This is an optimization exercise on Yosys and OpenROAD, whose aim is small area, not a production implementation.
At most, simulation tests tie the RTL to the original design; equivalence was not proved.
Some runs may be left out. An edit can pass the tests and still lose a function that they never use.
The RTL of runs 2 to 5 and 8 was laid out without a check of its function.
No activity file was given, so power comes from the tool's default toggle rates.

`flow/run.sh`:
```
#!/bin/bash
# synth_recipe.tcl (not shown) runs the flow's synth.tcl, then flattens the netlist and writes it again
# the make line also repeats each setting of config.mk as NAME=value (left out here)
make -C /OpenROAD-flow-scripts/flow DESIGN_CONFIG=/design/flow/config.mk WORK_HOME=/design/flow/orfs CLKGATE_MAP_FILE= SYNTH_SCRIPT=/design/flow/synth_recipe.tcl finish
```
`flow/config.mk`:
```
export PLATFORM = sky130hd
export DESIGN_NAME = mem_tester
export DESIGN_NICKNAME = mem_tester
export VERILOG_FILES = /design/flow/design.v
export SDC_FILE = /design/flow/constraint.sdc
export NUM_CORES = 4
export LEC_CHECK = 0
export CAP_MARGIN = 20
export CORE_MARGIN = 2
export CORE_UTILIZATION = 40
export PLACE_DENSITY = 0.6
export SLEW_MARGIN = 20
```
`flow/constraint.sdc`:
```
create_clock -name core_clock -period 5.0 [get_ports {clk}]
set_input_delay 1.0000 -clock core_clock [delete_from_list [all_inputs] [get_ports {clk}]]
set_output_delay 1.0000 -clock core_clock [all_outputs]
set_load 0.01 [all_outputs]
```
`flow/design.v`:
```
module rnd_vec_gen
(
	input clk,
	input next,        
	input rnw,         
	input wr_state,    
	input rd_state,    
	input inj_a,       
	input inj_b,       
	input [5:0] rom_idx,
	output [15:0] wr_out_d,  
	output [15:0] rd_out     
);
	localparam LA = 70;    
	localparam LB = 62;    
	localparam GA = 6;     
	localparam GB = 7;     
	localparam FA = 10;    
	localparam PA = 69;
	localparam PB = 55;
	localparam [15:0] W0 = 16'h9e37;  
	reg [15:0] ra [0:LA-1];
	reg [15:0] rb [0:LB-1];
	reg [15:0] rom;
	always @* begin
		case (rom_idx)
		6'd0: rom = 16'hfdeb;
		6'd1: rom = 16'hfdeb;
		6'd2: rom = 16'hfdeb;
		6'd3: rom = 16'hfdeb;
		6'd4: rom = 16'hfdeb;
		6'd5: rom = 16'hfdeb;
		6'd6: rom = 16'hfdeb;
		6'd7: rom = 16'hfdeb;
		6'd8: rom = 16'hfdeb;
		6'd9: rom = 16'hfdeb;
		6'd10: rom = 16'h5fb3;
		6'd11: rom = 16'hc17c;
		6'd12: rom = 16'h2344;
		6'd13: rom = 16'h850d;
		6'd14: rom = 16'he6d5;
		6'd15: rom = 16'h489e;
		6'd16: rom = 16'haa66;
		6'd17: rom = 16'h0c2f;
		6'd18: rom = 16'h6df7;
		6'd19: rom = 16'hcfc0;
		6'd20: rom = 16'h3188;
		6'd21: rom = 16'h9351;
		6'd22: rom = 16'hf519;
		6'd23: rom = 16'h56e2;
		6'd24: rom = 16'hb8ab;
		6'd25: rom = 16'h1a73;
		6'd26: rom = 16'h7c3c;
		6'd27: rom = 16'hde04;
		6'd28: rom = 16'h3fcd;
		6'd29: rom = 16'ha195;
		6'd30: rom = 16'h035e;
		6'd31: rom = 16'h6526;
		6'd32: rom = 16'hc6ef;
		6'd33: rom = 16'h28b7;
		6'd34: rom = 16'h8a80;
		6'd35: rom = 16'hec48;
		6'd36: rom = 16'h4e11;
		6'd37: rom = 16'hafd9;
		6'd38: rom = 16'h11a2;
		6'd39: rom = 16'h736a;
		6'd40: rom = 16'hd533;
		6'd41: rom = 16'h36fb;
		6'd42: rom = 16'h98c4;
		6'd43: rom = 16'hfa8c;
		6'd44: rom = 16'h5c55;
		6'd45: rom = 16'hbe1e;
		6'd46: rom = 16'h1fe6;
		6'd47: rom = 16'h81af;
		6'd48: rom = 16'he377;
		6'd49: rom = 16'h4540;
		6'd50: rom = 16'ha708;
		6'd51: rom = 16'h08d1;
		6'd52: rom = 16'h6a99;
		6'd53: rom = 16'hcc62;
		6'd54: rom = 16'h2e2a;
		6'd55: rom = 16'h8ff3;
		6'd56: rom = 16'hf1bb;
		6'd57: rom = 16'h5384;
		6'd58: rom = 16'hb54c;
		6'd59: rom = 16'h1715;
		6'd60: rom = 16'h78dd;
		6'd61: rom = 16'hdaa6;
		6'd62: rom = 16'h3c6e;
		6'd63: rom = 16'h9e37;
		endcase
	end
	reg [5:0] j;
	always @(posedge clk)
		if (!next) j <= 6'd0;
		else if (j != 6'd55) j <= j + 6'd1;
	wire le23 = (j <= 6'd23);
	wire le54 = (j <= 6'd54);
	wire step_a = next & ~rnw;
	wire step_b = next &  rnw;
	reg first_a, first_b;  
	wire loop_a = ~step_a & ~wr_state;
	wire loop_b = ~step_b & (~rd_state | (first_b & (j == 6'd0)));
	wire row_end = ~next & (j != 6'd0);
	always @(posedge clk) begin
		first_a <= loop_a | (first_a & ~row_end);
		first_b <= loop_b | (first_b & ~row_end);
	end
	wire [15:0] a54 = le54 ? (first_a ? ra[54+FA] : ra[54+GA]) : ra[54];
	wire [15:0] a23 = le23 ? (first_a ? ra[23+FA] : ra[23+GA]) : ra[23];
	wire [15:0] b54 = (le54 & ~first_b) ? rb[54+GB] : rb[54];
	wire [15:0] b23 = (le23 & ~first_b) ? rb[23+GB] : rb[23];
	integer i;
	always @(posedge clk) begin
		ra[0] <= step_a ? a54 + a23 : (inj_a ? W0 : ra[0]);
		ra[1] <= inj_a ? rom : (loop_a ? ra[PA] : ra[0]);
		for (i = 2; i < LA; i = i + 1)
			ra[i] <= ra[i-1];
		rb[0] <= step_b ? b54 + b23 : (inj_b ? W0 : rb[0]);
		rb[1] <= inj_b ? rom : (loop_b ? rb[PB] : rb[0]);
		for (i = 2; i < LB; i = i + 1)
			rb[i] <= rb[i-1];
	end
	assign wr_out_d = ra[1];
	assign rd_out   = rb[0];
endmodule
module sdram_control
#(
parameter DRAM_DATA_SIZE = 16,
parameter DRAM_COL_SIZE = 9,
parameter DRAM_ROW_SIZE = 13,
parameter DRAM_BNK_SIZE = 2,
parameter DRAM_ROWBNK = DRAM_ROW_SIZE + DRAM_BNK_SIZE,  
parameter cmdNOP  = 3'b111,  
parameter cmdMRS  = 3'b000,  
parameter cmdACT  = 3'b011,  
parameter cmdREAD = 3'b101,  
parameter cmdWRIT = 3'b100,  
parameter cmdPRE  = 3'b010,  
parameter cmdBST  = 3'b110,  
parameter cmdREF  = 3'b001,  
parameter mrsMODE = 14'b00000000110111,  
parameter CTR200US_SIZE = 15  
)
(
input clk,
input rst_n,  
input start,  
output reg done,  
input rnw,  
output reg ready,  
output DRAM_LDQM,DRAM_UDQM,
output DRAM_WE_N,
output DRAM_CAS_N,
output DRAM_RAS_N,
output DRAM_CS_N,
output DRAM_BA_0,
output DRAM_BA_1,
output reg [DRAM_DATA_SIZE-1:0] rdat,
input  wire [DRAM_DATA_SIZE-1:0] DRAM_DQ_I,  
output wire                      DRAM_DQ_OE,  
output wire [DRAM_ROW_SIZE-1:0] DRAM_ADDR,
output [5:0] sdram_state,
output wr_state,  
output rd_state,  
output inj_a,     
output inj_b,
output [5:0] rom_idx
);
reg [DRAM_ROW_SIZE-1:0] da;  
reg [2:0] dcmd;  
reg       dcsn;  
reg [1:0] dba;  
reg       dqm;  
assign DRAM_ADDR                         = da;
assign {DRAM_RAS_N,DRAM_CAS_N,DRAM_WE_N} = dcmd;
assign DRAM_CS_N                         = dcsn;
assign {DRAM_BA_1,DRAM_BA_0}             = dba;
assign DRAM_LDQM                         = dqm;
assign DRAM_UDQM                         = dqm;
assign sdram_state = state;
reg [5:0] state;
reg [CTR200US_SIZE:0] ctr;  
reg ctr_init;
reg [DRAM_ROWBNK:0] actr;  
reg actr_rst;
reg actr_inc;
reg busin;  
localparam RESET        = 6'd00;
localparam RST2         = 6'd01;
localparam W200US1      = 6'd02;
localparam W200US2      = 6'd03;
localparam IPREA1       = 6'd04;
localparam IPREA2       = 6'd05;
localparam IREF1        = 6'd06;
localparam IREF2        = 6'd07;
localparam IREF3        = 6'd08;
localparam IREF4        = 6'd09;
localparam IREF5        = 6'd10;
localparam IREF6        = 6'd11;
localparam IREF7        = 6'd12;
localparam IMRS         = 6'd13;
localparam IDLE         = 6'd14;
localparam RD_BEGIN1    = 6'd15;
localparam RD_BEGIN2    = 6'd16;
localparam RD_CHKEND    = 6'd17;
localparam RD_COL1      = 6'd18;
localparam RD_COL2      = 6'd19;
localparam RD_COL3      = 6'd20;
localparam RD_COL4      = 6'd21;
localparam RD_COL4_1    = 6'd22;
localparam RD_COL5      = 6'd23;
localparam RD_COL6      = 6'd24;
localparam RD_WAIT      = 6'd25;
localparam RD_PRE       = 6'd26;
localparam RD_END1      = 6'd27;
localparam RD_END2      = 6'd28;
localparam WR_BEGIN1    = 6'd29;
localparam WR_BEGIN2    = 6'd30;
localparam WR_CHKEND    = 6'd31;
localparam WR_COL1      = 6'd32;
localparam WR_COL2      = 6'd33;
localparam WR_COL3      = 6'd34;
localparam WR_WAIT1     = 6'd35;
localparam WR_WAIT2     = 6'd36;
localparam WR_BST       = 6'd37;
localparam WR_PRE       = 6'd38;
localparam WR_END1      = 6'd39;
always @(posedge clk) begin
	if (!rst_n) state <= RESET;
	else
	case( state )
		RESET:     state <= RST2;
		RST2:      state <= W200US1;
		W200US1:   state <= W200US2;
		W200US2:
			if( ctr[CTR200US_SIZE] )
				state <= IPREA1;
			else
				state <= W200US2;
		IPREA1:    state <= IPREA2;
		IPREA2:    state <= IREF1;
		IREF1:     state <= IREF2;
		IREF2:     state <= IREF3;
		IREF3:     state <= IREF4;
		IREF4:     state <= IREF5;
		IREF5:     state <= IREF6;
		IREF6:     state <= IREF7;
		IREF7:
			if( ctr[7] ) state <= IMRS;
				else state <= IREF1;
		IMRS:   state <= IDLE;
		IDLE:
			begin
				if( start ) begin
					if( rnw ) state <= RD_BEGIN1;
						else state <= WR_BEGIN1;
				end
					else state <= IDLE;
			end
		RD_BEGIN1: state <= RD_BEGIN2;
		RD_BEGIN2: state <= RD_CHKEND;
		RD_CHKEND:
			begin
				if( actr[DRAM_ROWBNK] )
					state <= IDLE;
				else
					state <= RD_COL1;
			end
		RD_COL1:   state <= RD_COL2;
		RD_COL2:   state <= RD_COL3;
		RD_COL3:   state <= RD_COL4;
		RD_COL4:   state <= mrsMODE[4] ? RD_COL4_1 : RD_COL5;
		RD_COL4_1: state <= RD_COL5;
		RD_COL5:   state <= RD_COL6;
		RD_COL6:   state <= RD_WAIT;
		RD_WAIT:
			begin
				if( ctr[DRAM_COL_SIZE] )
					state <= RD_PRE;
				else
					state <= RD_WAIT;
			end
		RD_PRE:    state <= RD_END1;
		RD_END1:   state <= RD_END2;
		RD_END2:   state <= RD_CHKEND;
		WR_BEGIN1: state <= WR_BEGIN2;
		WR_BEGIN2: state <= WR_CHKEND;
		WR_CHKEND:
			begin
				if( actr[DRAM_ROWBNK] )
					state <= IDLE;
				else
					state <= WR_COL1;
			end
		WR_COL1:   state <= WR_COL2;
		WR_COL2:   state <= WR_COL3;
		WR_COL3:   state <= WR_WAIT1;
		WR_WAIT1:
			begin
				if( ctr[DRAM_COL_SIZE] )
					state <= WR_WAIT2;
				else
					state <= WR_WAIT1;
			end
		WR_WAIT2:  state <= WR_BST;
		WR_BST:    state <= WR_PRE;
		WR_PRE:    state <= WR_END1;
		WR_END1:   state <= WR_CHKEND;
	endcase
end
always @(posedge clk) begin
	if( !rst_n ) begin
		dcsn  <= 1'b1;
		done  <= 1'b0;
		busin <= 1'b1;
		dcmd  <= cmdNOP;
		da    <= 0;
		dba   <= 0;
		dqm   <= 1'b1;
		ready <= 1'b0;
		ctr_init <= 1'b1;
		actr_rst <= 1'b0;
		actr_inc <= 1'b0;
	end
	else  
	begin
		case( state )
			RST2: begin
				dcsn <= 1'b0;
				dcmd <= cmdNOP;
				dqm <= 1'b1;
				ctr_init <= 1'b1;  
				ready <= 1'b0;
			end
			W200US1:  
				ctr_init <= 1'b0;
			IPREA1: begin  
				dcmd <= cmdPRE; da[10] <= 1'b1;  
			end
			IPREA2: begin  
				dcmd <= cmdNOP;
				ctr_init <= 1'b1;  
			end
			IREF1: begin
				ctr_init <= 1'b0;
				dcmd <= cmdREF;  
			end
			IREF2: begin
				dcmd <= cmdNOP;
			end
			IMRS: begin
				dcmd <= cmdMRS;
				{dba,da} <= mrsMODE;
			end
			IDLE: begin
				dcmd  <= cmdNOP;
				dqm   <= 1'b0;  
				done  <= 1'b1;
				busin <= 1'b1;
				ready <= 1'b0;
			end
			RD_BEGIN1: begin
				busin <= 1'b1;
				done <= 1'b0;
				actr_rst <= 1'b1;  
			end
			RD_BEGIN2: begin
				actr_rst <= 1'b0;  
			end
			RD_CHKEND: begin
				ctr_init <= ~mrsMODE[4];
				ready <= 1'b0;
			end
			RD_COL1: begin
				dcmd <= cmdACT;
				da   <= actr[DRAM_ROWBNK-1:DRAM_BNK_SIZE];  
				dba  <= actr[DRAM_BNK_SIZE-1:0];
				ctr_init <= mrsMODE[4];
			end
			RD_COL2: begin
				dcmd <= cmdNOP;
				ctr_init <= 0;
			end
			RD_COL3: begin
				dcmd <= cmdREAD;
				da   <= 0;
				dba  <= actr[DRAM_BNK_SIZE-1:0];
			end
			RD_COL4: begin
				dcmd <= cmdNOP;
			end
			RD_COL6: begin
				ready <= 1'b1;
			end
			RD_PRE: begin
				dcmd <= cmdPRE;
				da   <= 0;
				dba  <= actr[DRAM_BNK_SIZE-1:0];
			end
			RD_END1: begin
				dcmd <= cmdNOP;
				actr_inc <= 1'b1;
			end
			RD_END2: begin
				actr_inc <= 1'b0;
			end
			WR_BEGIN1: begin
				busin <= 1'b0;
				actr_rst <= 1'b1;
				done <= 1'b0;
			end
			WR_BEGIN2: begin
				actr_rst <= 1'b0;
				ctr_init <= 1'b1;
			end
			WR_CHKEND: begin
				ctr_init <= 1'b0;
			end
			WR_COL1: begin
				dcmd <= cmdACT;
				da   <= actr[DRAM_ROWBNK-1:DRAM_BNK_SIZE];  
				dba  <= actr[DRAM_BNK_SIZE-1:0];
			end
			WR_COL2: begin
				dcmd <= cmdNOP;
				ready <= 1'b1;
			end
			WR_COL3: begin
				dcmd <= cmdWRIT;
				da   <= 0;
				dba  <= actr[DRAM_BNK_SIZE-1:0];
			end
			WR_WAIT1: begin
				dcmd <= cmdNOP;
			end
			WR_WAIT2: begin
				ready <= 1'b0;
			end
			WR_BST: begin
				dcmd <= cmdBST;
			end
			WR_PRE: begin
				dcmd <= cmdPRE;
				da   <= 0;
				dba  <= actr[DRAM_BNK_SIZE-1:0];
				actr_inc <= 1'b1;
			end
			WR_END1: begin
				dcmd <= cmdNOP;
				actr_inc <= 1'b0;
				ctr_init <= 1'b1;
			end
		endcase
	end
end
assign DRAM_DQ_OE = ~busin;
always @(posedge clk) begin 
	rdat <= DRAM_DQ_I;
end
assign wr_state = (state >= WR_BEGIN1);
assign rd_state = (state >= RD_BEGIN1) && (state <= RD_END2);
assign inj_a   = (state == W200US2) && (ctr[CTR200US_SIZE:6] == 10'd83);
assign inj_b   = (state == W200US2) && (ctr[CTR200US_SIZE:6] == 10'd25);
assign rom_idx = ctr[5:0];
always @(posedge clk) begin
	if( ctr_init ) ctr <= 0;
		else ctr <= ctr + 1'd1;
end
always @(posedge clk) begin
	if( actr_rst ) actr <= 0;
		else if( actr_inc ) actr <= actr + 1'd1;
end
endmodule
module mem_tester
#(
  parameter DRAM_DATA_SIZE = 16,
  parameter DRAM_COL_SIZE = 9,
  parameter DRAM_ROW_SIZE = 13,
  parameter DRAM_TEST_ROWBNK = 7  
)
(
	input clk,
	input rst_n,
	output reg [31:0] passcount,
	output reg [31:0] failcount,
	input  [DRAM_DATA_SIZE-1:0] DRAM_DQ_I,
	output [DRAM_DATA_SIZE-1:0] DRAM_DQ_O,
	output DRAM_DQ_OE,
	output [DRAM_ROW_SIZE-1:0] DRAM_ADDR,
	output DRAM_LDQM,DRAM_UDQM,
	output DRAM_WE_N,
	output DRAM_CAS_N,
	output DRAM_RAS_N,
	output DRAM_CS_N,
	output DRAM_BA_0,
	output DRAM_BA_1
);
reg inc_pass_ctr;  
reg inc_err_ctr;   
reg check_in_progress;  
always @(posedge clk, negedge rst_n)
	if( !rst_n ) passcount <= 32'd0;
		else if( inc_pass_ctr ) passcount <= passcount + 32'd1;
always @(posedge clk,negedge rst_n)
	if ( !rst_n ) failcount <= 32'd0;
		else if( inc_err_ctr ) failcount <= failcount + 32'd1;
wire [DRAM_DATA_SIZE-1:0] rnd_out;  
wire dram_ready;
reg dram_start,dram_rnw;
wire wr_state, rd_state, inj_a, inj_b;
wire [5:0] rom_idx;
rnd_vec_gen my_rnd
(
	.clk(clk),
	.next(dram_ready),
	.rnw(dram_rnw),
	.wr_state(wr_state),
	.rd_state(rd_state),
	.inj_a(inj_a),
	.inj_b(inj_b),
	.rom_idx(rom_idx),
	.wr_out_d(DRAM_DQ_O),
	.rd_out(rnd_out)
);
wire dram_done;
wire [DRAM_DATA_SIZE-1:0] dram_rdat;
wire [5:0] sdram_state;
sdram_control my_dram
(
	.rst_n(rst_n),
	.clk(clk),
	.start(dram_start),
	.rnw(dram_rnw),
	.done(dram_done),
	.ready(dram_ready),
	.rdat(dram_rdat),
	.sdram_state(sdram_state),
	.wr_state(wr_state),
	.rd_state(rd_state),
	.inj_a(inj_a),
	.inj_b(inj_b),
	.rom_idx(rom_idx),
	.DRAM_DQ_I(DRAM_DQ_I),
	.DRAM_DQ_OE(DRAM_DQ_OE),
	.DRAM_ADDR(DRAM_ADDR),
	.DRAM_CS_N(DRAM_CS_N),
	.DRAM_RAS_N(DRAM_RAS_N),
	.DRAM_CAS_N(DRAM_CAS_N),
	.DRAM_WE_N(DRAM_WE_N),
	.DRAM_LDQM(DRAM_LDQM),
	.DRAM_UDQM(DRAM_UDQM),
	.DRAM_BA_0(DRAM_BA_0),
	.DRAM_BA_1(DRAM_BA_1)
);
defparam my_dram.DRAM_DATA_SIZE = DRAM_DATA_SIZE;
defparam my_dram.DRAM_COL_SIZE  = DRAM_COL_SIZE;
defparam my_dram.DRAM_ROW_SIZE  = DRAM_ROW_SIZE;
defparam my_dram.DRAM_ROWBNK    = DRAM_TEST_ROWBNK;
reg [3:0] curr_state,next_state;
parameter RESET        = 4'h0;
parameter INIT1        = 4'h1;
parameter INIT2        = 4'h2;
parameter BEGIN_WRITE1 = 4'h3;
parameter BEGIN_WRITE2 = 4'h4;
parameter BEGIN_WRITE3 = 4'h5;
parameter BEGIN_WRITE4 = 4'h6;
parameter WRITE        = 4'h7;
parameter BEGIN_READ1  = 4'h8;
parameter BEGIN_READ2  = 4'h9;
parameter BEGIN_READ3  = 4'hA;
parameter BEGIN_READ4  = 4'hB;
parameter READ         = 4'hC;
parameter END_READ     = 4'hD;
parameter INC_PASSES1  = 4'hE;
parameter INC_PASSES2  = 4'hF;
always @* begin
	case( curr_state )
		RESET:        next_state <= INIT1;
		INIT1:
				if( dram_done )
					next_state <= INIT2;
				else
					next_state <= INIT1;
		INIT2:        next_state <= BEGIN_WRITE1;
		BEGIN_WRITE1: next_state <= BEGIN_WRITE2;
		BEGIN_WRITE2: next_state <= BEGIN_WRITE3;
		BEGIN_WRITE3: next_state <= BEGIN_WRITE4;
		BEGIN_WRITE4: next_state <= WRITE;
		WRITE:
				if( dram_done )
					next_state <= BEGIN_READ1;
				else
					next_state <= WRITE;
		BEGIN_READ1: next_state <= BEGIN_READ2;
		BEGIN_READ2: next_state <= BEGIN_READ3;
		BEGIN_READ3: next_state <= BEGIN_READ4;
		BEGIN_READ4: next_state <= READ;
		READ:
				if( dram_done )
				  next_state <= END_READ;
				else
				  next_state <= READ;
		END_READ:    next_state <= INC_PASSES1;
		INC_PASSES1: next_state <= INC_PASSES2;
		INC_PASSES2: next_state <= BEGIN_WRITE1;
		default: next_state <= RESET;
	endcase
end
always @(posedge clk,negedge rst_n)
begin
	if( !rst_n )
		curr_state <= RESET;
	else
		curr_state <= next_state;
end
always @(posedge clk) begin
    case( curr_state )
    RESET:
    begin
      inc_pass_ctr <= 1'b0;
      check_in_progress <= 1'b0;
      dram_start <= 1'b0;
    end
    INIT1:
    begin
      dram_start <= 1'b0;  
    end
    INIT2:
    begin
    end
    BEGIN_WRITE1:
    begin
      dram_rnw <= 1'b0;
    end
    BEGIN_WRITE2:
    begin
      dram_start <= 1'b1;
    end
    BEGIN_WRITE3:
    begin
      dram_start <= 1'b0;
    end
    BEGIN_READ1:
    begin
      dram_rnw <= 1'b1;
    end
    BEGIN_READ2:
    begin
      dram_start <= 1'b1;
    end
    BEGIN_READ3:
    begin
      dram_start <= 1'b0;
      check_in_progress <= 1'b1;
    end
    END_READ:
    begin
      check_in_progress <= 1'b0;
    end
    INC_PASSES1:
    begin
      inc_pass_ctr <= 1'b1;
    end
    INC_PASSES2:
    begin
      inc_pass_ctr <= 1'b0;
    end
    endcase
end
always @(posedge clk) inc_err_ctr <= check_in_progress & dram_ready & (( dram_rdat==rnd_out )?1'b0:1'b1);
endmodule
```
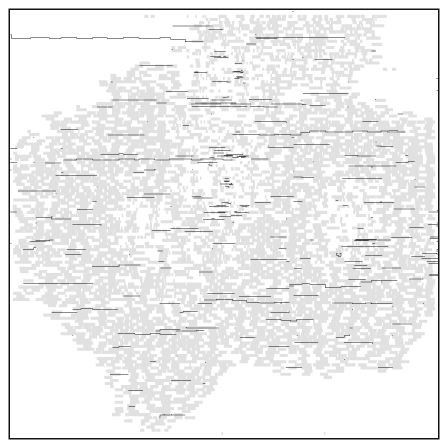
Figure 1: run 1, M3 wires.
Cells faint in the background.
share of all routed wire = 4.5%
main direction = horizontal
nets with wire on the layer = 120
longest straight run = 78.0 um

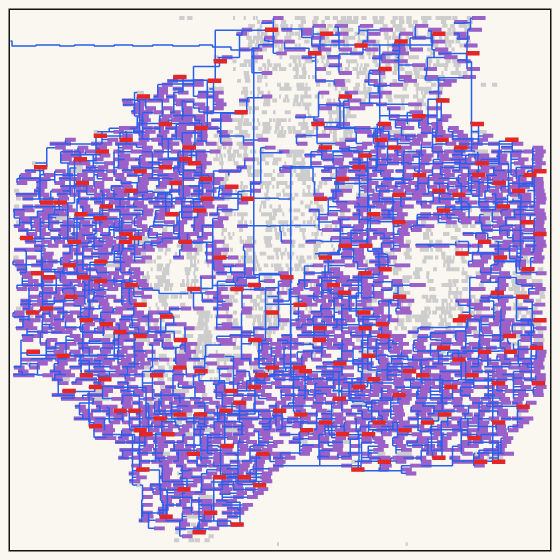
Figure 2: run 1, clock wires, drivers and flops.
red -> clock drivers  # count 199
purple -> flip-flops  # count 2,275
blue -> clock wires  # length 21.9 mm
routed clock nets = 200

==> summary.txt, run 1 <==
hold buffer count at cts=0; Placer Congestion=0.821; CP max FO=15; number of synthesized flops with an enable pin=36; Async S/R FF share, synth=2.99%; Post-Syn Area per Cell=15.2 um2; vias in the first global route=24,237; peak supply drop=348 uV; Critical Path RT=5490 ps; top-count cell post-synth=dfxtp_1; number of synthesized register bits=2,275; max-slew violation count=0; layout cells sized above 1=10.6%; largest net degree at the start of global routing=42; insertion delay to the later sink of the worst-skew pair=780 ps; area leader, netlist=dfxtp_1; clock sinks=2,275; Distinct cells, synth=89; Initial Util=40.4%; period utilization=82.1%; post-synthesis cell count=3,610; core footprint=136,000 um2; Synth Cell Area=54,800 um2; standard-cell row count=135; CTS H-tree depth=4; Final Skew=25.9 ps; top cells by count, synth=dfxtp_1, nand2_1, nor2_1, a21oi_1, o21ai_0; fin nets=3,928; global-route wire length before repair=136,000 um; Layout area overhead=18.5%; Slew HR=36.2%; initial antenna violation count=2; DP Wirelength=52,700 um; Worst Path Arrival=4590 ps; LEAKAGE=0.0262 uW; vias post-DR=24,869; Yosys warnings=5; routed len/inst=14.8 um; met2 usage=18.6%; global route hottest layer=met2; status=no timing/DRC/antenna violations; Worst Max-Slew Pin Slew=954 ps; gr ovfl total=0; # setup viols final=0; Pwr Density=535 nW/um2; crit start category=register; post-route ant nets=0; Root Buffer=clkbuf_16
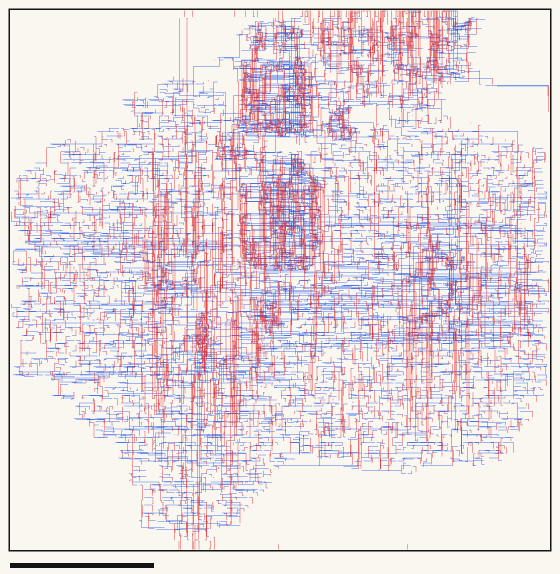
Figure 3: run 1, signal wires by layer.
The bar under the picture is 100 um long. Only two layers are drawn.
blue -> metal 1  # wire length 42.6 mm
red -> metal 2  # wire length 37.6 mm

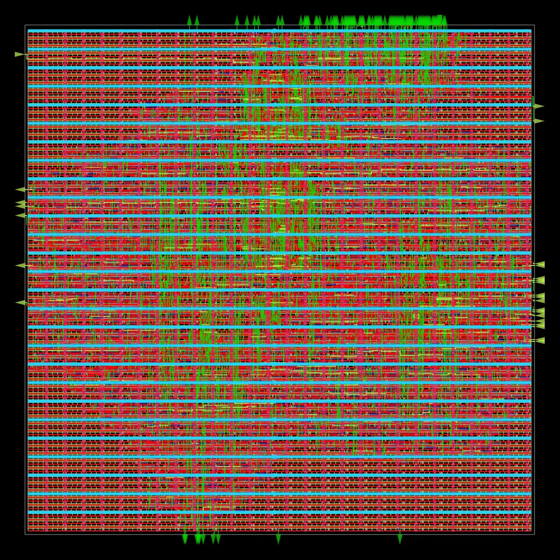
Figure 4: run 1, the whole layout, all layers.
Routed WL: 85,900 um
Die X: 374 um
Finished Cell Area: 65,000 um2
post-layout util: 47.9%
die area: 140,000 um2

run 1: stage by stage:
| stage | power, uW | worst slack (ps) | std cells |
|---|---|---|---|
| 2_1_floorplan | 19000 | 1450 | 3615 |
| 3_3_place_gp | 19200 | 939 | 5438 |
| 3_5_place_dp | 19200 | 870 | 5438 |
| 4_1_cts | 35200 | 860 | 5806 |
| 5_1_grt | 36000 | 613 | 5806 |
| 6_report | 34800 | 897 | 5807 |
run 1: critical path, cell delays in order, from the launching register on:
cell and delay (ps):
dfxtp_1 430, ha_1 230, and4b_1 240, or2_1 440, o21ai_0 470, ha_1 320, a211oi_1 330, nor4b_1 110
nor4_1 760, o31ai_1 210, xnor2_1 210, nand2_1 60
run 1: per-layer routing:
layer | wire length (um) | part of all wire [%]
met1 | 42600 | 50
met2 | 37600 | 44
met3 | 3840 | 4.5
met4 | 1880 | 2.2
met5 | 0 | 0
run 1: path summary, 6_finish.rpt:
kind | from | to | slack, ps | cells after the start
max in group asynchronous | rst_n | passcount[16]$_DFFE_PN0P_ | 3880 | 2
worst max-delay path | my_rnd.j[1]$_SDFFE_PN0P_ | my_rnd.ra[0][15]$_SDFFCE_PN1P_ | 900 | 11
min in group core_clock | my_rnd.rb[32][14]$_DFF_P_ | my_rnd.rb[33][14]$_DFF_P_ | 310 | 0
worst min-delay path | rst_n | failcount[24]$_DFFE_PN0P_ | 210 | 1
worst min register to register | my_rnd.rb[32][14]$_DFF_P_ | my_rnd.rb[33][14]$_DFF_P_ | 310 | 0
worst max register to register | my_rnd.j[1]$_SDFFE_PN0P_ | my_rnd.ra[0][15]$_SDFFCE_PN1P_ | 900 | 11
run 1: final cells by class:
cell class | count | area (um2) | share of cell area, %
sequential | 2275 | 46200 | 71.2
multi-input combinational | 1209 | 7940 | 12.2
clock buffer | 282 | 5860 | 9.02
tap | 1781 | 2230 | 3.43
timing repair buffer | 138 | 1320 | 2.03
clock inverter | 86 | 1230 | 1.90
inverter | 35 | 131 | 0.202
antenna | 1 | 2.50 | 0.00385
run 1: report_power, final:
part           leakage [uW]  total, uW  switching [uW]  internal, uW
sequential           0.0188      18300            83.1         18200
combinational       0.00391        491             287           204
clock               0.00349      16000            6440          9510
run 1: kinds of logic after synthesis:
| family | share of synthesized area (%) |
|---|---|
| adder cells (fa/ha/maj) | 1.21 |
| XOR/XNOR | 2.10 |
| flip-flops | 84.4 |
| AO/OA/AOI/OAI | 4.03 |
| multiplexers | 2.10 |
| other | 0.00684 |
| buffers and inverters | 1.19 |
| AND/OR/NAND/NOR | 4.97 |
run 1: layout by cell type (no fill, tap or decap), types with 12 or more instances in the layout:
cell | netlist | routed
dfxtp_1 | 2171 | 2170
clkbuf_16 | 0 | 205
nand2_1 | 162 | 162
nor2_1 | 133 | 133
a21oi_1 | 121 | 121
clkdlybuf4s50_1 | 0 | 112
o21ai_0 | 102 | 102
xnor2_1 | 73 | 73
mux2i_1 | 71 | 71
dfrtp_1 | 68 | 68
nand3_1 | 55 | 55
xor2_1 | 55 | 55
ha_1 | 50 | 50
clkbuf_8 | 0 | 44
nand4_1 | 37 | 37
edfxtp_1 | 36 | 36
nor3_1 | 35 | 35
mux2_2 | 34 | 34
clkbuf_1 | 40 | 33
inv_1 | 32 | 32
buf_4 | 12 | 26
bufinv_16 | 0 | 25
clkinv_2 | 0 | 25
nor2b_1 | 24 | 24
and3_1 | 18 | 18
nor4_1 | 17 | 17
nand2b_1 | 15 | 15
a21o_1 | 13 | 13
inv_6 | 0 | 13
o211ai_1 | 12 | 12
a31oi_1 | 12 | 12
run 1: flip-flops by register name, summed over array words and instances (netlist names), 2 cells and up:
register,cells
my_rnd.rb,992
failcount,32
my_dram.ctr,16
passcount,32
curr_state,4
my_dram.da,7
my_dram.state,6
my_rnd.ra,1120
my_dram.dba,2
my_dram.dcmd,3
my_rnd.j,6
my_rnd.rom,16
my_dram.rdat,16
my_dram.actr,8
==> run 1 -> run 2 <==
--- a/flow/design.v
+++ b/flow/design.v
@@ -7,2 +7,3 @@
 	input rd_state,    
+	input long_loop,   
 	input inj_a,       
@@ -11,5 +12,5 @@
 	output [15:0] wr_out_d,  
-	output [15:0] rd_out     
+	output [15:0] rd_out_nx  
 );
-	localparam LA = 70;    
+	localparam LA = 61;    
 	localparam LB = 62;    
@@ -17,4 +18,3 @@
 	localparam GB = 7;     
-	localparam FA = 10;    
-	localparam PA = 69;
+	localparam PA = 59;
 	localparam PB = 55;
@@ -100,3 +100,3 @@
 	wire step_b = next &  rnw;
-	reg first_a, first_b;  
+	reg first_b;  
 	wire loop_a = ~step_a & ~wr_state;
@@ -105,9 +105,9 @@
 	always @(posedge clk) begin
-		first_a <= loop_a | (first_a & ~row_end);
 		first_b <= loop_b | (first_b & ~row_end);
 	end
-	wire [15:0] a54 = le54 ? (first_a ? ra[54+FA] : ra[54+GA]) : ra[54];
-	wire [15:0] a23 = le23 ? (first_a ? ra[23+FA] : ra[23+GA]) : ra[23];
+	wire [15:0] a54 = le54 ? ra[54+GA] : ra[54];
+	wire [15:0] a23 = le23 ? ra[23+GA] : ra[23];
 	wire [15:0] b54 = (le54 & ~first_b) ? rb[54+GB] : rb[54];
 	wire [15:0] b23 = (le23 & ~first_b) ? rb[23+GB] : rb[23];
+	wire [15:0] rb0_nx = step_b ? b54 + b23 : (inj_b ? W0 : rb[0]);
 	integer i;
@@ -115,6 +115,6 @@
 		ra[0] <= step_a ? a54 + a23 : (inj_a ? W0 : ra[0]);
-		ra[1] <= inj_a ? rom : (loop_a ? ra[PA] : ra[0]);
+		ra[1] <= inj_a ? rom : (loop_a ? (long_loop ? ra[PA+1] : ra[PA]) : ra[0]);
 		for (i = 2; i < LA; i = i + 1)
 			ra[i] <= ra[i-1];
-		rb[0] <= step_b ? b54 + b23 : (inj_b ? W0 : rb[0]);
+		rb[0] <= rb0_nx;
 		rb[1] <= inj_b ? rom : (loop_b ? rb[PB] : rb[0]);
@@ -124,3 +124,3 @@
 	assign wr_out_d = ra[1];
-	assign rd_out   = rb[0];
+	assign rd_out_nx = rb0_nx;
 endmodule
@@ -158,3 +158,2 @@
 output DRAM_BA_1,
-output reg [DRAM_DATA_SIZE-1:0] rdat,
 input  wire [DRAM_DATA_SIZE-1:0] DRAM_DQ_I,  
@@ -165,2 +164,3 @@
 output rd_state,  
+output long_loop,  
 output inj_a,     
@@ -457,8 +457,6 @@
 assign DRAM_DQ_OE = ~busin;
-always @(posedge clk) begin 
-	rdat <= DRAM_DQ_I;
-end
 assign wr_state = (state >= WR_BEGIN1);
 assign rd_state = (state >= RD_BEGIN1) && (state <= RD_END2);
-assign inj_a   = (state == W200US2) && (ctr[CTR200US_SIZE:6] == 10'd83);
+assign long_loop = rd_state && (actr >= 8'd45) && (actr < 8'd122);
+assign inj_a   = (state == W200US2) && (ctr[CTR200US_SIZE:6] == 10'd44);
 assign inj_b   = (state == W200US2) && (ctr[CTR200US_SIZE:6] == 10'd25);
@@ -507,6 +505,6 @@
 		else if( inc_err_ctr ) failcount <= failcount + 32'd1;
-wire [DRAM_DATA_SIZE-1:0] rnd_out;  
+wire [DRAM_DATA_SIZE-1:0] rnd_out_nx;  
 wire dram_ready;
 reg dram_start,dram_rnw;
-wire wr_state, rd_state, inj_a, inj_b;
+wire wr_state, rd_state, long_loop, inj_a, inj_b;
 wire [5:0] rom_idx;
@@ -519,2 +517,3 @@
 	.rd_state(rd_state),
+	.long_loop(long_loop),
 	.inj_a(inj_a),
@@ -523,6 +522,5 @@
 	.wr_out_d(DRAM_DQ_O),
-	.rd_out(rnd_out)
+	.rd_out_nx(rnd_out_nx)
 );
 wire dram_done;
-wire [DRAM_DATA_SIZE-1:0] dram_rdat;
 wire [5:0] sdram_state;
@@ -536,3 +534,2 @@
 	.ready(dram_ready),
-	.rdat(dram_rdat),
 	.sdram_state(sdram_state),
@@ -540,2 +537,3 @@
 	.rd_state(rd_state),
+	.long_loop(long_loop),
 	.inj_a(inj_a),
@@ -670,3 +668,5 @@
 end
-always @(posedge clk) inc_err_ctr <= check_in_progress & dram_ready & (( dram_rdat==rnd_out )?1'b0:1'b1);
+reg rd_mismatch;
+always @(posedge clk) rd_mismatch <= (DRAM_DQ_I != rnd_out_nx);
+always @(posedge clk) inc_err_ctr <= check_in_progress & dram_ready & rd_mismatch;
 endmodule
--- a/flow/config.mk
+++ b/flow/config.mk
@@ -9,4 +9,7 @@
 export CORE_MARGIN = 2
-export CORE_UTILIZATION = 40
-export PLACE_DENSITY = 0.6
+export CORE_UTILIZATION = 55
+export CTS_BUF_LIST = sky130_fd_sc_hd__clkbuf_8
+export CTS_CLUSTER_DIAMETER = 50
+export CTS_CLUSTER_SIZE = 16
+export PLACE_DENSITY = 0.75
 export SLEW_MARGIN = 20
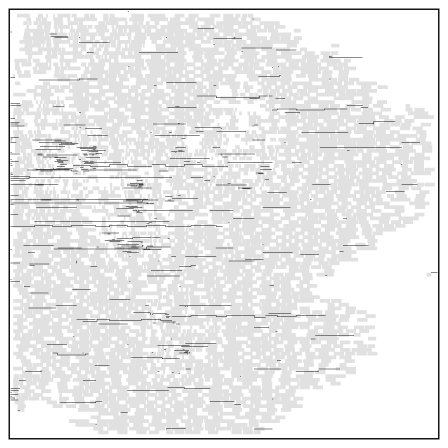
Figure 5: run 2, M3 wires.
Cells faint in the background.
Routed WL: 78,500 um
met3 Usage GRT: 3.91%
vias post-DR: 23,731

==> run 2 against run 1 <==
Synthesized area down 5.9%; critical path depth up 4; cell count shrank 15%; total power is 26% lower; core utilization rose by 13 points; synthesized cell count is 4.6% lower; critical path type unchanged; critical endpoint is now rd_mismatch$_DFF_P_.
==> summary.txt, run 2 <==
Worst Path Arrival=5270 ps (+680 ps); fin nets=3,721 (-5.3%); Flop pwr share=65.7% (+13 points); combinational share of power=1.8% (+0.4 points); Layout area overhead=10.3%; crit start category=register; Final Skew=59.0 ps (+33.1 ps); peak supply drop=364 uV (+4.7%); largest registers=my_rnd.rb x992, my_rnd.ra x976; core footprint=93,000 um2 (-31%); initial antenna violation count=10 (+8); gr ovfl total=0 (unchanged); status=no timing/DRC/antenna violations; R2R setup slack=460 ps (-440 ps); CP max-delay cell=or4b_1; Synth Area in Simple Gates=4.86% (-0.11 points); slowest stage delay, CP=490 ps (-270 ps); Initial Util=55.4% (+15 points); Adder-Cell Fraction of Synth Area=1.34% (+0.13 points); Largest register FFs=992 (-11%); Yosys warnings=5 (unchanged); Critical Path RT=5720 ps (+230 ps); post-layout util=61.1% (+13 points); Internal Pwr Total=20,400 uW (-27%); XOR/XNOR Fraction of Synth Area=2.07% (-0.030 points); top cells by count, synth=dfxtp_1, nand2_1, nor2_1, o21ai_0; Placer Congestion=0.873 (+6.3%); global-route wire length before repair=124,000 um (-8.5%); most frequent cells in the layout=dfxtp_1, clkbuf_8, nand2_1; Slew HR=36.0% (-0.20 points); clock share of power=32.5% (-13 points); top-count cell post-synth=dfxtp_1; number of synthesized register bits=2,115 (-7.0%); insertion delay to the later sink of the worst-skew pair=870 ps (+90 ps); Die X=310 um (-17%); die area=96,200 um2 (-31%); area leader, netlist=dfxtp_1; commonest non-fill, non-tap cell in the layout=dfxtp_1; Synth Area in Compound Gates=4.75% (+0.72 points); post-synthesis cell count=3,443 (-4.6%); number of synthesized flops with an enable pin=20 (-44%); post-route ant nets=0 (unchanged); layout cells sized above 1=9.02% (-1.6 points)
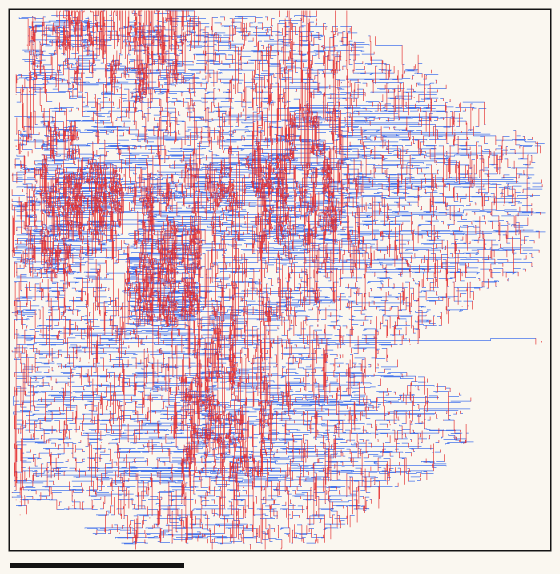
Figure 6: run 2, signal wires by layer.
The bar under the picture is 100 um long. Only two layers are drawn.
red -> metal 2  # wire length 34.0 mm
blue -> metal 1  # wire length 38.2 mm

## run 2: changes by cell type in the layout (fill, tap and decap cells not counted), moves of 16 or more
cell | before | now
a21oi_1 | 121 | 79
bufinv_16 | 25 | 2
clkbuf_1 | 33 | 0
clkbuf_16 | 205 | 0
clkbuf_8 | 44 | 164
clkinv_2 | 25 | 1
dfxtp_1 | 2170 | 2027
edfxtp_1 | 36 | 20
inv_1 | 32 | 53
mux2_2 | 34 | 79
mux2i_1 | 71 | 43
## run 2: cell type report
type	instances	area (um2)
clock buffers	164	2260
multi-input cells	1186	8090
repair buffers	140	1330
diodes	5	12.5
well taps	1254	1570
flip-flops and latches	2115	42900
clock inverters	52	561
inverters	44	165
fillers	6958	36200
## run 2: kinds of logic after synthesis
kind of cell	Yosys count
flops	2115
simple gates	511
compound gates	372
buf+inv	147
mux	123
xor+xnor	120
fa+ha+maj	54
other cells	1
## run 2: stage by stage
stage | cell area [um2] | cells | hold WS (ps) | setup slack [ps]
finish | 56900 | 4960 | 169 | 457
global placement | 54000 | 4739 | 310 | 579
global route | 56900 | 4956 | 128 | 211
floorplan | 51600 | 3448 | 310 | 315
detailed placement | 54000 | 4739 | 312 | 443
CTS | 56800 | 4955 | 83.8 | 445
## run 2: worst paths after layout
check	from	to	depth (start not counted)
worst max-delay path	my_rnd.j[1]$_SDFFE_PN0P_	rd_mismatch$_DFF_P_	15
worst min-delay path	rst_n	failcount[12]$_DFFE_PN0P_	1
worst max register to register	my_rnd.j[1]$_SDFFE_PN0P_	rd_mismatch$_DFF_P_	15
worst min register to register	my_rnd.rb[19][8]$_DFF_P_	my_rnd.rb[20][8]$_DFF_P_	0
max in group asynchronous	rst_n	failcount[28]$_DFFE_PN0P_	2
min in group core_clock	my_rnd.rb[19][8]$_DFF_P_	my_rnd.rb[20][8]$_DFF_P_	0
## run 2: per-layer routing
metal  routed length (um)  vias up  GRT usage [%]
met5                   53        -              0
met3                 4030      167           3.91
met4                 2200        8           6.26
met2                34000      553           24.6
met1                38200    11222           23.6
li1                     -    11781              -
## run 2: power groups by stage
stage	logic (uW)	registers (uW)	clock network (uW)
finish	468	17000	8390
global route	522	17000	9320
CTS	466	17000	8680
detailed placement	463	17400	0
global placement	461	17400	0
floorplan	309	17400	0
## run 2: worst register-to-register path, stage by stage, from the launching register on
cell and delay [ps]:
dfxtp_1 450, ha_1 210, nor2_1 70, o21ai_2 120, nor2b_1 330, buf_4 240
mux2_2 370, fa_1 440, a211oi_1 450, nor4b_1 110, o31ai_1 420, and3b_1 220
o2111ai_1 100, or4b_1 490, nor4_1 280, nand4_1 140
==> run 2 -> run 3 <==
--- a/flow/config.mk
+++ b/flow/config.mk
@@ -10,5 +10,5 @@
 export CORE_UTILIZATION = 55
-export CTS_BUF_LIST = sky130_fd_sc_hd__clkbuf_8
-export CTS_CLUSTER_DIAMETER = 50
-export CTS_CLUSTER_SIZE = 16
+export CTS_BUF_LIST = sky130_fd_sc_hd__clkbuf_16
+export CTS_CLUSTER_DIAMETER = 60
+export CTS_CLUSTER_SIZE = 24
 export PLACE_DENSITY = 0.75
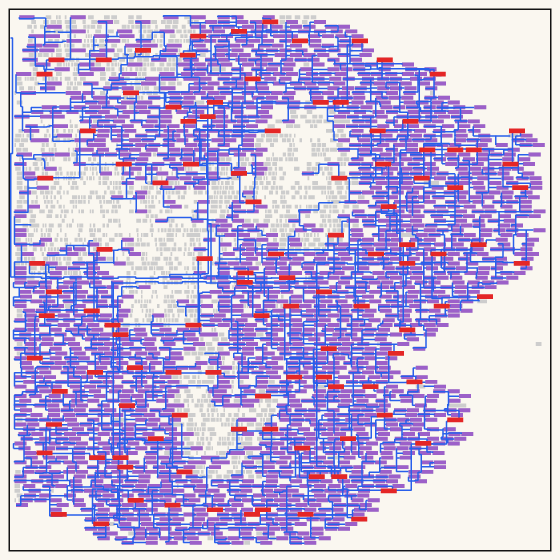
Figure 7: run 3, clock wires, drivers and flops.
red -> clock drivers  # count 110
blue -> clock wires  # length 17,700 um
purple -> flip-flops  # count 2,115
flops lie = widely spread
routed clock nets = 111

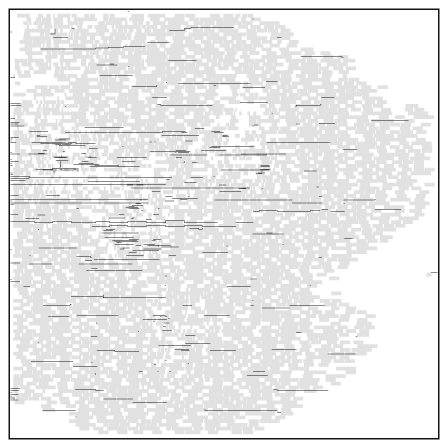
Figure 8: run 3, M3 wires.
Cells faint in the background.
met3 Usage GRT: 3.27%
vias post-DR: 23,521

==> run 3 against run 2 <==
Register-to-register slack worse by 20 ps; fmax down 0.36%; core utilization up 0.58 points; clock power up 14%.
==> summary.txt, run 3 <==
Initial Util=55.4% (unchanged); Worst Hold Path EP=my_rnd.ra[53][4]$_DFF_P_; Critical Path RT=5570 ps (-150 ps); combinational share of power=1.7% (about the same); Largest register FFs=992 (unchanged); critical path depth in cells=15 (unchanged); layout cells sized above 1=7.61% (-1.4 points); Routed WL=80,300 um (+2.3%); Final Skew=28.4 ps (-30.7 ps); Yosys warnings=5 (unchanged); R2R cell count=15 (unchanged); Placer Congestion=0.873 (unchanged); most frequent cells in the layout=dfxtp_1, nand2_1, nor2_1; core footprint=93,000 um2 (unchanged); number of synthesized register bits=2,115 (unchanged); gr ovfl total=0 (unchanged); fin nets=3,669 (-1.4%); RR Startpoint=my_rnd.j[1]$_SDFFE_PN0P_; hold slack final=302 ps (+133 ps); initial antenna violation count=7 (-3); post-synthesis cell count=3,443 (unchanged); post-route ant nets=0 (unchanged); worst hold stages=0; insertion delay to the later sink of the worst-skew pair=690 ps (-180 ps); number of synthesized flops with an enable pin=20 (unchanged); CP max-delay cell=or4b_1; slowest stage delay, CP=490 ps (about the same); Layout area overhead=11.4%; min-delay src=my_rnd.ra[52][4]$_DFF_P_; top cells by count, synth=dfxtp_1, nand2_1, nor2_1, o21ai_0; Internal Pwr Total=21,500 uW (+5.5%); largest registers=my_rnd.rb x992, my_rnd.ra x976; crit start category=register; global-route wire length before repair=126,000 um (+1.5%); Slew HR=33.7% (-2.3 points); Flop pwr share=62.9% (-2.8 points); commonest non-fill, non-tap cell in the layout=dfxtp_1; R2R setup slack=440 ps (-20 ps); area leader, netlist=dfxtp_1; status=no timing/DRC/antenna violations; top-count cell post-synth=dfxtp_1
## run 3: cell types whose count changed in the layout (fill, tap and decap cells not counted), sizes merged
cell | previous run | this run
diode | 5 | 3
clkbuf | 164 | 115
clkinvlp | 6 | 3
clkinv | 11 | 13
inv | 77 | 67
## run 3: cell families (layout without fill, tap and decap cells)
family	Yosys count	count (layout)	synth area share (%)
compound gates	372	372	4.75
flops	2115	2115	83.2
xor+xnor	120	120	2.07
buf+inv	147	340	1.18
simple gates	511	511	4.86
other cells	1	9	0.00728
fa+ha+maj	54	54	1.34
mux	123	123	2.60
## run 3: worst register-to-register path, stage by stage (launching register included)
cell and delay (ps):
dfxtp_1 460, ha_1 210, nor2_1 70, o21ai_2 120
nor2b_1 320, buf_4 230, mux2_2 370, fa_1 440
a211oi_1 450, nor4b_1 110, o31ai_1 420, and3b_1 220
o2111ai_1 100, or4b_1 490, nor4_1 280, nand4_1 140
## run 3: worst max path at each step
stage	endpoint
after floorplan	rd_mismatch$_DFF_P_
after global placement	rd_mismatch$_DFF_P_
after detailed placement	rd_mismatch$_DFF_P_
after CTS	rd_mismatch$_DFF_P_
after global routing	rd_mismatch$_DFF_P_
final	rd_mismatch$_DFF_P_
## run 3: layout make-up
| type | instances | area, um2 |
|---|---|---|
| Antenna cell | 3 | 7.51 |
| Clock buffer | 115 | 2880 |
| Clock inverter | 41 | 487 |
| Fill cell | 6863 | 35600 |
| Inverter | 44 | 165 |
| Multi-Input combinational cell | 1186 | 8090 |
| Sequential cell | 2115 | 42900 |
| Tap cell | 1254 | 1570 |
| Timing Repair Buffer | 140 | 1330 |
## run 3: power by group through the flow
stage	sequential [uW]	combinational, uW	clock [uW]
finish	17000	468	9540
global placement	17400	461	0
global route	17000	522	10400
floorplan	17400	309	0
CTS	17000	466	9810
detailed placement	17400	463	0
## run 3: per-stage QoR
step	cells	power, uW	area, um2	util [%]	worst slack (ps)
floorplan	3448	17700	51600	-	315
global placement	4739	17800	54000	58.1	579
global route	4895	27900	57400	61.7	174
finish	4898	27000	57400	61.7	440
detailed placement	4739	17800	54000	58.1	443
CTS	4895	27300	57400	61.7	413
## run 3: layer usage
metal	up-vias	wire length [um]	track usage, %
met5	-	53	0
met4	8	2160	5.99
met1	11207	38800	24.1
met2	473	35300	25.6
met3	140	3930	3.27
li1	11693	-	-
==> run 3 -> run 4 <==
--- a/flow/design.v
+++ b/flow/design.v
@@ -23,71 +23,13 @@
 	reg [15:0] rb [0:LB-1];
-	reg [15:0] rom;
+	reg c_lo;
 	always @* begin
 		case (rom_idx)
-		6'd0: rom = 16'hfdeb;
-		6'd1: rom = 16'hfdeb;
-		6'd2: rom = 16'hfdeb;
-		6'd3: rom = 16'hfdeb;
-		6'd4: rom = 16'hfdeb;
-		6'd5: rom = 16'hfdeb;
-		6'd6: rom = 16'hfdeb;
-		6'd7: rom = 16'hfdeb;
-		6'd8: rom = 16'hfdeb;
-		6'd9: rom = 16'hfdeb;
-		6'd10: rom = 16'h5fb3;
-		6'd11: rom = 16'hc17c;
-		6'd12: rom = 16'h2344;
-		6'd13: rom = 16'h850d;
-		6'd14: rom = 16'he6d5;
-		6'd15: rom = 16'h489e;
-		6'd16: rom = 16'haa66;
-		6'd17: rom = 16'h0c2f;
-		6'd18: rom = 16'h6df7;
-		6'd19: rom = 16'hcfc0;
-		6'd20: rom = 16'h3188;
-		6'd21: rom = 16'h9351;
-		6'd22: rom = 16'hf519;
-		6'd23: rom = 16'h56e2;
-		6'd24: rom = 16'hb8ab;
-		6'd25: rom = 16'h1a73;
-		6'd26: rom = 16'h7c3c;
-		6'd27: rom = 16'hde04;
-		6'd28: rom = 16'h3fcd;
-		6'd29: rom = 16'ha195;
-		6'd30: rom = 16'h035e;
-		6'd31: rom = 16'h6526;
-		6'd32: rom = 16'hc6ef;
-		6'd33: rom = 16'h28b7;
-		6'd34: rom = 16'h8a80;
-		6'd35: rom = 16'hec48;
-		6'd36: rom = 16'h4e11;
-		6'd37: rom = 16'hafd9;
-		6'd38: rom = 16'h11a2;
-		6'd39: rom = 16'h736a;
-		6'd40: rom = 16'hd533;
-		6'd41: rom = 16'h36fb;
-		6'd42: rom = 16'h98c4;
-		6'd43: rom = 16'hfa8c;
-		6'd44: rom = 16'h5c55;
-		6'd45: rom = 16'hbe1e;
-		6'd46: rom = 16'h1fe6;
-		6'd47: rom = 16'h81af;
-		6'd48: rom = 16'he377;
-		6'd49: rom = 16'h4540;
-		6'd50: rom = 16'ha708;
-		6'd51: rom = 16'h08d1;
-		6'd52: rom = 16'h6a99;
-		6'd53: rom = 16'hcc62;
-		6'd54: rom = 16'h2e2a;
-		6'd55: rom = 16'h8ff3;
-		6'd56: rom = 16'hf1bb;
-		6'd57: rom = 16'h5384;
-		6'd58: rom = 16'hb54c;
-		6'd59: rom = 16'h1715;
-		6'd60: rom = 16'h78dd;
-		6'd61: rom = 16'hdaa6;
-		6'd62: rom = 16'h3c6e;
-		6'd63: rom = 16'h9e37;
+			6'd2, 6'd5, 6'd7, 6'd9, 6'd11, 6'd13, 6'd15, 6'd17, 6'd19, 6'd21,
+			6'd24, 6'd26, 6'd28, 6'd30, 6'd32, 6'd34, 6'd36, 6'd38, 6'd40, 6'd42,
+			6'd45, 6'd47, 6'd49, 6'd51, 6'd53, 6'd55, 6'd57, 6'd59, 6'd61: c_lo = 1'b1;
+			default: c_lo = 1'b0;
 		endcase
 	end
+	wire [15:0] seed_nx = (rom_idx == 6'd0) ? 16'hefa6 : ra[0] - 16'h9e37 - {15'd0, c_lo};
+	wire seed_a = inj_a & (rom_idx != 6'd63);
 	reg [5:0] j;
@@ -101,3 +43,3 @@
 	reg first_b;  
-	wire loop_a = ~step_a & ~wr_state;
+	wire loop_a = ~step_a & ~wr_state & ~inj_a;
 	wire loop_b = ~step_b & (~rd_state | (first_b & (j == 6'd0)));
@@ -114,4 +56,4 @@
 	always @(posedge clk) begin
-		ra[0] <= step_a ? a54 + a23 : (inj_a ? W0 : ra[0]);
-		ra[1] <= inj_a ? rom : (loop_a ? (long_loop ? ra[PA+1] : ra[PA]) : ra[0]);
+		ra[0] <= step_a ? a54 + a23 : (seed_a ? seed_nx : ra[0]);
+		ra[1] <= loop_a ? (long_loop ? ra[PA+1] : ra[PA]) : ra[0];
 		for (i = 2; i < LA; i = i + 1)
@@ -119,3 +61,3 @@
 		rb[0] <= rb0_nx;
-		rb[1] <= inj_b ? rom : (loop_b ? rb[PB] : rb[0]);
+		rb[1] <= inj_b ? ra[3] : (loop_b ? rb[PB] : rb[0]);
 		for (i = 2; i < LB; i = i + 1)
@@ -461,3 +403,3 @@
 assign inj_a   = (state == W200US2) && (ctr[CTR200US_SIZE:6] == 10'd44);
-assign inj_b   = (state == W200US2) && (ctr[CTR200US_SIZE:6] == 10'd25);
+assign inj_b   = (state == W200US2) && (ctr[CTR200US_SIZE:6] == 10'd80);
 assign rom_idx = ctr[5:0];
--- a/flow/config.mk
+++ b/flow/config.mk
@@ -10,5 +10,5 @@
 export CORE_UTILIZATION = 55
-export CTS_BUF_LIST = sky130_fd_sc_hd__clkbuf_16
-export CTS_CLUSTER_DIAMETER = 60
-export CTS_CLUSTER_SIZE = 24
+export CTS_BUF_LIST = sky130_fd_sc_hd__clkbuf_8
+export CTS_CLUSTER_DIAMETER = 50
+export CTS_CLUSTER_SIZE = 16
 export PLACE_DENSITY = 0.75
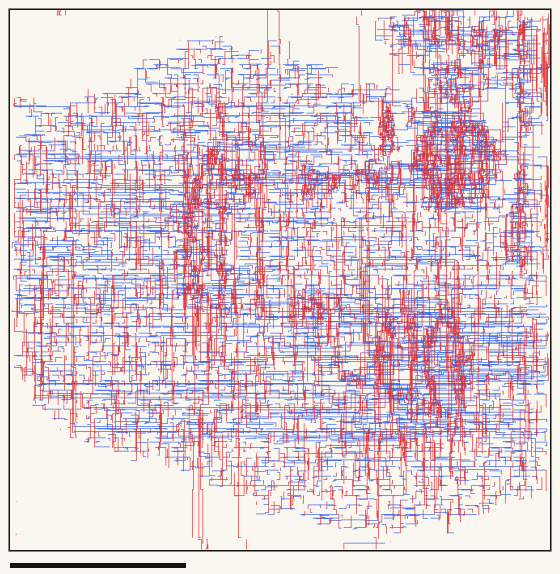
Figure 9: run 4, signal wires by layer.
The bar under the picture is 100 um long. Only two layers are drawn.
blue -> metal 1  # wire length 37.5 mm
red -> metal 2  # wire length 32.8 mm

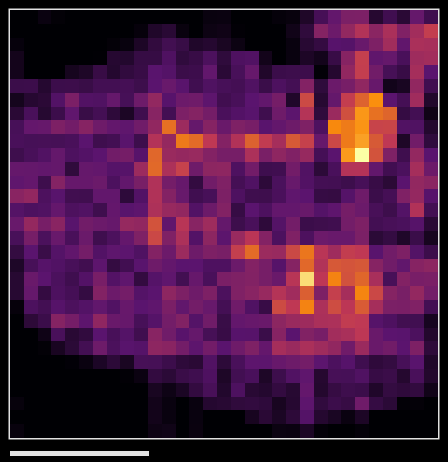
Figure 10: run 4, wire density map.
The bar under the picture is 100 um long. The die is cut into 31 by 31 equal tiles; black is low, pale yellow is high, scaled to the fullest tile. Values are wire area over tile area, all layers added.
mean over tiles = 0.13
nearly empty tiles = 15%
emptiest ninth of the die = south-west

==> run 4 against run 3 <==
Core utilization shrank 0.78 points; wire length shrank 6.3%; non-clock buffer count down 3; fmax is 1.8% lower; total power shrank 6.2%; cell area shrank 3.0%; global-route usage is 0.76 points lower; synthesized cell count shrank 3.9%; count of clock-buffer cells in the layout up 50; still clean; first-iteration DRC count is 2.5% lower; register-to-register slack lost 90 ps; synthesized area down 2.0%.
==> summary.txt, run 4 <==
status=no timing/DRC/antenna violations; fin nets=3,616 (-1.4%); crit path kind=reg -> reg; Placer Congestion=0.861 (-1.3%); area leader, netlist=dfxtp_1; number of synthesized flops with an enable pin=20 (unchanged); DR vias/cell=4.70; number of synthesized register bits=2,100 (-0.71%); pre-CTS setup slack=94.8 ps (-348 ps); top cells by count, synth=dfxtp_1, nand2_1, nor2_1, a21oi_1, o21ai_0; global-route wire length before repair=118,000 um (-6.4%); largest registers=my_rnd.rb x992, my_rnd.ra x976; Yosys warnings=5 (unchanged); Pwr Density=455 nW/um2; slowest stage delay, CP=460 ps (-30 ps); post-synth top area share=79.8%; insertion delay to the later sink of the worst-skew pair=850 ps (+160 ps); Slew HR=25.2% (-8.5 points); Routed WL=75,200 um (-6.3%); initial DRC count=1,465; min Tclk post-route=4640 ps; post-synthesis cell count=3,309 (-3.9%); vias post-DR=22,470 (-4.5%); Final Skew=44.2 ps (+15.9 ps); gr ovfl total=0 (unchanged); post-route ant nets=0 (unchanged); largest net degree at the start of global routing=72; Largest register FFs=992 (unchanged); CP endpoint kind=register; DP Wirelength=48,600 um; top-count cell post-synth=dfxtp_1; initial antenna violation count=7 (unchanged); LEAKAGE=0.0224 uW; Worst Max-Slew Pin Slew=1120 ps; Final Power=25,300 uW (-6.2%); Critical Path RT=5720 ps (+150 ps); most frequent cells in the layout=dfxtp_1, clkbuf_8, nand2_1; maximum clock rate=215 MHz; commonest non-fill, non-tap cell in the layout=dfxtp_1; Finished Cell Area=55,700 um2 (-3.0%); R2R setup slack=360 ps (-90 ps); standard-cell row count=111; Non-Filler Instances=4,780 (-2.4%); placed instance count=4,561 (-3.8%); Layout area overhead=10.2%; core footprint=91,400 um2 (-1.8%); fillcell total=6,718 (-2.1%); Cell Area, Placed=53,000 um2 (-2.0%); final worst setup slack=355 ps (-85.2 ps); CP max-delay cell=dfxtp_1; crit start category=register; CTS H-tree depth=4; layout cells sized above 1=8.58% (+0.98 points); total CTS buffers=162; Initial Util=55.3% (-0.14 points)
## run 4: logic make-up after synthesis
kind of cell | after synthesis | share of synthesized area (%)
AO/OA/AOI/OAI | 325 | 4.14
AND/OR/NAND/NOR | 480 | 4.66
other | 1 | 0.00743
XOR/XNOR | 125 | 2.20
flip-flops | 2100 | 84.3
adder cells (fa/ha/maj) | 59 | 1.49
multiplexers | 104 | 2.22
buffers and inverters | 115 | 0.971
## run 4: worst register-to-register path, cell delays in order (launching register included)
cell	delay, ps
dfxtp_1	460
ha_1	190
and3b_1	190
nor2_1	110
or2_2	180
nor2b_2	380
buf_4	290
mux2_2	390
fa_1	460
a211oi_1	330
nor2_1	130
a41oi_2	320
a31oi_1	140
a211o_1	300
mux2_2	280
a211oi_1	270
nand3_1	100
## run 4: worst paths after layout
path	end	from	cells past startpoint
max	rd_mismatch$_DFF_P_	my_rnd.j[1]$_SDFFE_PN0P_	16
min	passcount[20]$_DFFE_PN0P_	rst_n	1
max reg2reg	rd_mismatch$_DFF_P_	my_rnd.j[1]$_SDFFE_PN0P_	16
min reg2reg	my_rnd.rb[19][15]$_DFF_P_	my_rnd.rb[18][15]$_DFF_P_	0
max in group asynchronous	failcount[22]$_DFFE_PN0P_	rst_n	2
min in group core_clock	my_rnd.rb[19][15]$_DFF_P_	my_rnd.rb[18][15]$_DFF_P_	0
## run 4: layout make-up
class                           instances  area (um2)  area share (%)
Clock buffer                          165        2270            4.08
Inverter                               39         146           0.263
Clock inverter                         48         402           0.722
Tap cell                             1186        1480            2.67
Multi-Input combinational cell       1099        7460            13.4
Antenna cell                            6        15.0          0.0270
Sequential cell                      2100       42600            76.5
Timing Repair Buffer                  137        1310            2.35
## run 4: stage by stage
step / utilization (%) / hold slack, ps
3_5_place_dp: 58.0 / 312
2_1_floorplan: - / 310
3_3_place_gp: 58.0 / 309
5_1_grt: 60.9 / 289
4_1_cts: 60.9 / 206
6_report: 60.9 / 284
## run 4: per-layer routing
layer / vias up / GRT usage [%] / wire [um]
met5: - / 0 / 0
met4: 0 / 5.66 / 1570
met3: 126 / 3.44 / 3380
met2: 463 / 24.3 / 32800
met1: 10598 / 22.9 / 37500
li1: 11283 / - / -
## run 4: timing repair
action / CTS / global route
endpoints found under the setup margin: 0 / 1
hold endpoints to repair: 0 / 0
gates resized for setup: 0 / 3
hold buffers: 0 / 0
buffers inserted: 0 / 0
## run 4: power by group
part | total [uW] | internal, uW | switching [uW]
Sequential | 16900 | 16800 | 77.0
Clock | 8080 | 3110 | 4970
Combinational | 347 | 155 | 193
Figure 11. Clock wires, drivers and flops (run 4).
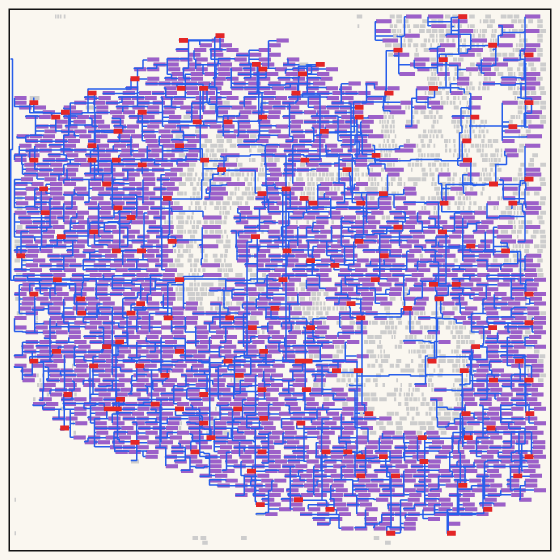

==> run 4 -> run 5 <==
==> flow/flow/run.sh (new file) <==
#!/bin/bash
# Own layout flow: the standard flow (standard.sh, unchanged synthesis) with
#  - port buffers of the smallest buffer cell instead of the default choice,
#  - clock tree built from clkbuf_8 clusters without dummy loads.
# The full output of the ORFS run is kept in standard.log; ORFS's per-step logs
# are under orfs/logs/.
set -euo pipefail
export BUFFER_PORTS_ARGS="-buffer_cell sky130_fd_sc_hd__buf_1"
export CTS_ARGS="-sink_clustering_enable -repair_clock_nets -sink_clustering_size 16 -sink_clustering_max_diameter 50 -buf_list sky130_fd_sc_hd__clkbuf_8 -dont_use_dummy_load"
bash standard.sh > standard.log 2>&1
==> flow/standard.sh (new file) <==
#!/bin/bash
# synth_recipe.tcl (not shown) runs the flow's synth.tcl, then flattens the netlist and writes it again
# the make line also repeats each setting of config.mk as NAME=value (left out here)
make -C /OpenROAD-flow-scripts/flow DESIGN_CONFIG=/design/flow/config.mk WORK_HOME=/design/flow/orfs CLKGATE_MAP_FILE= SYNTH_SCRIPT=/design/flow/synth_recipe.tcl "${@:-finish}"
removed: flow/run.sh
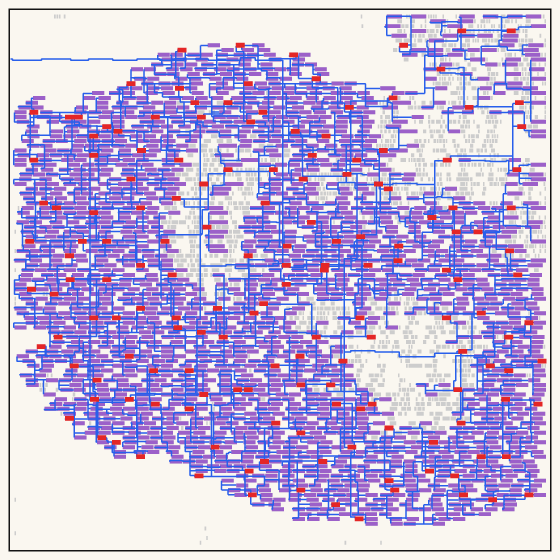
Figure 12: run 5, clock wires, drivers and flops.
P_clk: 7450 uW
insertion delay to the later sink of the worst-skew pair: 840 ps
clock share of power: 30.2%
Final Skew: 89.7 ps

==> run 5 against run 4 <==
Synthesized area stayed put; flip-flop and latch count stayed put; sequential share of layout area is 1.6 points higher; clock power is 7.8% lower; first-iteration DRC count is 13% lower; critical endpoint unchanged; largest cell class unchanged.
==> summary.txt, run 5 <==
area leader, netlist=dfxtp_1; crit path kind=reg -> reg; R2R cell count=16 (unchanged); gr ovfl total=0 (unchanged); top-count cell post-synth=dfxtp_1; Yosys warnings=5 (unchanged); RR Startpoint=my_rnd.j[1]$_SDFFE_PN0P_; switching share of power=19.7% (-1.0 points); fillcell total=6,763 (+0.67%); pre-CTS setup slack=139 ps (+44.0 ps); top cells by count, synth=dfxtp_1, nand2_1, nor2_1, a21oi_1, o21ai_0; reg-to-reg endpoint=rd_mismatch$_DFF_P_; status=no timing/DRC/antenna violations; Layout area overhead=7.98%; Slew HR=28.9% (+3.7 points); register area=42,600 um2 (about the same); standard-cell row count=111 (unchanged); Internal Pwr Total=19,800 uW (-1.4%); LEAKAGE=0.0219 uW (-2.2%); number of synthesized flops with an enable pin=20 (unchanged); most frequent cells in the layout=dfxtp_1, clkbuf_8, nand2_1; Placer Congestion=0.852 (-1.1%); Switching Power=4850 uW (-7.4%); post-synth top area share=79.8% (unchanged); fin nets=3,619 (+0.083%); layout cells sized above 1=7.80% (-0.79 points); Worst Max-Slew Pin Slew=1070 ps (-55.0 ps); maximum clock rate=214 MHz (-0.55%); Critical Path RT=5670 ps (-50 ps); CTS H-tree depth=4 (unchanged); slowest stage delay, CP=460 ps (about the same); final worst setup slack=330 ps (-25.5 ps); Initial Util=55.3% (unchanged); number of synthesized register bits=2,100 (unchanged); DP Wirelength=48,400 um (-0.47%); largest net degree at the start of global routing=79 (+9.7%); combinational share of power=1.2% (-0.2 points); multi-input logic area=7450 um2 (about the same); Final Power=24,700 uW (-2.6%); Flop pwr share=68.5% (+1.8 points); min-delay src=my_rnd.rb[4][14]$_DFF_P_; CP max-delay cell=fa_1; Largest register FFs=992 (unchanged); min Tclk post-route=4670 ps (+25.5 ps); post-CTS setup buffers=0 (unchanged); total CTS buffers=160 (-1.2%)
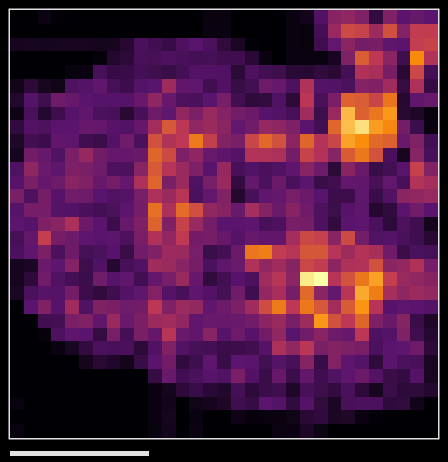
Figure 13: run 5, wire density map.
The bar under the picture is 100 um long. The die is cut into 31 by 31 equal tiles; black is low, pale yellow is high, scaled to the fullest tile. Values are wire area over tile area, all layers added.
routed len/inst: 15.8 um
vias post-DR: 22,367

==> run 5: cell counts after synthesis <==
Identical to the previous run, type by type.
==> run 5: final cells by class <==
| type | count | area share (%) |
|---|---|---|
| Antenna cell | 4 | 0.0184 |
| Sequential cell | 2100 | 78.1 |
| Inverter | 39 | 0.268 |
| Timing Repair Buffer | 142 | 1.18 |
| Multi-Input combinational cell | 1099 | 13.7 |
| Clock buffer | 160 | 4.04 |
| Tap cell | 1186 | 2.72 |
==> run 5: per-layer routing <==
metal	global-route usage [%]	wire length, um	up-vias
li1	-	-	11214
met4	6.32	1910	2
met5	0	13	-
met3	3.30	3440	141
met1	22.7	37700	10591
met2	23.7	31800	419
==> run 5: how the worst max path moves through the flow <==
stage / endpoint / slack, ps / cells after the start / startpoint
after floorplan: rd_mismatch$_DFF_P_ / 190 / 19 / my_rnd.j[1]$_SDFFE_PN0P_
after global placement: rd_mismatch$_DFF_P_ / 190 / 16 / my_rnd.j[1]$_SDFFE_PN0P_
after detailed placement: rd_mismatch$_DFF_P_ / 140 / 16 / my_rnd.j[1]$_SDFFE_PN0P_
after CTS: rd_mismatch$_DFF_P_ / 60 / 16 / my_rnd.j[1]$_SDFFE_PN0P_
after global routing: rd_mismatch$_DFF_P_ / 40 / 16 / my_rnd.j[1]$_SDFFE_PN0P_
final: rd_mismatch$_DFF_P_ / 330 / 16 / my_rnd.j[1]$_SDFFE_PN0P_
==> run 5: power groups by stage <==
stage | Sequential, uW | Clock (uW) | Combinational, uW
after floorplan | 17300 | 0 | 222
after global placement | 17300 | 0 | 300
after detailed placement | 17300 | 0 | 306
after CTS | 16900 | 7720 | 307
after global routing | 16900 | 8320 | 346
final | 16900 | 7450 | 308
==> run 5: stage by stage <==
| stage | instances | util [%] | hold slack [ps] |
|---|---|---|---|
| after floorplan | 3314 | - | 310 |
| after global placement | 4566 | 57.2 | 310 |
| after detailed placement | 4566 | 57.2 | 312 |
| after CTS | 4726 | 59.6 | 263 |
| after global routing | 4727 | 59.7 | 252 |
| final | 4730 | 59.7 | 269 |
==> run 5: kinds of logic after synthesis <==
group | synth area share, %
AO/OA/AOI/OAI | 4.14
flip-flops | 84.3
buffers and inverters | 0.971
adder cells (fa/ha/maj) | 1.49
other | 0.00743
XOR/XNOR | 2.20
AND/OR/NAND/NOR | 4.66
multiplexers | 2.22
==> run 5: what timing repair did <==
item | CTS | global route
endpoints found under the setup margin | 0 | 2
hold endpoints to repair | 0 | 0
hold buffers | 0 | 0
gates resized for setup | 0 | 4
Figure 14. M3 wires (run 5).
Cells faint in the background.
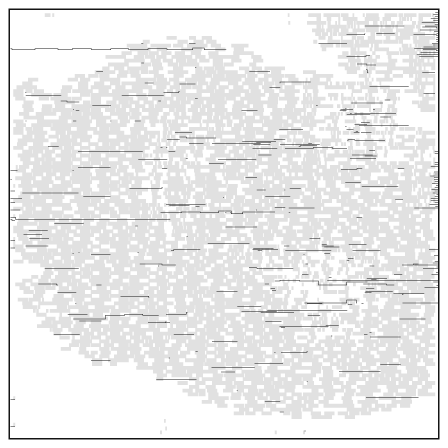

==> run 5 -> run 6 <==
--- a/flow/design.v
+++ b/flow/design.v
@@ -5,4 +5,4 @@
 	input rnw,         
-	input wr_state,    
 	input rd_state,    
+	input hold_a,      
 	input long_loop,   
@@ -14,11 +14,8 @@
 );
-	localparam LA = 61;    
-	localparam LB = 62;    
 	localparam GA = 6;     
 	localparam GB = 7;     
-	localparam PA = 59;
-	localparam PB = 55;
 	localparam [15:0] W0 = 16'h9e37;  
-	reg [15:0] ra [0:LA-1];
-	reg [15:0] rb [0:LB-1];
+	reg [15:0] ra [0:55];
+	reg [15:0] rb [0:55];
+	reg [15:0] tl [56:61];
 	reg c_lo;
@@ -26,5 +23,5 @@
 		case (rom_idx)
-			6'd2, 6'd5, 6'd7, 6'd9, 6'd11, 6'd13, 6'd15, 6'd17, 6'd19, 6'd21,
-			6'd24, 6'd26, 6'd28, 6'd30, 6'd32, 6'd34, 6'd36, 6'd38, 6'd40, 6'd42,
-			6'd45, 6'd47, 6'd49, 6'd51, 6'd53, 6'd55, 6'd57, 6'd59, 6'd61: c_lo = 1'b1;
+			6'd1, 6'd3, 6'd6, 6'd8, 6'd10, 6'd12, 6'd14, 6'd16, 6'd18, 6'd20,
+			6'd22, 6'd25, 6'd27, 6'd29, 6'd31, 6'd33, 6'd35, 6'd37, 6'd39, 6'd41,
+			6'd43, 6'd46, 6'd48, 6'd50, 6'd52, 6'd54, 6'd56, 6'd58, 6'd60, 6'd62: c_lo = 1'b1;
 			default: c_lo = 1'b0;
@@ -32,4 +29,3 @@
 	end
-	wire [15:0] seed_nx = (rom_idx == 6'd0) ? 16'hefa6 : ra[0] - 16'h9e37 - {15'd0, c_lo};
-	wire seed_a = inj_a & (rom_idx != 6'd63);
+	wire [15:0] seed_nx = (rom_idx == 6'd0) ? 16'h8dde : ra[0] - 16'h9e37 - {15'd0, c_lo};
 	reg [5:0] j;
@@ -43,11 +39,10 @@
 	reg first_b;  
-	wire loop_a = ~step_a & ~wr_state & ~inj_a;
+	wire loop_a = hold_a & ~inj_a;
 	wire loop_b = ~step_b & (~rd_state | (first_b & (j == 6'd0)));
 	wire row_end = ~next & (j != 6'd0);
-	always @(posedge clk) begin
+	always @(posedge clk)
 		first_b <= loop_b | (first_b & ~row_end);
-	end
-	wire [15:0] a54 = le54 ? ra[54+GA] : ra[54];
+	wire [15:0] a54 = le54 ? tl[54+GA] : ra[54];
 	wire [15:0] a23 = le23 ? ra[23+GA] : ra[23];
-	wire [15:0] b54 = (le54 & ~first_b) ? rb[54+GB] : rb[54];
+	wire [15:0] b54 = (le54 & ~first_b) ? tl[54+GB] : rb[54];
 	wire [15:0] b23 = (le23 & ~first_b) ? rb[23+GB] : rb[23];
@@ -56,12 +51,17 @@
 	always @(posedge clk) begin
-		ra[0] <= step_a ? a54 + a23 : (seed_a ? seed_nx : ra[0]);
-		ra[1] <= loop_a ? (long_loop ? ra[PA+1] : ra[PA]) : ra[0];
-		for (i = 2; i < LA; i = i + 1)
+		ra[0] <= step_a ? a54 + a23 : (inj_a ? seed_nx : ra[0]);
+		ra[1] <= loop_a ? (long_loop ? ra[55] : ra[54]) : ra[0];
+		for (i = 2; i < 56; i = i + 1)
 			ra[i] <= ra[i-1];
 		rb[0] <= rb0_nx;
-		rb[1] <= inj_b ? ra[3] : (loop_b ? rb[PB] : rb[0]);
-		for (i = 2; i < LB; i = i + 1)
+		rb[1] <= inj_b ? ra[19] : (loop_b ? rb[55] : rb[0]);
+		for (i = 2; i < 56; i = i + 1)
 			rb[i] <= rb[i-1];
+		tl[56] <= rnw ? rb[55] : ra[55];
+		for (i = 57; i < 62; i = i + 1)
+			tl[i] <= tl[i-1];
 	end
-	assign wr_out_d = ra[1];
+	reg a_looped;
+	always @(posedge clk) a_looped <= loop_a;
+	assign wr_out_d  = a_looped ? ra[0] : ra[1];
 	assign rd_out_nx = rb0_nx;
@@ -104,5 +104,5 @@
 output [5:0] sdram_state,
-output wr_state,  
 output rd_state,  
-output long_loop,  
+output hold_a,    
+output reg long_loop,  
 output inj_a,     
@@ -399,7 +399,12 @@
 assign DRAM_DQ_OE = ~busin;
-assign wr_state = (state >= WR_BEGIN1);
+wire wr_state = (state >= WR_BEGIN1);
 assign rd_state = (state >= RD_BEGIN1) && (state <= RD_END2);
-assign long_loop = rd_state && (actr >= 8'd45) && (actr < 8'd122);
-assign inj_a   = (state == W200US2) && (ctr[CTR200US_SIZE:6] == 10'd44);
-assign inj_b   = (state == W200US2) && (ctr[CTR200US_SIZE:6] == 10'd80);
+wire last_gap = ((state >= WR_BST) && (&actr[DRAM_ROWBNK-1:0])) ||
+                ((state == WR_CHKEND) && actr[DRAM_ROWBNK]);
+assign hold_a = ~(ready & ~rnw) & (~wr_state | last_gap) & ~((state == IDLE) & start & ~rnw);
+always @(posedge clk)
+	long_loop <= rd_state & (((actr == 0) && (ctr[9:0] == 10'd39)) ||
+	                         (long_loop & ~((actr == 3) && (ctr[9:0] == 10'd187))));
+assign inj_a   = (state == W200US2) && (ctr[CTR200US_SIZE:6] == 10'd23);
+assign inj_b   = (state == W200US2) && (ctr[CTR200US_SIZE:6] == 10'd25);
 assign rom_idx = ctr[5:0];
@@ -450,3 +455,3 @@
 reg dram_start,dram_rnw;
-wire wr_state, rd_state, long_loop, inj_a, inj_b;
+wire rd_state, hold_a, long_loop, inj_a, inj_b;
 wire [5:0] rom_idx;
@@ -457,4 +462,4 @@
 	.rnw(dram_rnw),
-	.wr_state(wr_state),
 	.rd_state(rd_state),
+	.hold_a(hold_a),
 	.long_loop(long_loop),
@@ -477,4 +482,4 @@
 	.sdram_state(sdram_state),
-	.wr_state(wr_state),
 	.rd_state(rd_state),
+	.hold_a(hold_a),
 	.long_loop(long_loop),
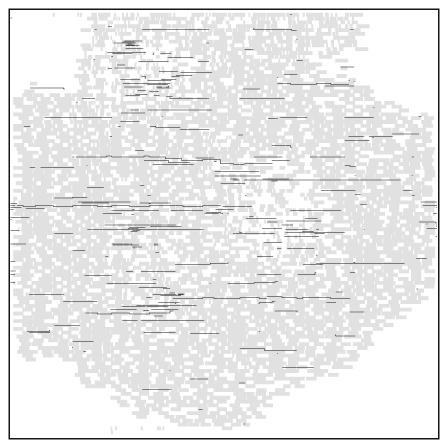
Figure 15: run 6, M3 wires.
Cells faint in the background.
met3 Usage GRT: 3.59%
vias post-DR: 22,482
Routed WL: 77,000 um

==> run 6 against run 5 <==
Die area shrank 2.0%; critical path depth down 1; flip-flop and latch count down 78; clock power decreased by 4.2%; synthesized cell count down 0.39%; fmax up 3.7%; first-iteration DRC count up 24%; cell count is 0.85% lower; combinational power grew 4%; total power is 3.7% lower; clock skew is 15 ps higher; still clean on timing, DRC and antenna; worst setup slack better by 170 ps.
==> summary.txt, run 6 <==
status=no timing/DRC/antenna violations; CTS H-tree depth=4 (unchanged); LEAKAGE=0.0214 uW (-2.5%); post-layout util=59.6% (-0.099 points); most frequent cells in the layout=dfxtp_1, clkbuf_8, nor2_1; Initial Util=55.2% (about the same); area leader, netlist=dfxtp_1; top-count cell post-synth=dfxtp_1; Critical Path RT=5740 ps (+70 ps); number of synthesized flops with an enable pin=20 (unchanged); hold buffer count at cts=0 (unchanged); post-CTS setup buffers=0 (unchanged); min Tclk post-route=4500 ps (-168 ps); fin nets=3,586 (-0.91%); post-synth top area share=78.3% (-1.5 points); CTS resizes=0 (unchanged); reg-to-reg endpoint=rd_mismatch$_DFF_P_; Placer Congestion=0.890 (+4.4%); Slew HR=35.4% (+6.5 points); Yosys warnings=6 (+1); standard-cell row count=110 (-0.90%); top cells by count, synth=dfxtp_1, nor2_1, nand2_1, mux2_2, a21oi_1; insertion delay to the later sink of the worst-skew pair=850 ps (about the same); R2R cell count=15 (-1); largest net degree at the start of global routing=56 (-29%); Layout area overhead=7.88% (about the same)
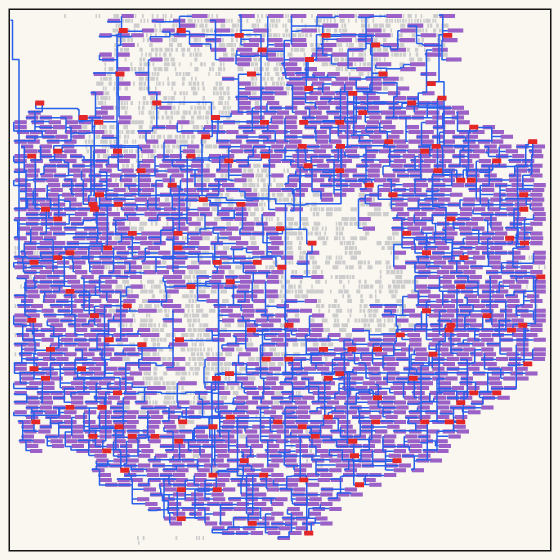
Figure 16: run 6, clock wires, drivers and flops.
blue -> clock wires  # length 17,100 um
purple -> flip-flops  # count 2,022
red -> clock drivers  # count 152
flops lie = widely spread

==> run 6: how the worst max path moves through the flow <==
| stage | startpoint | end | slack (ps) | cells past startpoint |
|---|---|---|---|---|
| 2_1_floorplan | my_rnd.j[0]$_SDFFE_PN0P_ | rd_mismatch$_DFF_P_ | 650 | 17 |
| 3_3_place_gp | my_rnd.j[0]$_SDFFE_PN0P_ | rd_mismatch$_DFF_P_ | 520 | 16 |
| 3_5_place_dp | my_rnd.j[1]$_SDFFE_PN0P_ | rd_mismatch$_DFF_P_ | 470 | 15 |
| 4_1_cts | my_rnd.j[1]$_SDFFE_PN0P_ | rd_mismatch$_DFF_P_ | 500 | 15 |
| 5_1_grt | my_rnd.j[1]$_SDFFE_PN0P_ | rd_mismatch$_DFF_P_ | 190 | 15 |
| 6_report | my_rnd.j[1]$_SDFFE_PN0P_ | rd_mismatch$_DFF_P_ | 500 | 15 |
==> run 6: metrics by stage <==
step	worst slack [ps]	cells	power [uW]	hold slack, ps
floorplan	652	3301	16800	310
global placement	522	4533	17000	310
detailed placement	471	4533	17000	312
CTS	501	4685	24000	146
global route	190	4689	24600	182
finish	497	4690	23700	219
==> run 6: layout make-up <==
cell class / instances / area, um2 / area share, %
multi-input combinational: 1153 / 7990 / 15.0
sequential: 2022 / 41000 / 76.9
timing repair buffer: 138 / 616 / 1.15
clock buffer: 152 / 2090 / 3.92
antenna: 5 / 12.5 / 0.0234
tap: 1176 / 1470 / 2.76
inverter: 44 / 165 / 0.309
==> run 6: kinds of logic (layout without fill, tap and decap cells) <==
logic type                 count (synthesis)  count (layout)  synth area share (%)
AOI/OAI and AO/OA                        313             313                  4.19
xor gates and xnor gates                 123             123                  2.21
adders and majority gates                 57              57                  1.47
buffers and inverters                    126             334                  1.03
DFF                                     2022            2022                  82.9
muxes                                    140             140                  3.08
other                                      1              11               0.00758
and+or+nand+nor                          514             514                  5.10
==> run 6: worst max-delay path, cell delays in order, from the launching register on <==
cell,delay (ps)
dfxtp_1,420
ha_1,170
and3b_1,180
o211ai_2,150
nor2b_1,220
buf_4,300
mux2_2,380
ha_1,410
nand4_1,150
nor4_2,480
nor4b_1,170
o311ai_1,470
xnor3_1,480
o21ai_1,180
xnor2_1,160
nand3b_1,90
==> run 6: routing by layer <==
layer	wire length [um]	global-route usage (%)	vias up
met5	0	0	-
met4	1740	5.87	0
met1	38700	24.4	10674
li1	-	-	11236
met2	32900	24.6	440
met3	3730	3.59	132
==> run 6: report_power, final <==
part / leakage (uW) / switching, uW / total [uW] / internal [uW]
combinational: 0.00358 / 208 / 321 / 114
sequential: 0.0167 / 77.8 / 16300 / 16200
clock: 0.00109 / 4420 / 7140 / 2720
total: 0.0214 / 4700 / 23700 / 19000
Figure 17. The whole layout, all layers (run 6).
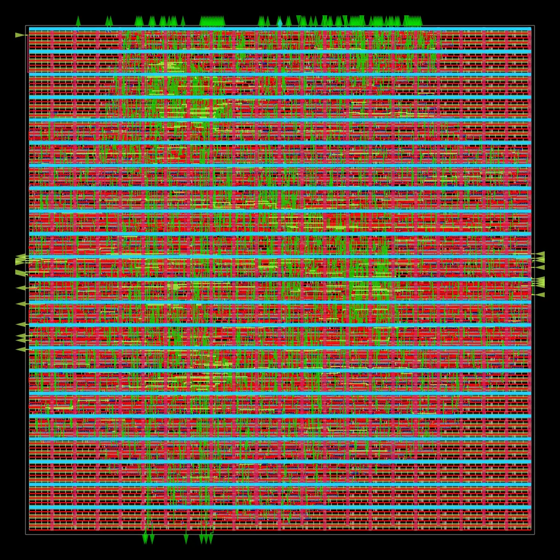

==> run 6 -> run 7 <==
--- a/flow/flow/run.sh
+++ b/flow/flow/run.sh
@@ -8,3 +8,3 @@
 export BUFFER_PORTS_ARGS="-buffer_cell sky130_fd_sc_hd__buf_1"
-export CTS_ARGS="-sink_clustering_enable -repair_clock_nets -sink_clustering_size 16 -sink_clustering_max_diameter 50 -buf_list sky130_fd_sc_hd__clkbuf_8 -dont_use_dummy_load"
+export CTS_ARGS="-sink_clustering_enable -repair_clock_nets -sink_clustering_size 22 -sink_clustering_max_diameter 40 -buf_list sky130_fd_sc_hd__clkbuf_8 -dont_use_dummy_load"
 bash standard.sh > standard.log 2>&1
--- a/flow/config.mk
+++ b/flow/config.mk
@@ -9,3 +9,3 @@
 export CORE_MARGIN = 2
-export CORE_UTILIZATION = 55
+export CORE_UTILIZATION = 65
 export CTS_BUF_LIST = sky130_fd_sc_hd__clkbuf_8
@@ -13,3 +13,3 @@
 export CTS_CLUSTER_SIZE = 16
-export PLACE_DENSITY = 0.75
+export PLACE_DENSITY = 0.85
 export SLEW_MARGIN = 20
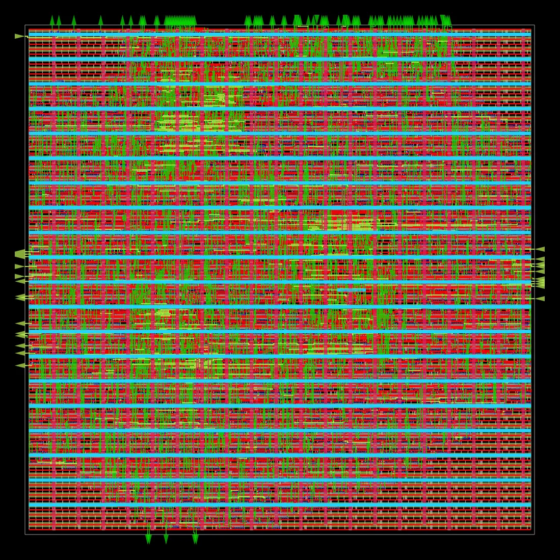
Figure 18: run 7, the whole layout, all layers.
Die X: 280 um
standard-cell row count: 101
number of I/O pins: 120
Routed WL: 83,000 um
Finished Cell Area: 53,000 um2

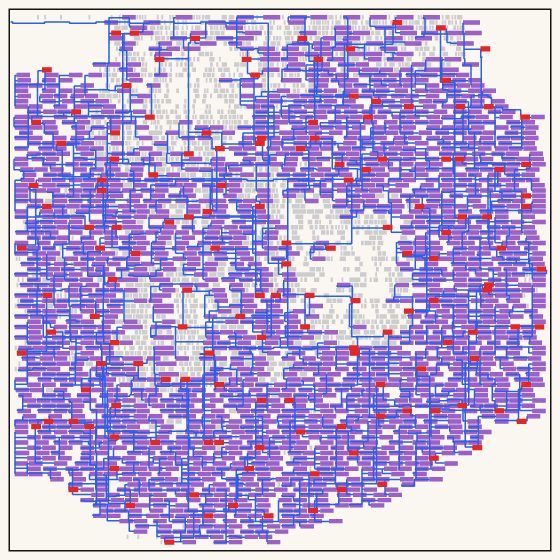
Figure 19: run 7, clock wires, drivers and flops.
blue -> clock wires  # length 16,800 um
purple -> flip-flops  # count 2,022
red -> clock drivers  # count 147
routed clock nets = 148

==> run 7 against run 6 <==
Register-to-register slack got worse by 60 ps; critical endpoint unchanged; critical path type unchanged; sequential power barely moved; worst setup slack worse by 62 ps; synthesized area is the same; highest routed layer is now met5; core utilization grew 10 points; non-clock buffer count is 4 lower; clock power is 1% lower; worst hold slack improved by 23 ps.
==> summary.txt, run 7 <==
fin nets=3,577 (-0.25%); vias in the first global route=23,151; Met1 Routed Length=38,400 um (-0.76%); min Tclk post-route=4560 ps (+61.8 ps); number of synthesized flops with an enable pin=20 (unchanged); CTS H-tree depth=4 (unchanged); Switching Power=4720 uW (+0.25%); CTS resizes=0 (unchanged); clock share of power=29.8% (-0.3 points); Critical Path RT=5700 ps (-40 ps); top-count cell post-synth=dfxtp_1; combinational share of power=1.4% (about the same); DR top layer=met5; Flop pwr share=68.8% (+0.2 points); CTS Buffer Depth=3; Tot GR Track Use=21.3%; insertion delay to the later sink of the worst-skew pair=820 ps (-30 ps); Yosys warnings=6 (unchanged); Hold Crit Class=reg -> reg; Placer Congestion=0.888 (-0.12%); vias post-DR=23,001 (+2.3%); CP endpoint kind=register; post-synth top area share=78.3% (unchanged); final worst setup slack=435 ps (-61.8 ps); most frequent cells in the layout=dfxtp_1, clkbuf_8, nor2_1; area leader, netlist=dfxtp_1; Slew HR=28.2% (-7.2 points); Internal Pwr Total=19,000 uW (-0.40%); gr ovfl total=0; pre-CTS setup slack=511 ps (+40.6 ps); commonest non-fill, non-tap cell in the layout=dfxtp_1; period utilization=91.3%; largest net degree at the start of global routing=53 (-5.4%); crit start category=register; DP Wirelength=55,300 um; LEAKAGE=0.0213 uW (-0.26%); hold buffer count at cts=0 (unchanged); routed len/inst=18.5 um; ys flop type=dfxtp_1; Final Skew=136 ps; Layout area overhead=7.16%; Initial Util=65.4% (+10 points); clock sinks=2,022; met3 wire length=4480 um (+20%); post-synthesis cell count=3,296; switching share of power=19.9% (+0.10 points); top cells by count, synth=dfxtp_1, nor2_1, nand2_1, mux2_2, a21oi_1; met2 wire len=38,100 um (+16%); DR vias/cell=5.13; Worst Path Arrival=5260 ps; status=no timing/DRC/antenna violations; total CTS buffers=147; post-CTS setup buffers=0 (unchanged); number of synthesized register bits=2,022; Worst Max-Slew Pin Slew=1080 ps
run 7: critical path: stages, from the launching register on:
cell,delay (ps)
dfxtp_1,350
inv_1,100
ha_1,130
and3b_1,180
o211ai_2,160
nor2b_1,210
buf_4,290
mux2_2,400
fa_1,440
a211oi_1,630
o21ai_0,190
a21o_1,220
o31a_1,110
a2111oi_0,430
o2111ai_1,210
nor3_1,320
nand3b_1,100
run 7: per-layer routing:
metal  vias to the layer above  global-route usage (%)
met3                       157                    4.78
met1                     11079                    29.3
met5                         -                       0
met4                         2                    6.79
met2                       557                    34.0
li1                      11206                       -
run 7: metrics by stage:
| stage | cell area (um2) | hold WS (ps) | utilization, % | total power (uW) | std cells |
|---|---|---|---|---|---|
| after floorplan | 49500 | 310 | - | 16800 | 3301 |
| after global placement | 51000 | 310 | 67.4 | 17000 | 4331 |
| after detailed placement | 51000 | 312 | 67.4 | 17000 | 4331 |
| after CTS | 53000 | 182 | 70.0 | 23800 | 4478 |
| after global routing | 53000 | 211 | 70.0 | 24500 | 4480 |
| final | 53000 | 243 | 70.0 | 23700 | 4480 |
run 7: final timing paths:
path / end / cells past startpoint / slack [ps] / startpoint
worst max-delay path: rd_mismatch$_DFF_P_ / 16 / 440 / my_rnd.j[0]$_SDFFE_PN0P_
worst min-delay path: my_rnd.ra[13][7]$_DFF_P_ / 0 / 240 / my_rnd.ra[12][7]$_DFF_P_
worst max register to register: rd_mismatch$_DFF_P_ / 16 / 440 / my_rnd.j[0]$_SDFFE_PN0P_
worst min register to register: my_rnd.ra[13][7]$_DFF_P_ / 0 / 240 / my_rnd.ra[12][7]$_DFF_P_
max in group asynchronous: failcount[29]$_DFFE_PN0P_ / 2 / 3690 / rst_n
min in group asynchronous: passcount[16]$_DFFE_PN0P_ / 1 / 250 / rst_n
run 7: cell type report:
type                    instances  area, um2
flip-flops and latches       2022      41000
multi-input cells            1153       7990
repair buffers                134        586
well taps                     978       1220
diodes                          2       5.00
clock buffers                 147       2020
inverters                      44        165
fillers                      4721      22700
run 7: power by group through the flow:
stage / combinational (uW) / clock [uW] / sequential [uW]
after floorplan: 216 / 0 / 16600
after global placement: 321 / 0 / 16600
after detailed placement: 325 / 0 / 16600
after CTS: 328 / 7230 / 16300
after global routing: 361 / 7800 / 16300
final: 331 / 7060 / 16300
run 7: cells by family after synthesis:
family	share of synthesized area (%)
AOI/OAI and AO/OA	4.19
xor gates and xnor gates	2.21
adders and majority gates	1.47
buffers and inverters	1.03
DFF	82.9
muxes	3.08
other	0.00758
and+or+nand+nor	5.10
==> run 7 -> run 8 <==
--- a/flow/design.v
+++ b/flow/design.v
@@ -1,68 +1,72 @@
-module rnd_vec_gen
-(
-	input clk,
-	input next,        
-	input rnw,         
-	input rd_state,    
-	input hold_a,      
-	input long_loop,   
-	input inj_a,       
-	input inj_b,       
-	input [5:0] rom_idx,
-	output [15:0] wr_out_d,  
-	output [15:0] rd_out_nx  
+module rnd_vec_gen(
+	clk,
+	init,
+	save,
+	restore,
+	next,
+	out
 );
-	localparam GA = 6;     
-	localparam GB = 7;     
-	localparam [15:0] W0 = 16'h9e37;  
-	reg [15:0] ra [0:55];
-	reg [15:0] rb [0:55];
-	reg [15:0] tl [56:61];
-	reg c_lo;
-	always @* begin
-		case (rom_idx)
-			6'd1, 6'd3, 6'd6, 6'd8, 6'd10, 6'd12, 6'd14, 6'd16, 6'd18, 6'd20,
-			6'd22, 6'd25, 6'd27, 6'd29, 6'd31, 6'd33, 6'd35, 6'd37, 6'd39, 6'd41,
-			6'd43, 6'd46, 6'd48, 6'd50, 6'd52, 6'd54, 6'd56, 6'd58, 6'd60, 6'd62: c_lo = 1'b1;
-			default: c_lo = 1'b0;
-		endcase
-	end
-	wire [15:0] seed_nx = (rom_idx == 6'd0) ? 16'h8dde : ra[0] - 16'h9e37 - {15'd0, c_lo};
-	reg [5:0] j;
-	always @(posedge clk)
-		if (!next) j <= 6'd0;
-		else if (j != 6'd55) j <= j + 6'd1;
-	wire le23 = (j <= 6'd23);
-	wire le54 = (j <= 6'd54);
-	wire step_a = next & ~rnw;
-	wire step_b = next &  rnw;
-	reg first_b;  
-	wire loop_a = hold_a & ~inj_a;
-	wire loop_b = ~step_b & (~rd_state | (first_b & (j == 6'd0)));
-	wire row_end = ~next & (j != 6'd0);
-	always @(posedge clk)
-		first_b <= loop_b | (first_b & ~row_end);
-	wire [15:0] a54 = le54 ? tl[54+GA] : ra[54];
-	wire [15:0] a23 = le23 ? ra[23+GA] : ra[23];
-	wire [15:0] b54 = (le54 & ~first_b) ? tl[54+GB] : rb[54];
-	wire [15:0] b23 = (le23 & ~first_b) ? rb[23+GB] : rb[23];
-	wire [15:0] rb0_nx = step_b ? b54 + b23 : (inj_b ? W0 : rb[0]);
+parameter OUT_SIZE = 16;  
+parameter LFSR_LENGTH   = 55;  
+parameter LFSR_FEEDBACK = 24;  
+	input clk;
+	input init;  
+	input save,restore,next;  
+	output  [OUT_SIZE-1:0] out;
+	wire    [OUT_SIZE-1:0] out;
+	reg [OUT_SIZE-1:0] rndbase_main  [0:LFSR_LENGTH-1];
+	reg [OUT_SIZE-1:0] rndbase_store [0:LFSR_LENGTH-1];
+	assign out = rndbase_main[0];
 	integer i;
-	always @(posedge clk) begin
-		ra[0] <= step_a ? a54 + a23 : (inj_a ? seed_nx : ra[0]);
-		ra[1] <= loop_a ? (long_loop ? ra[55] : ra[54]) : ra[0];
-		for (i = 2; i < 56; i = i + 1)
-			ra[i] <= ra[i-1];
-		rb[0] <= rb0_nx;
-		rb[1] <= inj_b ? ra[19] : (loop_b ? rb[55] : rb[0]);
-		for (i = 2; i < 56; i = i + 1)
-			rb[i] <= rb[i-1];
-		tl[56] <= rnw ? rb[55] : ra[55];
-		for (i = 57; i < 62; i = i + 1)
-			tl[i] <= tl[i-1];
+	integer j;
+	function [OUT_SIZE-1:0] seed_word;
+		input integer k;
+		reg [31:0] t;
+		begin
+			t = (k + 1) * 32'h9E3779B1;
+			seed_word = t[31:32-OUT_SIZE] | ((k == 0) ? 1 : 0);
+		end
+	endfunction
+	reg [OUT_SIZE-1:0] sum;
+	reg [LFSR_LENGTH-1:0] lsbs;
+	integer ti;
+	always @(posedge clk)
+	begin
+		if( init )  
+		begin
+			for(i=0;i<LFSR_LENGTH;i=i+1)
+				rndbase_main[i] <= seed_word(i);
+			lsbs <= {LFSR_LENGTH{1'b1}};
+		end
+		else  
+		begin
+			if( restore )  
+			begin
+				for(i=0;i<LFSR_LENGTH;i=i+1)
+					rndbase_main[i] <= rndbase_store[i];
+			end
+			else
+			begin
+				if( next )  
+				begin
+					shift_lfsr;
+				end
+				if( save )  
+				begin
+					for(j=0;j<LFSR_LENGTH;j=j+1)
+						rndbase_store[j] <= rndbase_main[j];
+				end
+			end
+		end
+	end
+	task shift_lfsr;
+	begin
+		for(ti=0;ti<LFSR_LENGTH;ti=ti+1)
+			lsbs[ti] <= rndbase_main[ti][0];
+		sum = rndbase_main[LFSR_LENGTH-1] + rndbase_main[LFSR_FEEDBACK-1];
+		for(ti=1;ti<LFSR_LENGTH;ti=ti+1)
+			rndbase_main[ti] <= rndbase_main[ti-1];
+		rndbase_main[0] <= { sum[OUT_SIZE-1:1], (|lsbs)?sum[0]:1'b1 };
 	end
-	reg a_looped;
-	always @(posedge clk) a_looped <= loop_a;
-	assign wr_out_d  = a_looped ? ra[0] : ra[1];
-	assign rd_out_nx = rb0_nx;
+	endtask
 endmodule
@@ -100,12 +104,9 @@
 output DRAM_BA_1,
+input      [DRAM_DATA_SIZE-1:0] wdat,
+output reg [DRAM_DATA_SIZE-1:0] rdat,
 input  wire [DRAM_DATA_SIZE-1:0] DRAM_DQ_I,  
+output wire [DRAM_DATA_SIZE-1:0] DRAM_DQ_O,  
 output wire                      DRAM_DQ_OE,  
 output wire [DRAM_ROW_SIZE-1:0] DRAM_ADDR,
-output [5:0] sdram_state,
-output rd_state,  
-output hold_a,    
-output reg long_loop,  
-output inj_a,     
-output inj_b,
-output [5:0] rom_idx
+output [5:0] sdram_state
 );
@@ -398,14 +399,9 @@
 end
+reg [DRAM_DATA_SIZE-1:0] R_DRAM_DQ;
+assign DRAM_DQ_O  = R_DRAM_DQ;
 assign DRAM_DQ_OE = ~busin;
-wire wr_state = (state >= WR_BEGIN1);
-assign rd_state = (state >= RD_BEGIN1) && (state <= RD_END2);
-wire last_gap = ((state >= WR_BST) && (&actr[DRAM_ROWBNK-1:0])) ||
-                ((state == WR_CHKEND) && actr[DRAM_ROWBNK]);
-assign hold_a = ~(ready & ~rnw) & (~wr_state | last_gap) & ~((state == IDLE) & start & ~rnw);
-always @(posedge clk)
-	long_loop <= rd_state & (((actr == 0) && (ctr[9:0] == 10'd39)) ||
-	                         (long_loop & ~((actr == 3) && (ctr[9:0] == 10'd187))));
-assign inj_a   = (state == W200US2) && (ctr[CTR200US_SIZE:6] == 10'd23);
-assign inj_b   = (state == W200US2) && (ctr[CTR200US_SIZE:6] == 10'd25);
-assign rom_idx = ctr[5:0];
+always @(posedge clk) begin 
+	rdat <= DRAM_DQ_I;
+	R_DRAM_DQ <= wdat;
+end
 always @(posedge clk) begin
@@ -452,7 +448,5 @@
 		else if( inc_err_ctr ) failcount <= failcount + 32'd1;
-wire [DRAM_DATA_SIZE-1:0] rnd_out_nx;  
+reg rnd_init,rnd_save,rnd_restore;  
+wire [DRAM_DATA_SIZE-1:0] rnd_out;  
 wire dram_ready;
-reg dram_start,dram_rnw;
-wire rd_state, hold_a, long_loop, inj_a, inj_b;
-wire [5:0] rom_idx;
 rnd_vec_gen my_rnd
@@ -460,14 +454,12 @@
 	.clk(clk),
+	.init(rnd_init),
 	.next(dram_ready),
-	.rnw(dram_rnw),
-	.rd_state(rd_state),
-	.hold_a(hold_a),
-	.long_loop(long_loop),
-	.inj_a(inj_a),
-	.inj_b(inj_b),
-	.rom_idx(rom_idx),
-	.wr_out_d(DRAM_DQ_O),
-	.rd_out_nx(rnd_out_nx)
+	.save(rnd_save),
+	.restore(rnd_restore),
+	.out(rnd_out)
 );
+defparam my_rnd.OUT_SIZE = DRAM_DATA_SIZE;
+reg dram_start,dram_rnw;
 wire dram_done;
+wire [DRAM_DATA_SIZE-1:0] dram_rdat;
 wire [5:0] sdram_state;
@@ -481,10 +473,7 @@
 	.ready(dram_ready),
+	.rdat(dram_rdat),
+	.wdat(rnd_out),
 	.sdram_state(sdram_state),
-	.rd_state(rd_state),
-	.hold_a(hold_a),
-	.long_loop(long_loop),
-	.inj_a(inj_a),
-	.inj_b(inj_b),
-	.rom_idx(rom_idx),
 	.DRAM_DQ_I(DRAM_DQ_I),
+	.DRAM_DQ_O(DRAM_DQ_O),
 	.DRAM_DQ_OE(DRAM_DQ_OE),
@@ -567,2 +556,5 @@
       check_in_progress <= 1'b0;
+      rnd_init <= 1'b1;  
+      rnd_save <= 1'b0;
+      rnd_restore <= 1'b0;
       dram_start <= 1'b0;
@@ -575,2 +567,3 @@
     begin
+      rnd_init <= 1'b0;  
     end
@@ -578,2 +571,3 @@
     begin
+      rnd_save <= 1'b1;
       dram_rnw <= 1'b0;
@@ -582,2 +576,3 @@
     begin
+      rnd_save   <= 1'b0;
       dram_start <= 1'b1;
@@ -590,2 +585,3 @@
     begin
+      rnd_restore <= 1'b1;
       dram_rnw <= 1'b1;
@@ -594,2 +590,3 @@
     begin
+      rnd_restore <= 1'b0;
       dram_start <= 1'b1;
@@ -615,5 +612,3 @@
 end
-reg rd_mismatch;
-always @(posedge clk) rd_mismatch <= (DRAM_DQ_I != rnd_out_nx);
-always @(posedge clk) inc_err_ctr <= check_in_progress & dram_ready & rd_mismatch;
+always @(posedge clk) inc_err_ctr <= check_in_progress & dram_ready & (( dram_rdat==rnd_out )?1'b0:1'b1);
 endmodule
==> flow/run.sh (new file) <==
#!/bin/bash
# synth_recipe.tcl (not shown) runs the flow's synth.tcl, then flattens the netlist and writes it again
# the make line also repeats each setting of config.mk as NAME=value (left out here)
make -C /OpenROAD-flow-scripts/flow DESIGN_CONFIG=/design/flow/config.mk WORK_HOME=/design/flow/orfs CLKGATE_MAP_FILE= SYNTH_SCRIPT=/design/flow/synth_recipe.tcl finish
--- a/flow/config.mk
+++ b/flow/config.mk
@@ -9,7 +9,4 @@
 export CORE_MARGIN = 2
-export CORE_UTILIZATION = 65
-export CTS_BUF_LIST = sky130_fd_sc_hd__clkbuf_8
-export CTS_CLUSTER_DIAMETER = 50
-export CTS_CLUSTER_SIZE = 16
-export PLACE_DENSITY = 0.85
+export CORE_UTILIZATION = 40
+export PLACE_DENSITY = 0.6
 export SLEW_MARGIN = 20
removed: flow/flow/run.sh
removed: flow/standard.sh
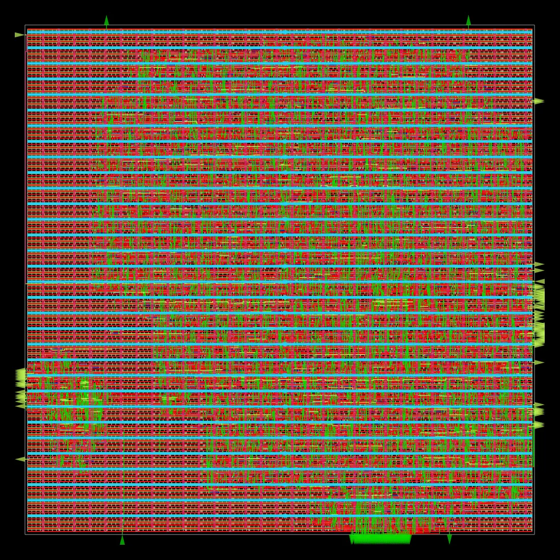
Figure 20: run 8, the whole layout, all layers.
Non-Filler Instances: 8,979
Finished Cell Area: 87,700 um2
post-layout util: 45.5%

==> run 8 against run 7 <==
Sequential share of layout area shrank 22 points; global-route usage decreased by 7.3 points; combinational power grew 32%; register-to-register slack better by 1500 ps; fmax grew 48%; first-iteration DRC count is 66% higher; largest cell class unchanged.
==> summary.txt, run 8 <==
register area=48,700 um2 (+19%); Synth Area in Simple Gates=11.3% (+6.2 points); Yosys warnings=5 (-1); CTS H-tree depth=4 (unchanged); pre-CTS setup slack=1980 ps (+1470 ps); fillcell total=17,361 (+270%); min Tclk post-route=3090 ps (-1480 ps); post-CTS setup buffers=0 (unchanged); Adder-Cell Fraction of Synth Area=0.333% (-1.1 points); fin nets=6,311 (+76%); top cells by count, synth=dfxtp_1, nor2_1, edfxtp_1, mux2i_1, a21oi_1; mux share of post-synthesis cell area=17.7% (+15 points); Placer Congestion=0.763 (-14%); multi-input logic area=27,000 um2 (+240%); ys flop type=dfxtp_1; clock sinks=1,973 (-2.4%); CTS resizes=0 (unchanged); number of synthesized register bits=1,973 (-2.4%); gr ovfl total=0 (unchanged); standard-cell row count=161 (+59%); Slew HR=27.6% (-0.65 points); most frequent cells in the layout=dfxtp_1, nor2_1, edfxtp_1; number of I/O pins=120 (unchanged); status=no timing/DRC/antenna violations; hold buffer count at cts=0 (unchanged); DP Wirelength=75,200 um (+36%); LEAKAGE=0.0287 uW (+35%); number of synthesized flops with an enable pin=887 (+4300%); crit start category=register; Routed WL=141,000 um (+70%); post-synthesis cell count=6,293 (+91%); vias in the first global route=44,411 (+92%)
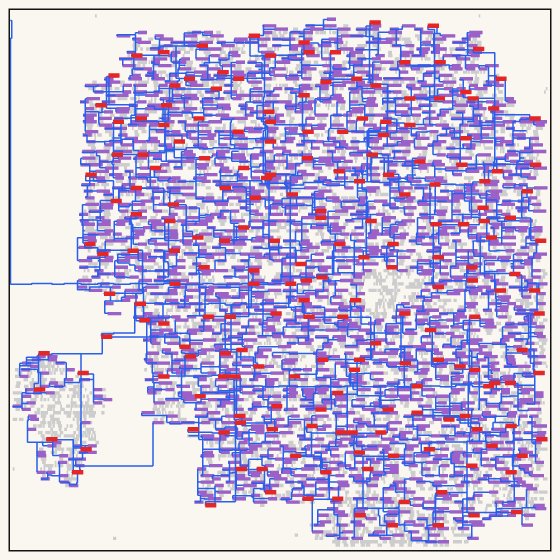
Figure 21: run 8, clock wires, drivers and flops.
red -> clock drivers  # count 202
purple -> flip-flops  # count 1,973
blue -> clock wires  # length 24.4 mm
routed clock nets = 203

run 8: cell count changes in the layout (fill, tap and decap cells not counted), moves of 116 or more:
cell,previous run,this run
a21oi_1,86,460
clkbuf_16,0,208
clkbuf_8,147,31
dfxtp_1,1934,1017
edfxtp_1,20,887
mux2_2,98,443
mux2i_1,42,875
nand2b_1,17,458
nor2_1,144,936
run 8: worst paths after layout:
kind / startpoint / to
worst min register to register: my_rnd.rndbase_main[39][5]$_SDFFE_PP1P_ / my_rnd.rndbase_store[39][5]$_DFFE_PP_
worst max register to register: rnd_restore$_DFFE_PP_ / my_rnd.rndbase_main[10][0]$_SDFFE_PP0P_
max in group asynchronous: rst_n / passcount[10]$_DFFE_PN0P_
worst min-delay path: rst_n / curr_state[0]$_DFF_PN0_
min in group core_clock: my_rnd.rndbase_main[39][5]$_SDFFE_PP1P_ / my_rnd.rndbase_store[39][5]$_DFFE_PP_
worst max-delay path: rnd_restore$_DFFE_PP_ / my_rnd.rndbase_main[10][0]$_SDFFE_PP0P_
run 8: cell families after synthesis:
kind of cell,count (synthesis)
xor gates and xnor gates,104
adders and majority gates,20
buffers and inverters,433
other,1
DFF,1973
muxes,1318
AOI/OAI and AO/OA,603
and+or+nand+nor,1841
run 8: area by class of cell:
class | count | area share [%]
flip-flops and latches | 1973 | 55.6
multi-input cells | 3892 | 30.8
well taps | 2526 | 3.60
diodes | 1 | 0.00285
repair buffers | 181 | 2.31
inverters | 23 | 0.0985
clock buffers | 315 | 6.75
clock inverters | 68 | 0.821
run 8: per-layer routing:
metal  track usage [%]  part of all wire (%)
met1              20.0                    50
met2              21.9                    44
met3              2.49                   3.2
met4              3.92                   2.0
met5                 0                     0
run 8: per-stage QoR:
stage	cells	cell area [um2]
2_1_floorplan	6298	77600
3_3_place_gp	8594	81000
3_5_place_dp	8595	81000
4_1_cts	8978	87700
5_1_grt	8979	87700
6_report	8979	87700
run 8: worst max-delay path, stage by stage (launching register included):
cell      delay, ps
edfxtp_1        430
buf_12          530
buf_12          740
buf_4           640
nor2_1          100
a21oi_1         140
nor2_1           60
run 8: report_power, final:
part           internal [uW]  switching [uW]  leakage [uW]  total [uW]
sequential             16800            90.1        0.0159       16900
clock                   8540            6320       0.00323       14900
combinational            191             247       0.00951         437
total                  25500            6650        0.0287       32200
Figure 22. Wire density map (run 8).
The bar under the picture is 100 um long. The die is cut into 22 by 22 equal tiles; black is low, pale yellow is high, scaled to the fullest tile. Values are wire area over tile area, all layers added.
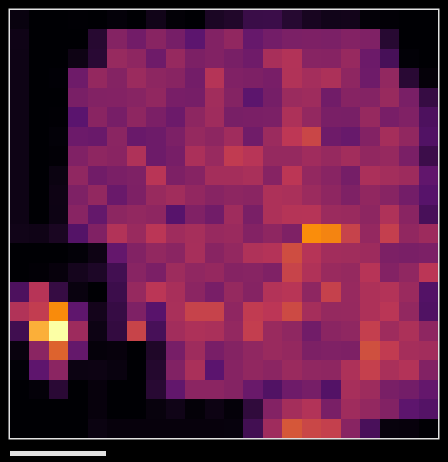

## Run 9: large edit since run 8, in outline
flow/design.v: 614 -> 369 lines; modules unchanged: 0
  rnd_vec_gen: edited, 72 -> 68 lines
  sdram_control: edited, 343 -> 176 lines
  mem_tester: edited, 199 -> 125 lines
==> module rnd_vec_gen as of run 9 <==
module rnd_vec_gen
(
	input clk,
	input next,        
	input rnw,         
	input rd_state,    
	input hold_a,      
	input long_loop,   
	input inj_a,       
	input inj_b,       
	input [5:0] rom_idx,
	output [15:0] wr_out_d,  
	output [15:0] rd_out_nx  
);
	localparam GA = 6;     
	localparam GB = 7;     
	localparam [15:0] W0 = 16'h9e37;  
	reg [15:0] ra [0:55];
	reg [15:0] rb [0:55];
	reg [15:0] tl [56:61];
	reg c_lo;
	always @* begin
		case (rom_idx)
			6'd1, 6'd3, 6'd6, 6'd8, 6'd10, 6'd12, 6'd14, 6'd16, 6'd18, 6'd20,
			6'd22, 6'd25, 6'd27, 6'd29, 6'd31, 6'd33, 6'd35, 6'd37, 6'd39, 6'd41,
			6'd43, 6'd46, 6'd48, 6'd50, 6'd52, 6'd54, 6'd56, 6'd58, 6'd60, 6'd62: c_lo = 1'b1;
			default: c_lo = 1'b0;
		endcase
	end
	wire [15:0] seed_nx = (rom_idx == 6'd0) ? 16'h8dde : ra[0] - 16'h9e37 - {15'd0, c_lo};
	reg [5:0] j;
	always @(posedge clk)
		if (!next) j <= 6'd0;
		else if (j != 6'd55) j <= j + 6'd1;
	wire le23 = (j <= 6'd23);
	wire le54 = (j <= 6'd54);
	wire step_a = next & ~rnw;
	wire step_b = next &  rnw;
	reg first_b;  
	wire loop_a = hold_a & ~inj_a;
	wire loop_b = ~step_b & (~rd_state | (first_b & (j == 6'd0)));
	wire row_end = ~next & (j != 6'd0);
	always @(posedge clk)
		first_b <= loop_b | (first_b & ~row_end);
	wire [15:0] a54 = le54 ? tl[54+GA] : ra[54];
	wire [15:0] a23 = le23 ? ra[23+GA] : ra[23];
	wire [15:0] b54 = (le54 & ~first_b) ? tl[54+GB] : rb[54];
	wire [15:0] b23 = (le23 & ~first_b) ? rb[23+GB] : rb[23];
	wire [15:0] rb0_nx = step_b ? b54 + b23 : (inj_b ? W0 : rb[0]);
	integer i;
	always @(posedge clk) begin
		ra[0] <= step_a ? a54 + a23 : (inj_a ? seed_nx : ra[0]);
		ra[1] <= loop_a ? (long_loop ? ra[55] : ra[54]) : ra[0];
		for (i = 2; i < 56; i = i + 1)
			ra[i] <= ra[i-1];
		rb[0] <= rb0_nx;
		rb[1] <= inj_b ? ra[19] : (loop_b ? rb[55] : rb[0]);
		for (i = 2; i < 56; i = i + 1)
			rb[i] <= rb[i-1];
		tl[56] <= rnw ? rb[55] : ra[55];
		for (i = 57; i < 62; i = i + 1)
			tl[i] <= tl[i-1];
	end
	reg a_looped;
	always @(posedge clk) a_looped <= loop_a;
	assign wr_out_d  = a_looped ? ra[0] : ra[1];
	assign rd_out_nx = rb0_nx;
endmodule
==> flow/flow/run.sh (new file) <==
#!/bin/bash
# Own layout flow: the standard flow (standard.sh, unchanged synthesis) with
#  - port buffers of the smallest buffer cell instead of the default choice,
#  - clock tree built from clkbuf_8 clusters without dummy loads.
# The full output of the ORFS run is kept in standard.log; ORFS's per-step logs
# are under orfs/logs/.
set -euo pipefail
export BUFFER_PORTS_ARGS="-buffer_cell sky130_fd_sc_hd__buf_1"
export CTS_ARGS="-sink_clustering_enable -repair_clock_nets -sink_clustering_size 36 -sink_clustering_max_diameter 45 -buf_list sky130_fd_sc_hd__clkbuf_16 -dont_use_dummy_load"
bash standard.sh > standard.log 2>&1
==> flow/standard.sh (new file) <==
#!/bin/bash
# synth_recipe.tcl (not shown) runs the flow's synth.tcl, then flattens the netlist and writes it again
# the make line also repeats each setting of config.mk as NAME=value (left out here)
make -C /OpenROAD-flow-scripts/flow DESIGN_CONFIG=/design/flow/config.mk WORK_HOME=/design/flow/orfs CLKGATE_MAP_FILE= SYNTH_SCRIPT=/design/flow/synth_recipe.tcl "${@:-finish}"
--- a/flow/config.mk
+++ b/flow/config.mk
@@ -8,5 +8,5 @@
 export CAP_MARGIN = 20
 export CORE_MARGIN = 2
-export CORE_UTILIZATION = 40
-export PLACE_DENSITY = 0.6
+export CORE_UTILIZATION = 65
+export PLACE_DENSITY = 0.85
 export SLEW_MARGIN = 20
removed: flow/run.sh
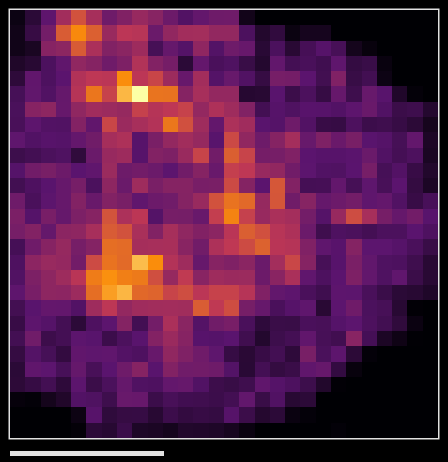
Figure 23: run 9, wire density map.
The bar under the picture is 100 um long. The die is cut into 28 by 28 equal tiles; black is low, pale yellow is high, scaled to the fullest tile. Values are wire area over tile area, all layers added.
routed len/inst: 18.9 um
vias post-DR: 22,296

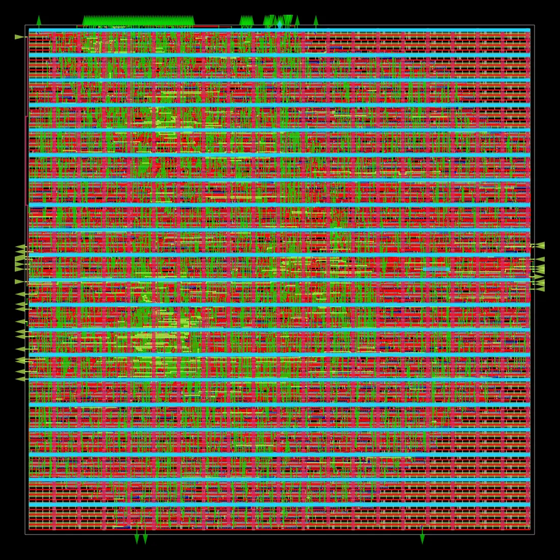
Figure 24: run 9, the whole layout, all layers.
die area: 77,000 um2
die height: 278 um
post-layout util: 71.4%
standard-cell row count: 100
Finished Cell Area: 53,000 um2

==> run 9 against run 8 <==
Critical path depth increased by 11; still clean; via count down 50%; wire length down 41%; synthesized cell count fell by 49%; clock skew rose by 28 ps; die area shrank 61%; count of clock-buffer cells in the layout down 199; critical path type unchanged; core utilization increased by 26 points.
==> summary.txt, run 9 <==
global route hottest layer=met2; vias in the first global route=22,622 (-49%); Routed WL=82,600 um (-41%); Cell Area, Placed=50,100 um2 (-38%); CTS H-tree depth=3 (-1); multi-input logic area=7630 um2 (-72%); Yosys warnings=6 (+1); fin nets=3,489 (-45%); pre-CTS setup slack=311 ps (-1670 ps); Hold Fails Final Rpt=0; min Tclk post-route=4670 ps (+1580 ps); Slew HR=26.1% (-1.5 points); DP Wirelength=51,800 um (-31%); Placer Congestion=0.883 (+16%); number of I/O pins=120 (unchanged); RR Startpoint=my_rnd.j[0]$_SDFFE_PN0P_; number of synthesized flops with an enable pin=16 (-98%); status=no timing/DRC/antenna violations; fillcell total=4,526 (-74%); LEAKAGE=0.0210 uW (-27%); crit start category=register; met3 Usage GRT=3.59% (+1.1 points); clock sinks=2,016 (+2.2%); Layout area overhead=8.96%; most frequent cells in the layout=dfxtp_1, nor2_1, nand2_1; top cells by count, synth=dfxtp_1, nor2_1, nand2_1, mux2_2, a21oi_1; gr ovfl total=0 (unchanged); min-delay src=my_rnd.rb[33][15]$_DFF_P_; end point of the critical path=rd_mismatch$_DFF_P_; reg-to-reg endpoint=rd_mismatch$_DFF_P_; Synth Cell Area=48,600 um2; ant diodes=0 (-1); Worst Path Arrival=5170 ps; met2 usage=35.1% (+13 points); M1 GR Usage=29.7% (+9.7 points)
-- run 9: logic make-up after synthesis --
kind of cell             Yosys count  synth area share (%)
adder cells (fa/ha/maj)           67                  1.75
other                              1               0.00771
XOR/XNOR                         132                  2.38
AO/OA/AOI/OAI                    273                  3.54
AND/OR/NAND/NOR                  488                  4.93
multiplexers                     135                  3.02
buffers and inverters            115                  1.00
flip-flops                      2016                  83.4
-- run 9: worst min-delay path by stage --
stage | to | slack [ps] | depth (start not counted)
floorplan | my_rnd.ra[10][0]$_DFF_P_ | 310 | 0
global placement | my_rnd.rb[6][9]$_DFF_P_ | 310 | 0
detailed placement | my_rnd.ra[7][15]$_DFF_P_ | 310 | 0
CTS | curr_state[0]$_DFFE_PN0N_ | 270 | 2
global route | my_rnd.rb[30][15]$_DFF_P_ | 280 | 0
finish | my_rnd.rb[34][15]$_DFF_P_ | 280 | 0
-- run 9: what timing repair did --
action,4_1_cts,5_1_grt
setup endpoints to repair,0,1
resized for setup,0,1
endpoints found under the hold margin,0,0
buffers inserted,0,0
hold buffers,0,0
-- run 9: metrics by stage --
stage	utilization, %	power (uW)	std cells
final	71.4	25300	4371
after CTS	71.4	25400	4371
after detailed placement	67.5	16900	4255
after floorplan	-	16800	3232
after global placement	67.5	16900	4255
after global routing	71.4	26000	4371
-- run 9: area by class of cell --
class | instances | share of cell area (%)
inverters | 41 | 0.293
flip-flops and latches | 2016 | 76.5
well taps | 969 | 2.29
repair buffers | 128 | 1.01
clock buffers | 116 | 5.48
multi-input cells | 1101 | 14.4
-- run 9: worst max-delay path, stage by stage, from the launching register on --
cell and delay, ps:
dfxtp_1 350, inv_1 100, ha_1 140, and3b_1 180, o211ai_2 160, nor2b_2 300
mux2_2 370, ha_1 210, fa_1 420, a211oi_2 320, o211ai_1 180, a221oi_2 420
o21ai_1 110, a21o_1 210, xor2_1 250, xnor2_1 170, a31oi_1 100, or4_1 540
-- run 9: metal layers --
layer	vias to the layer above	wire [um]	share of wire, %
met2	563	39200	47
met5	-	12	0.015
met3	160	3840	4.6
met1	10778	37600	46
li1	10793	-	-
met4	2	1990	2.4
-- run 9: where the power goes --
group          leakage, uW  total, uW  internal [uW]  switching (uW)
Sequential          0.0163      16200          16100            69.8
Clock              0.00143       8720           4090            4630
Combinational      0.00330        387            139             248
Total               0.0210      25300          20300            4950

## Gallery

M3 wires.
Cells faint in the background.
panel A
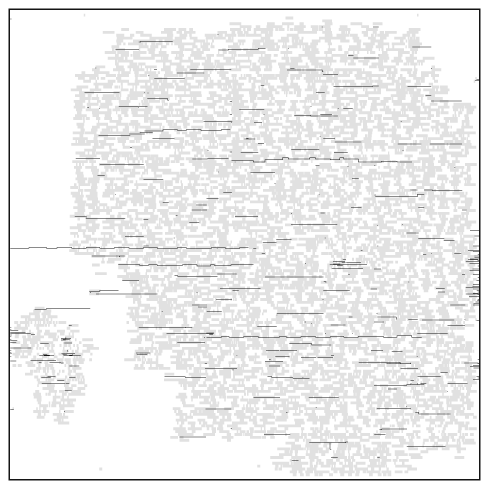
panel B
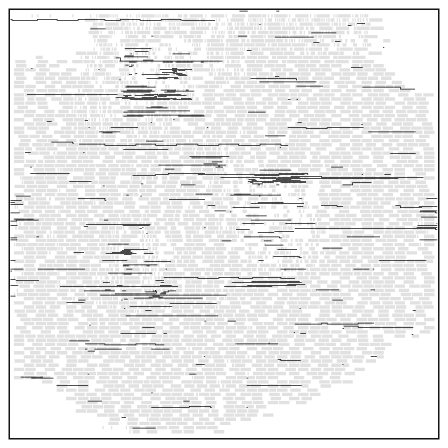
panel C
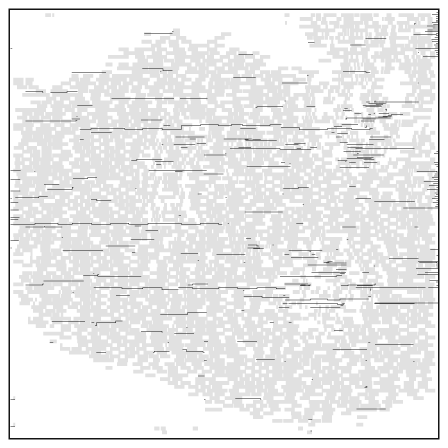
| from | picture |
|---|---|
| run 4 | panel C |
| run 8 | panel A |
| run 7 | panel B |

Key to panel C:
main direction = horizontal
share of all routed wire = 4.5%
longest straight run = 49.7 um
nets with wire on the layer = 174

## static timing again, ports no longer ideal
No port has a modelled driver above. Below, the same layouts with a new extraction and two added sets of constraints. Step 1, drivers: a clkbuf_16 drives clk and a buf_2 each remaining input, both assumed. Step 2 times the ports against the registers' clock, not the clock port: input delays grow and output delays shrink by t, the midpoint of the rising clock arrivals with the driver on. Three values: no drivers, after step 1, after step 2; two values: the first two.
| run | t, ns | setup slack, ns | worst slew at a driven data input, ns |
|---|---|---|---|
| run 1 | 0.842 | 0.897 / 0.897 / 0.897 | 0.04 |
| run 2 | 0.904 | 0.457 / 0.457 / 0.457 | 0.15 |
| run 3 | 0.746 | 0.440 / 0.440 / 0.440 | 0.15 |
| run 4 | 0.889 | 0.355 / 0.355 / 0.355 | 0.09 |
| run 5 | 0.853 | 0.330 / 0.330 / 0.330 | 0.12 |
| run 6 | 0.863 | 0.497 / 0.497 / 0.497 | 0.13 |
| run 7 | 0.815 | 0.435 / 0.435 / 0.435 | 0.13 |
| run 8 | 0.889 | 1.910 / 1.910 / 1.910 | 0.04 |
| run 9 | 0.731 | 0.331 / 0.331 / 0.331 | 0.12 |
After both steps every run listed still meets setup and hold.
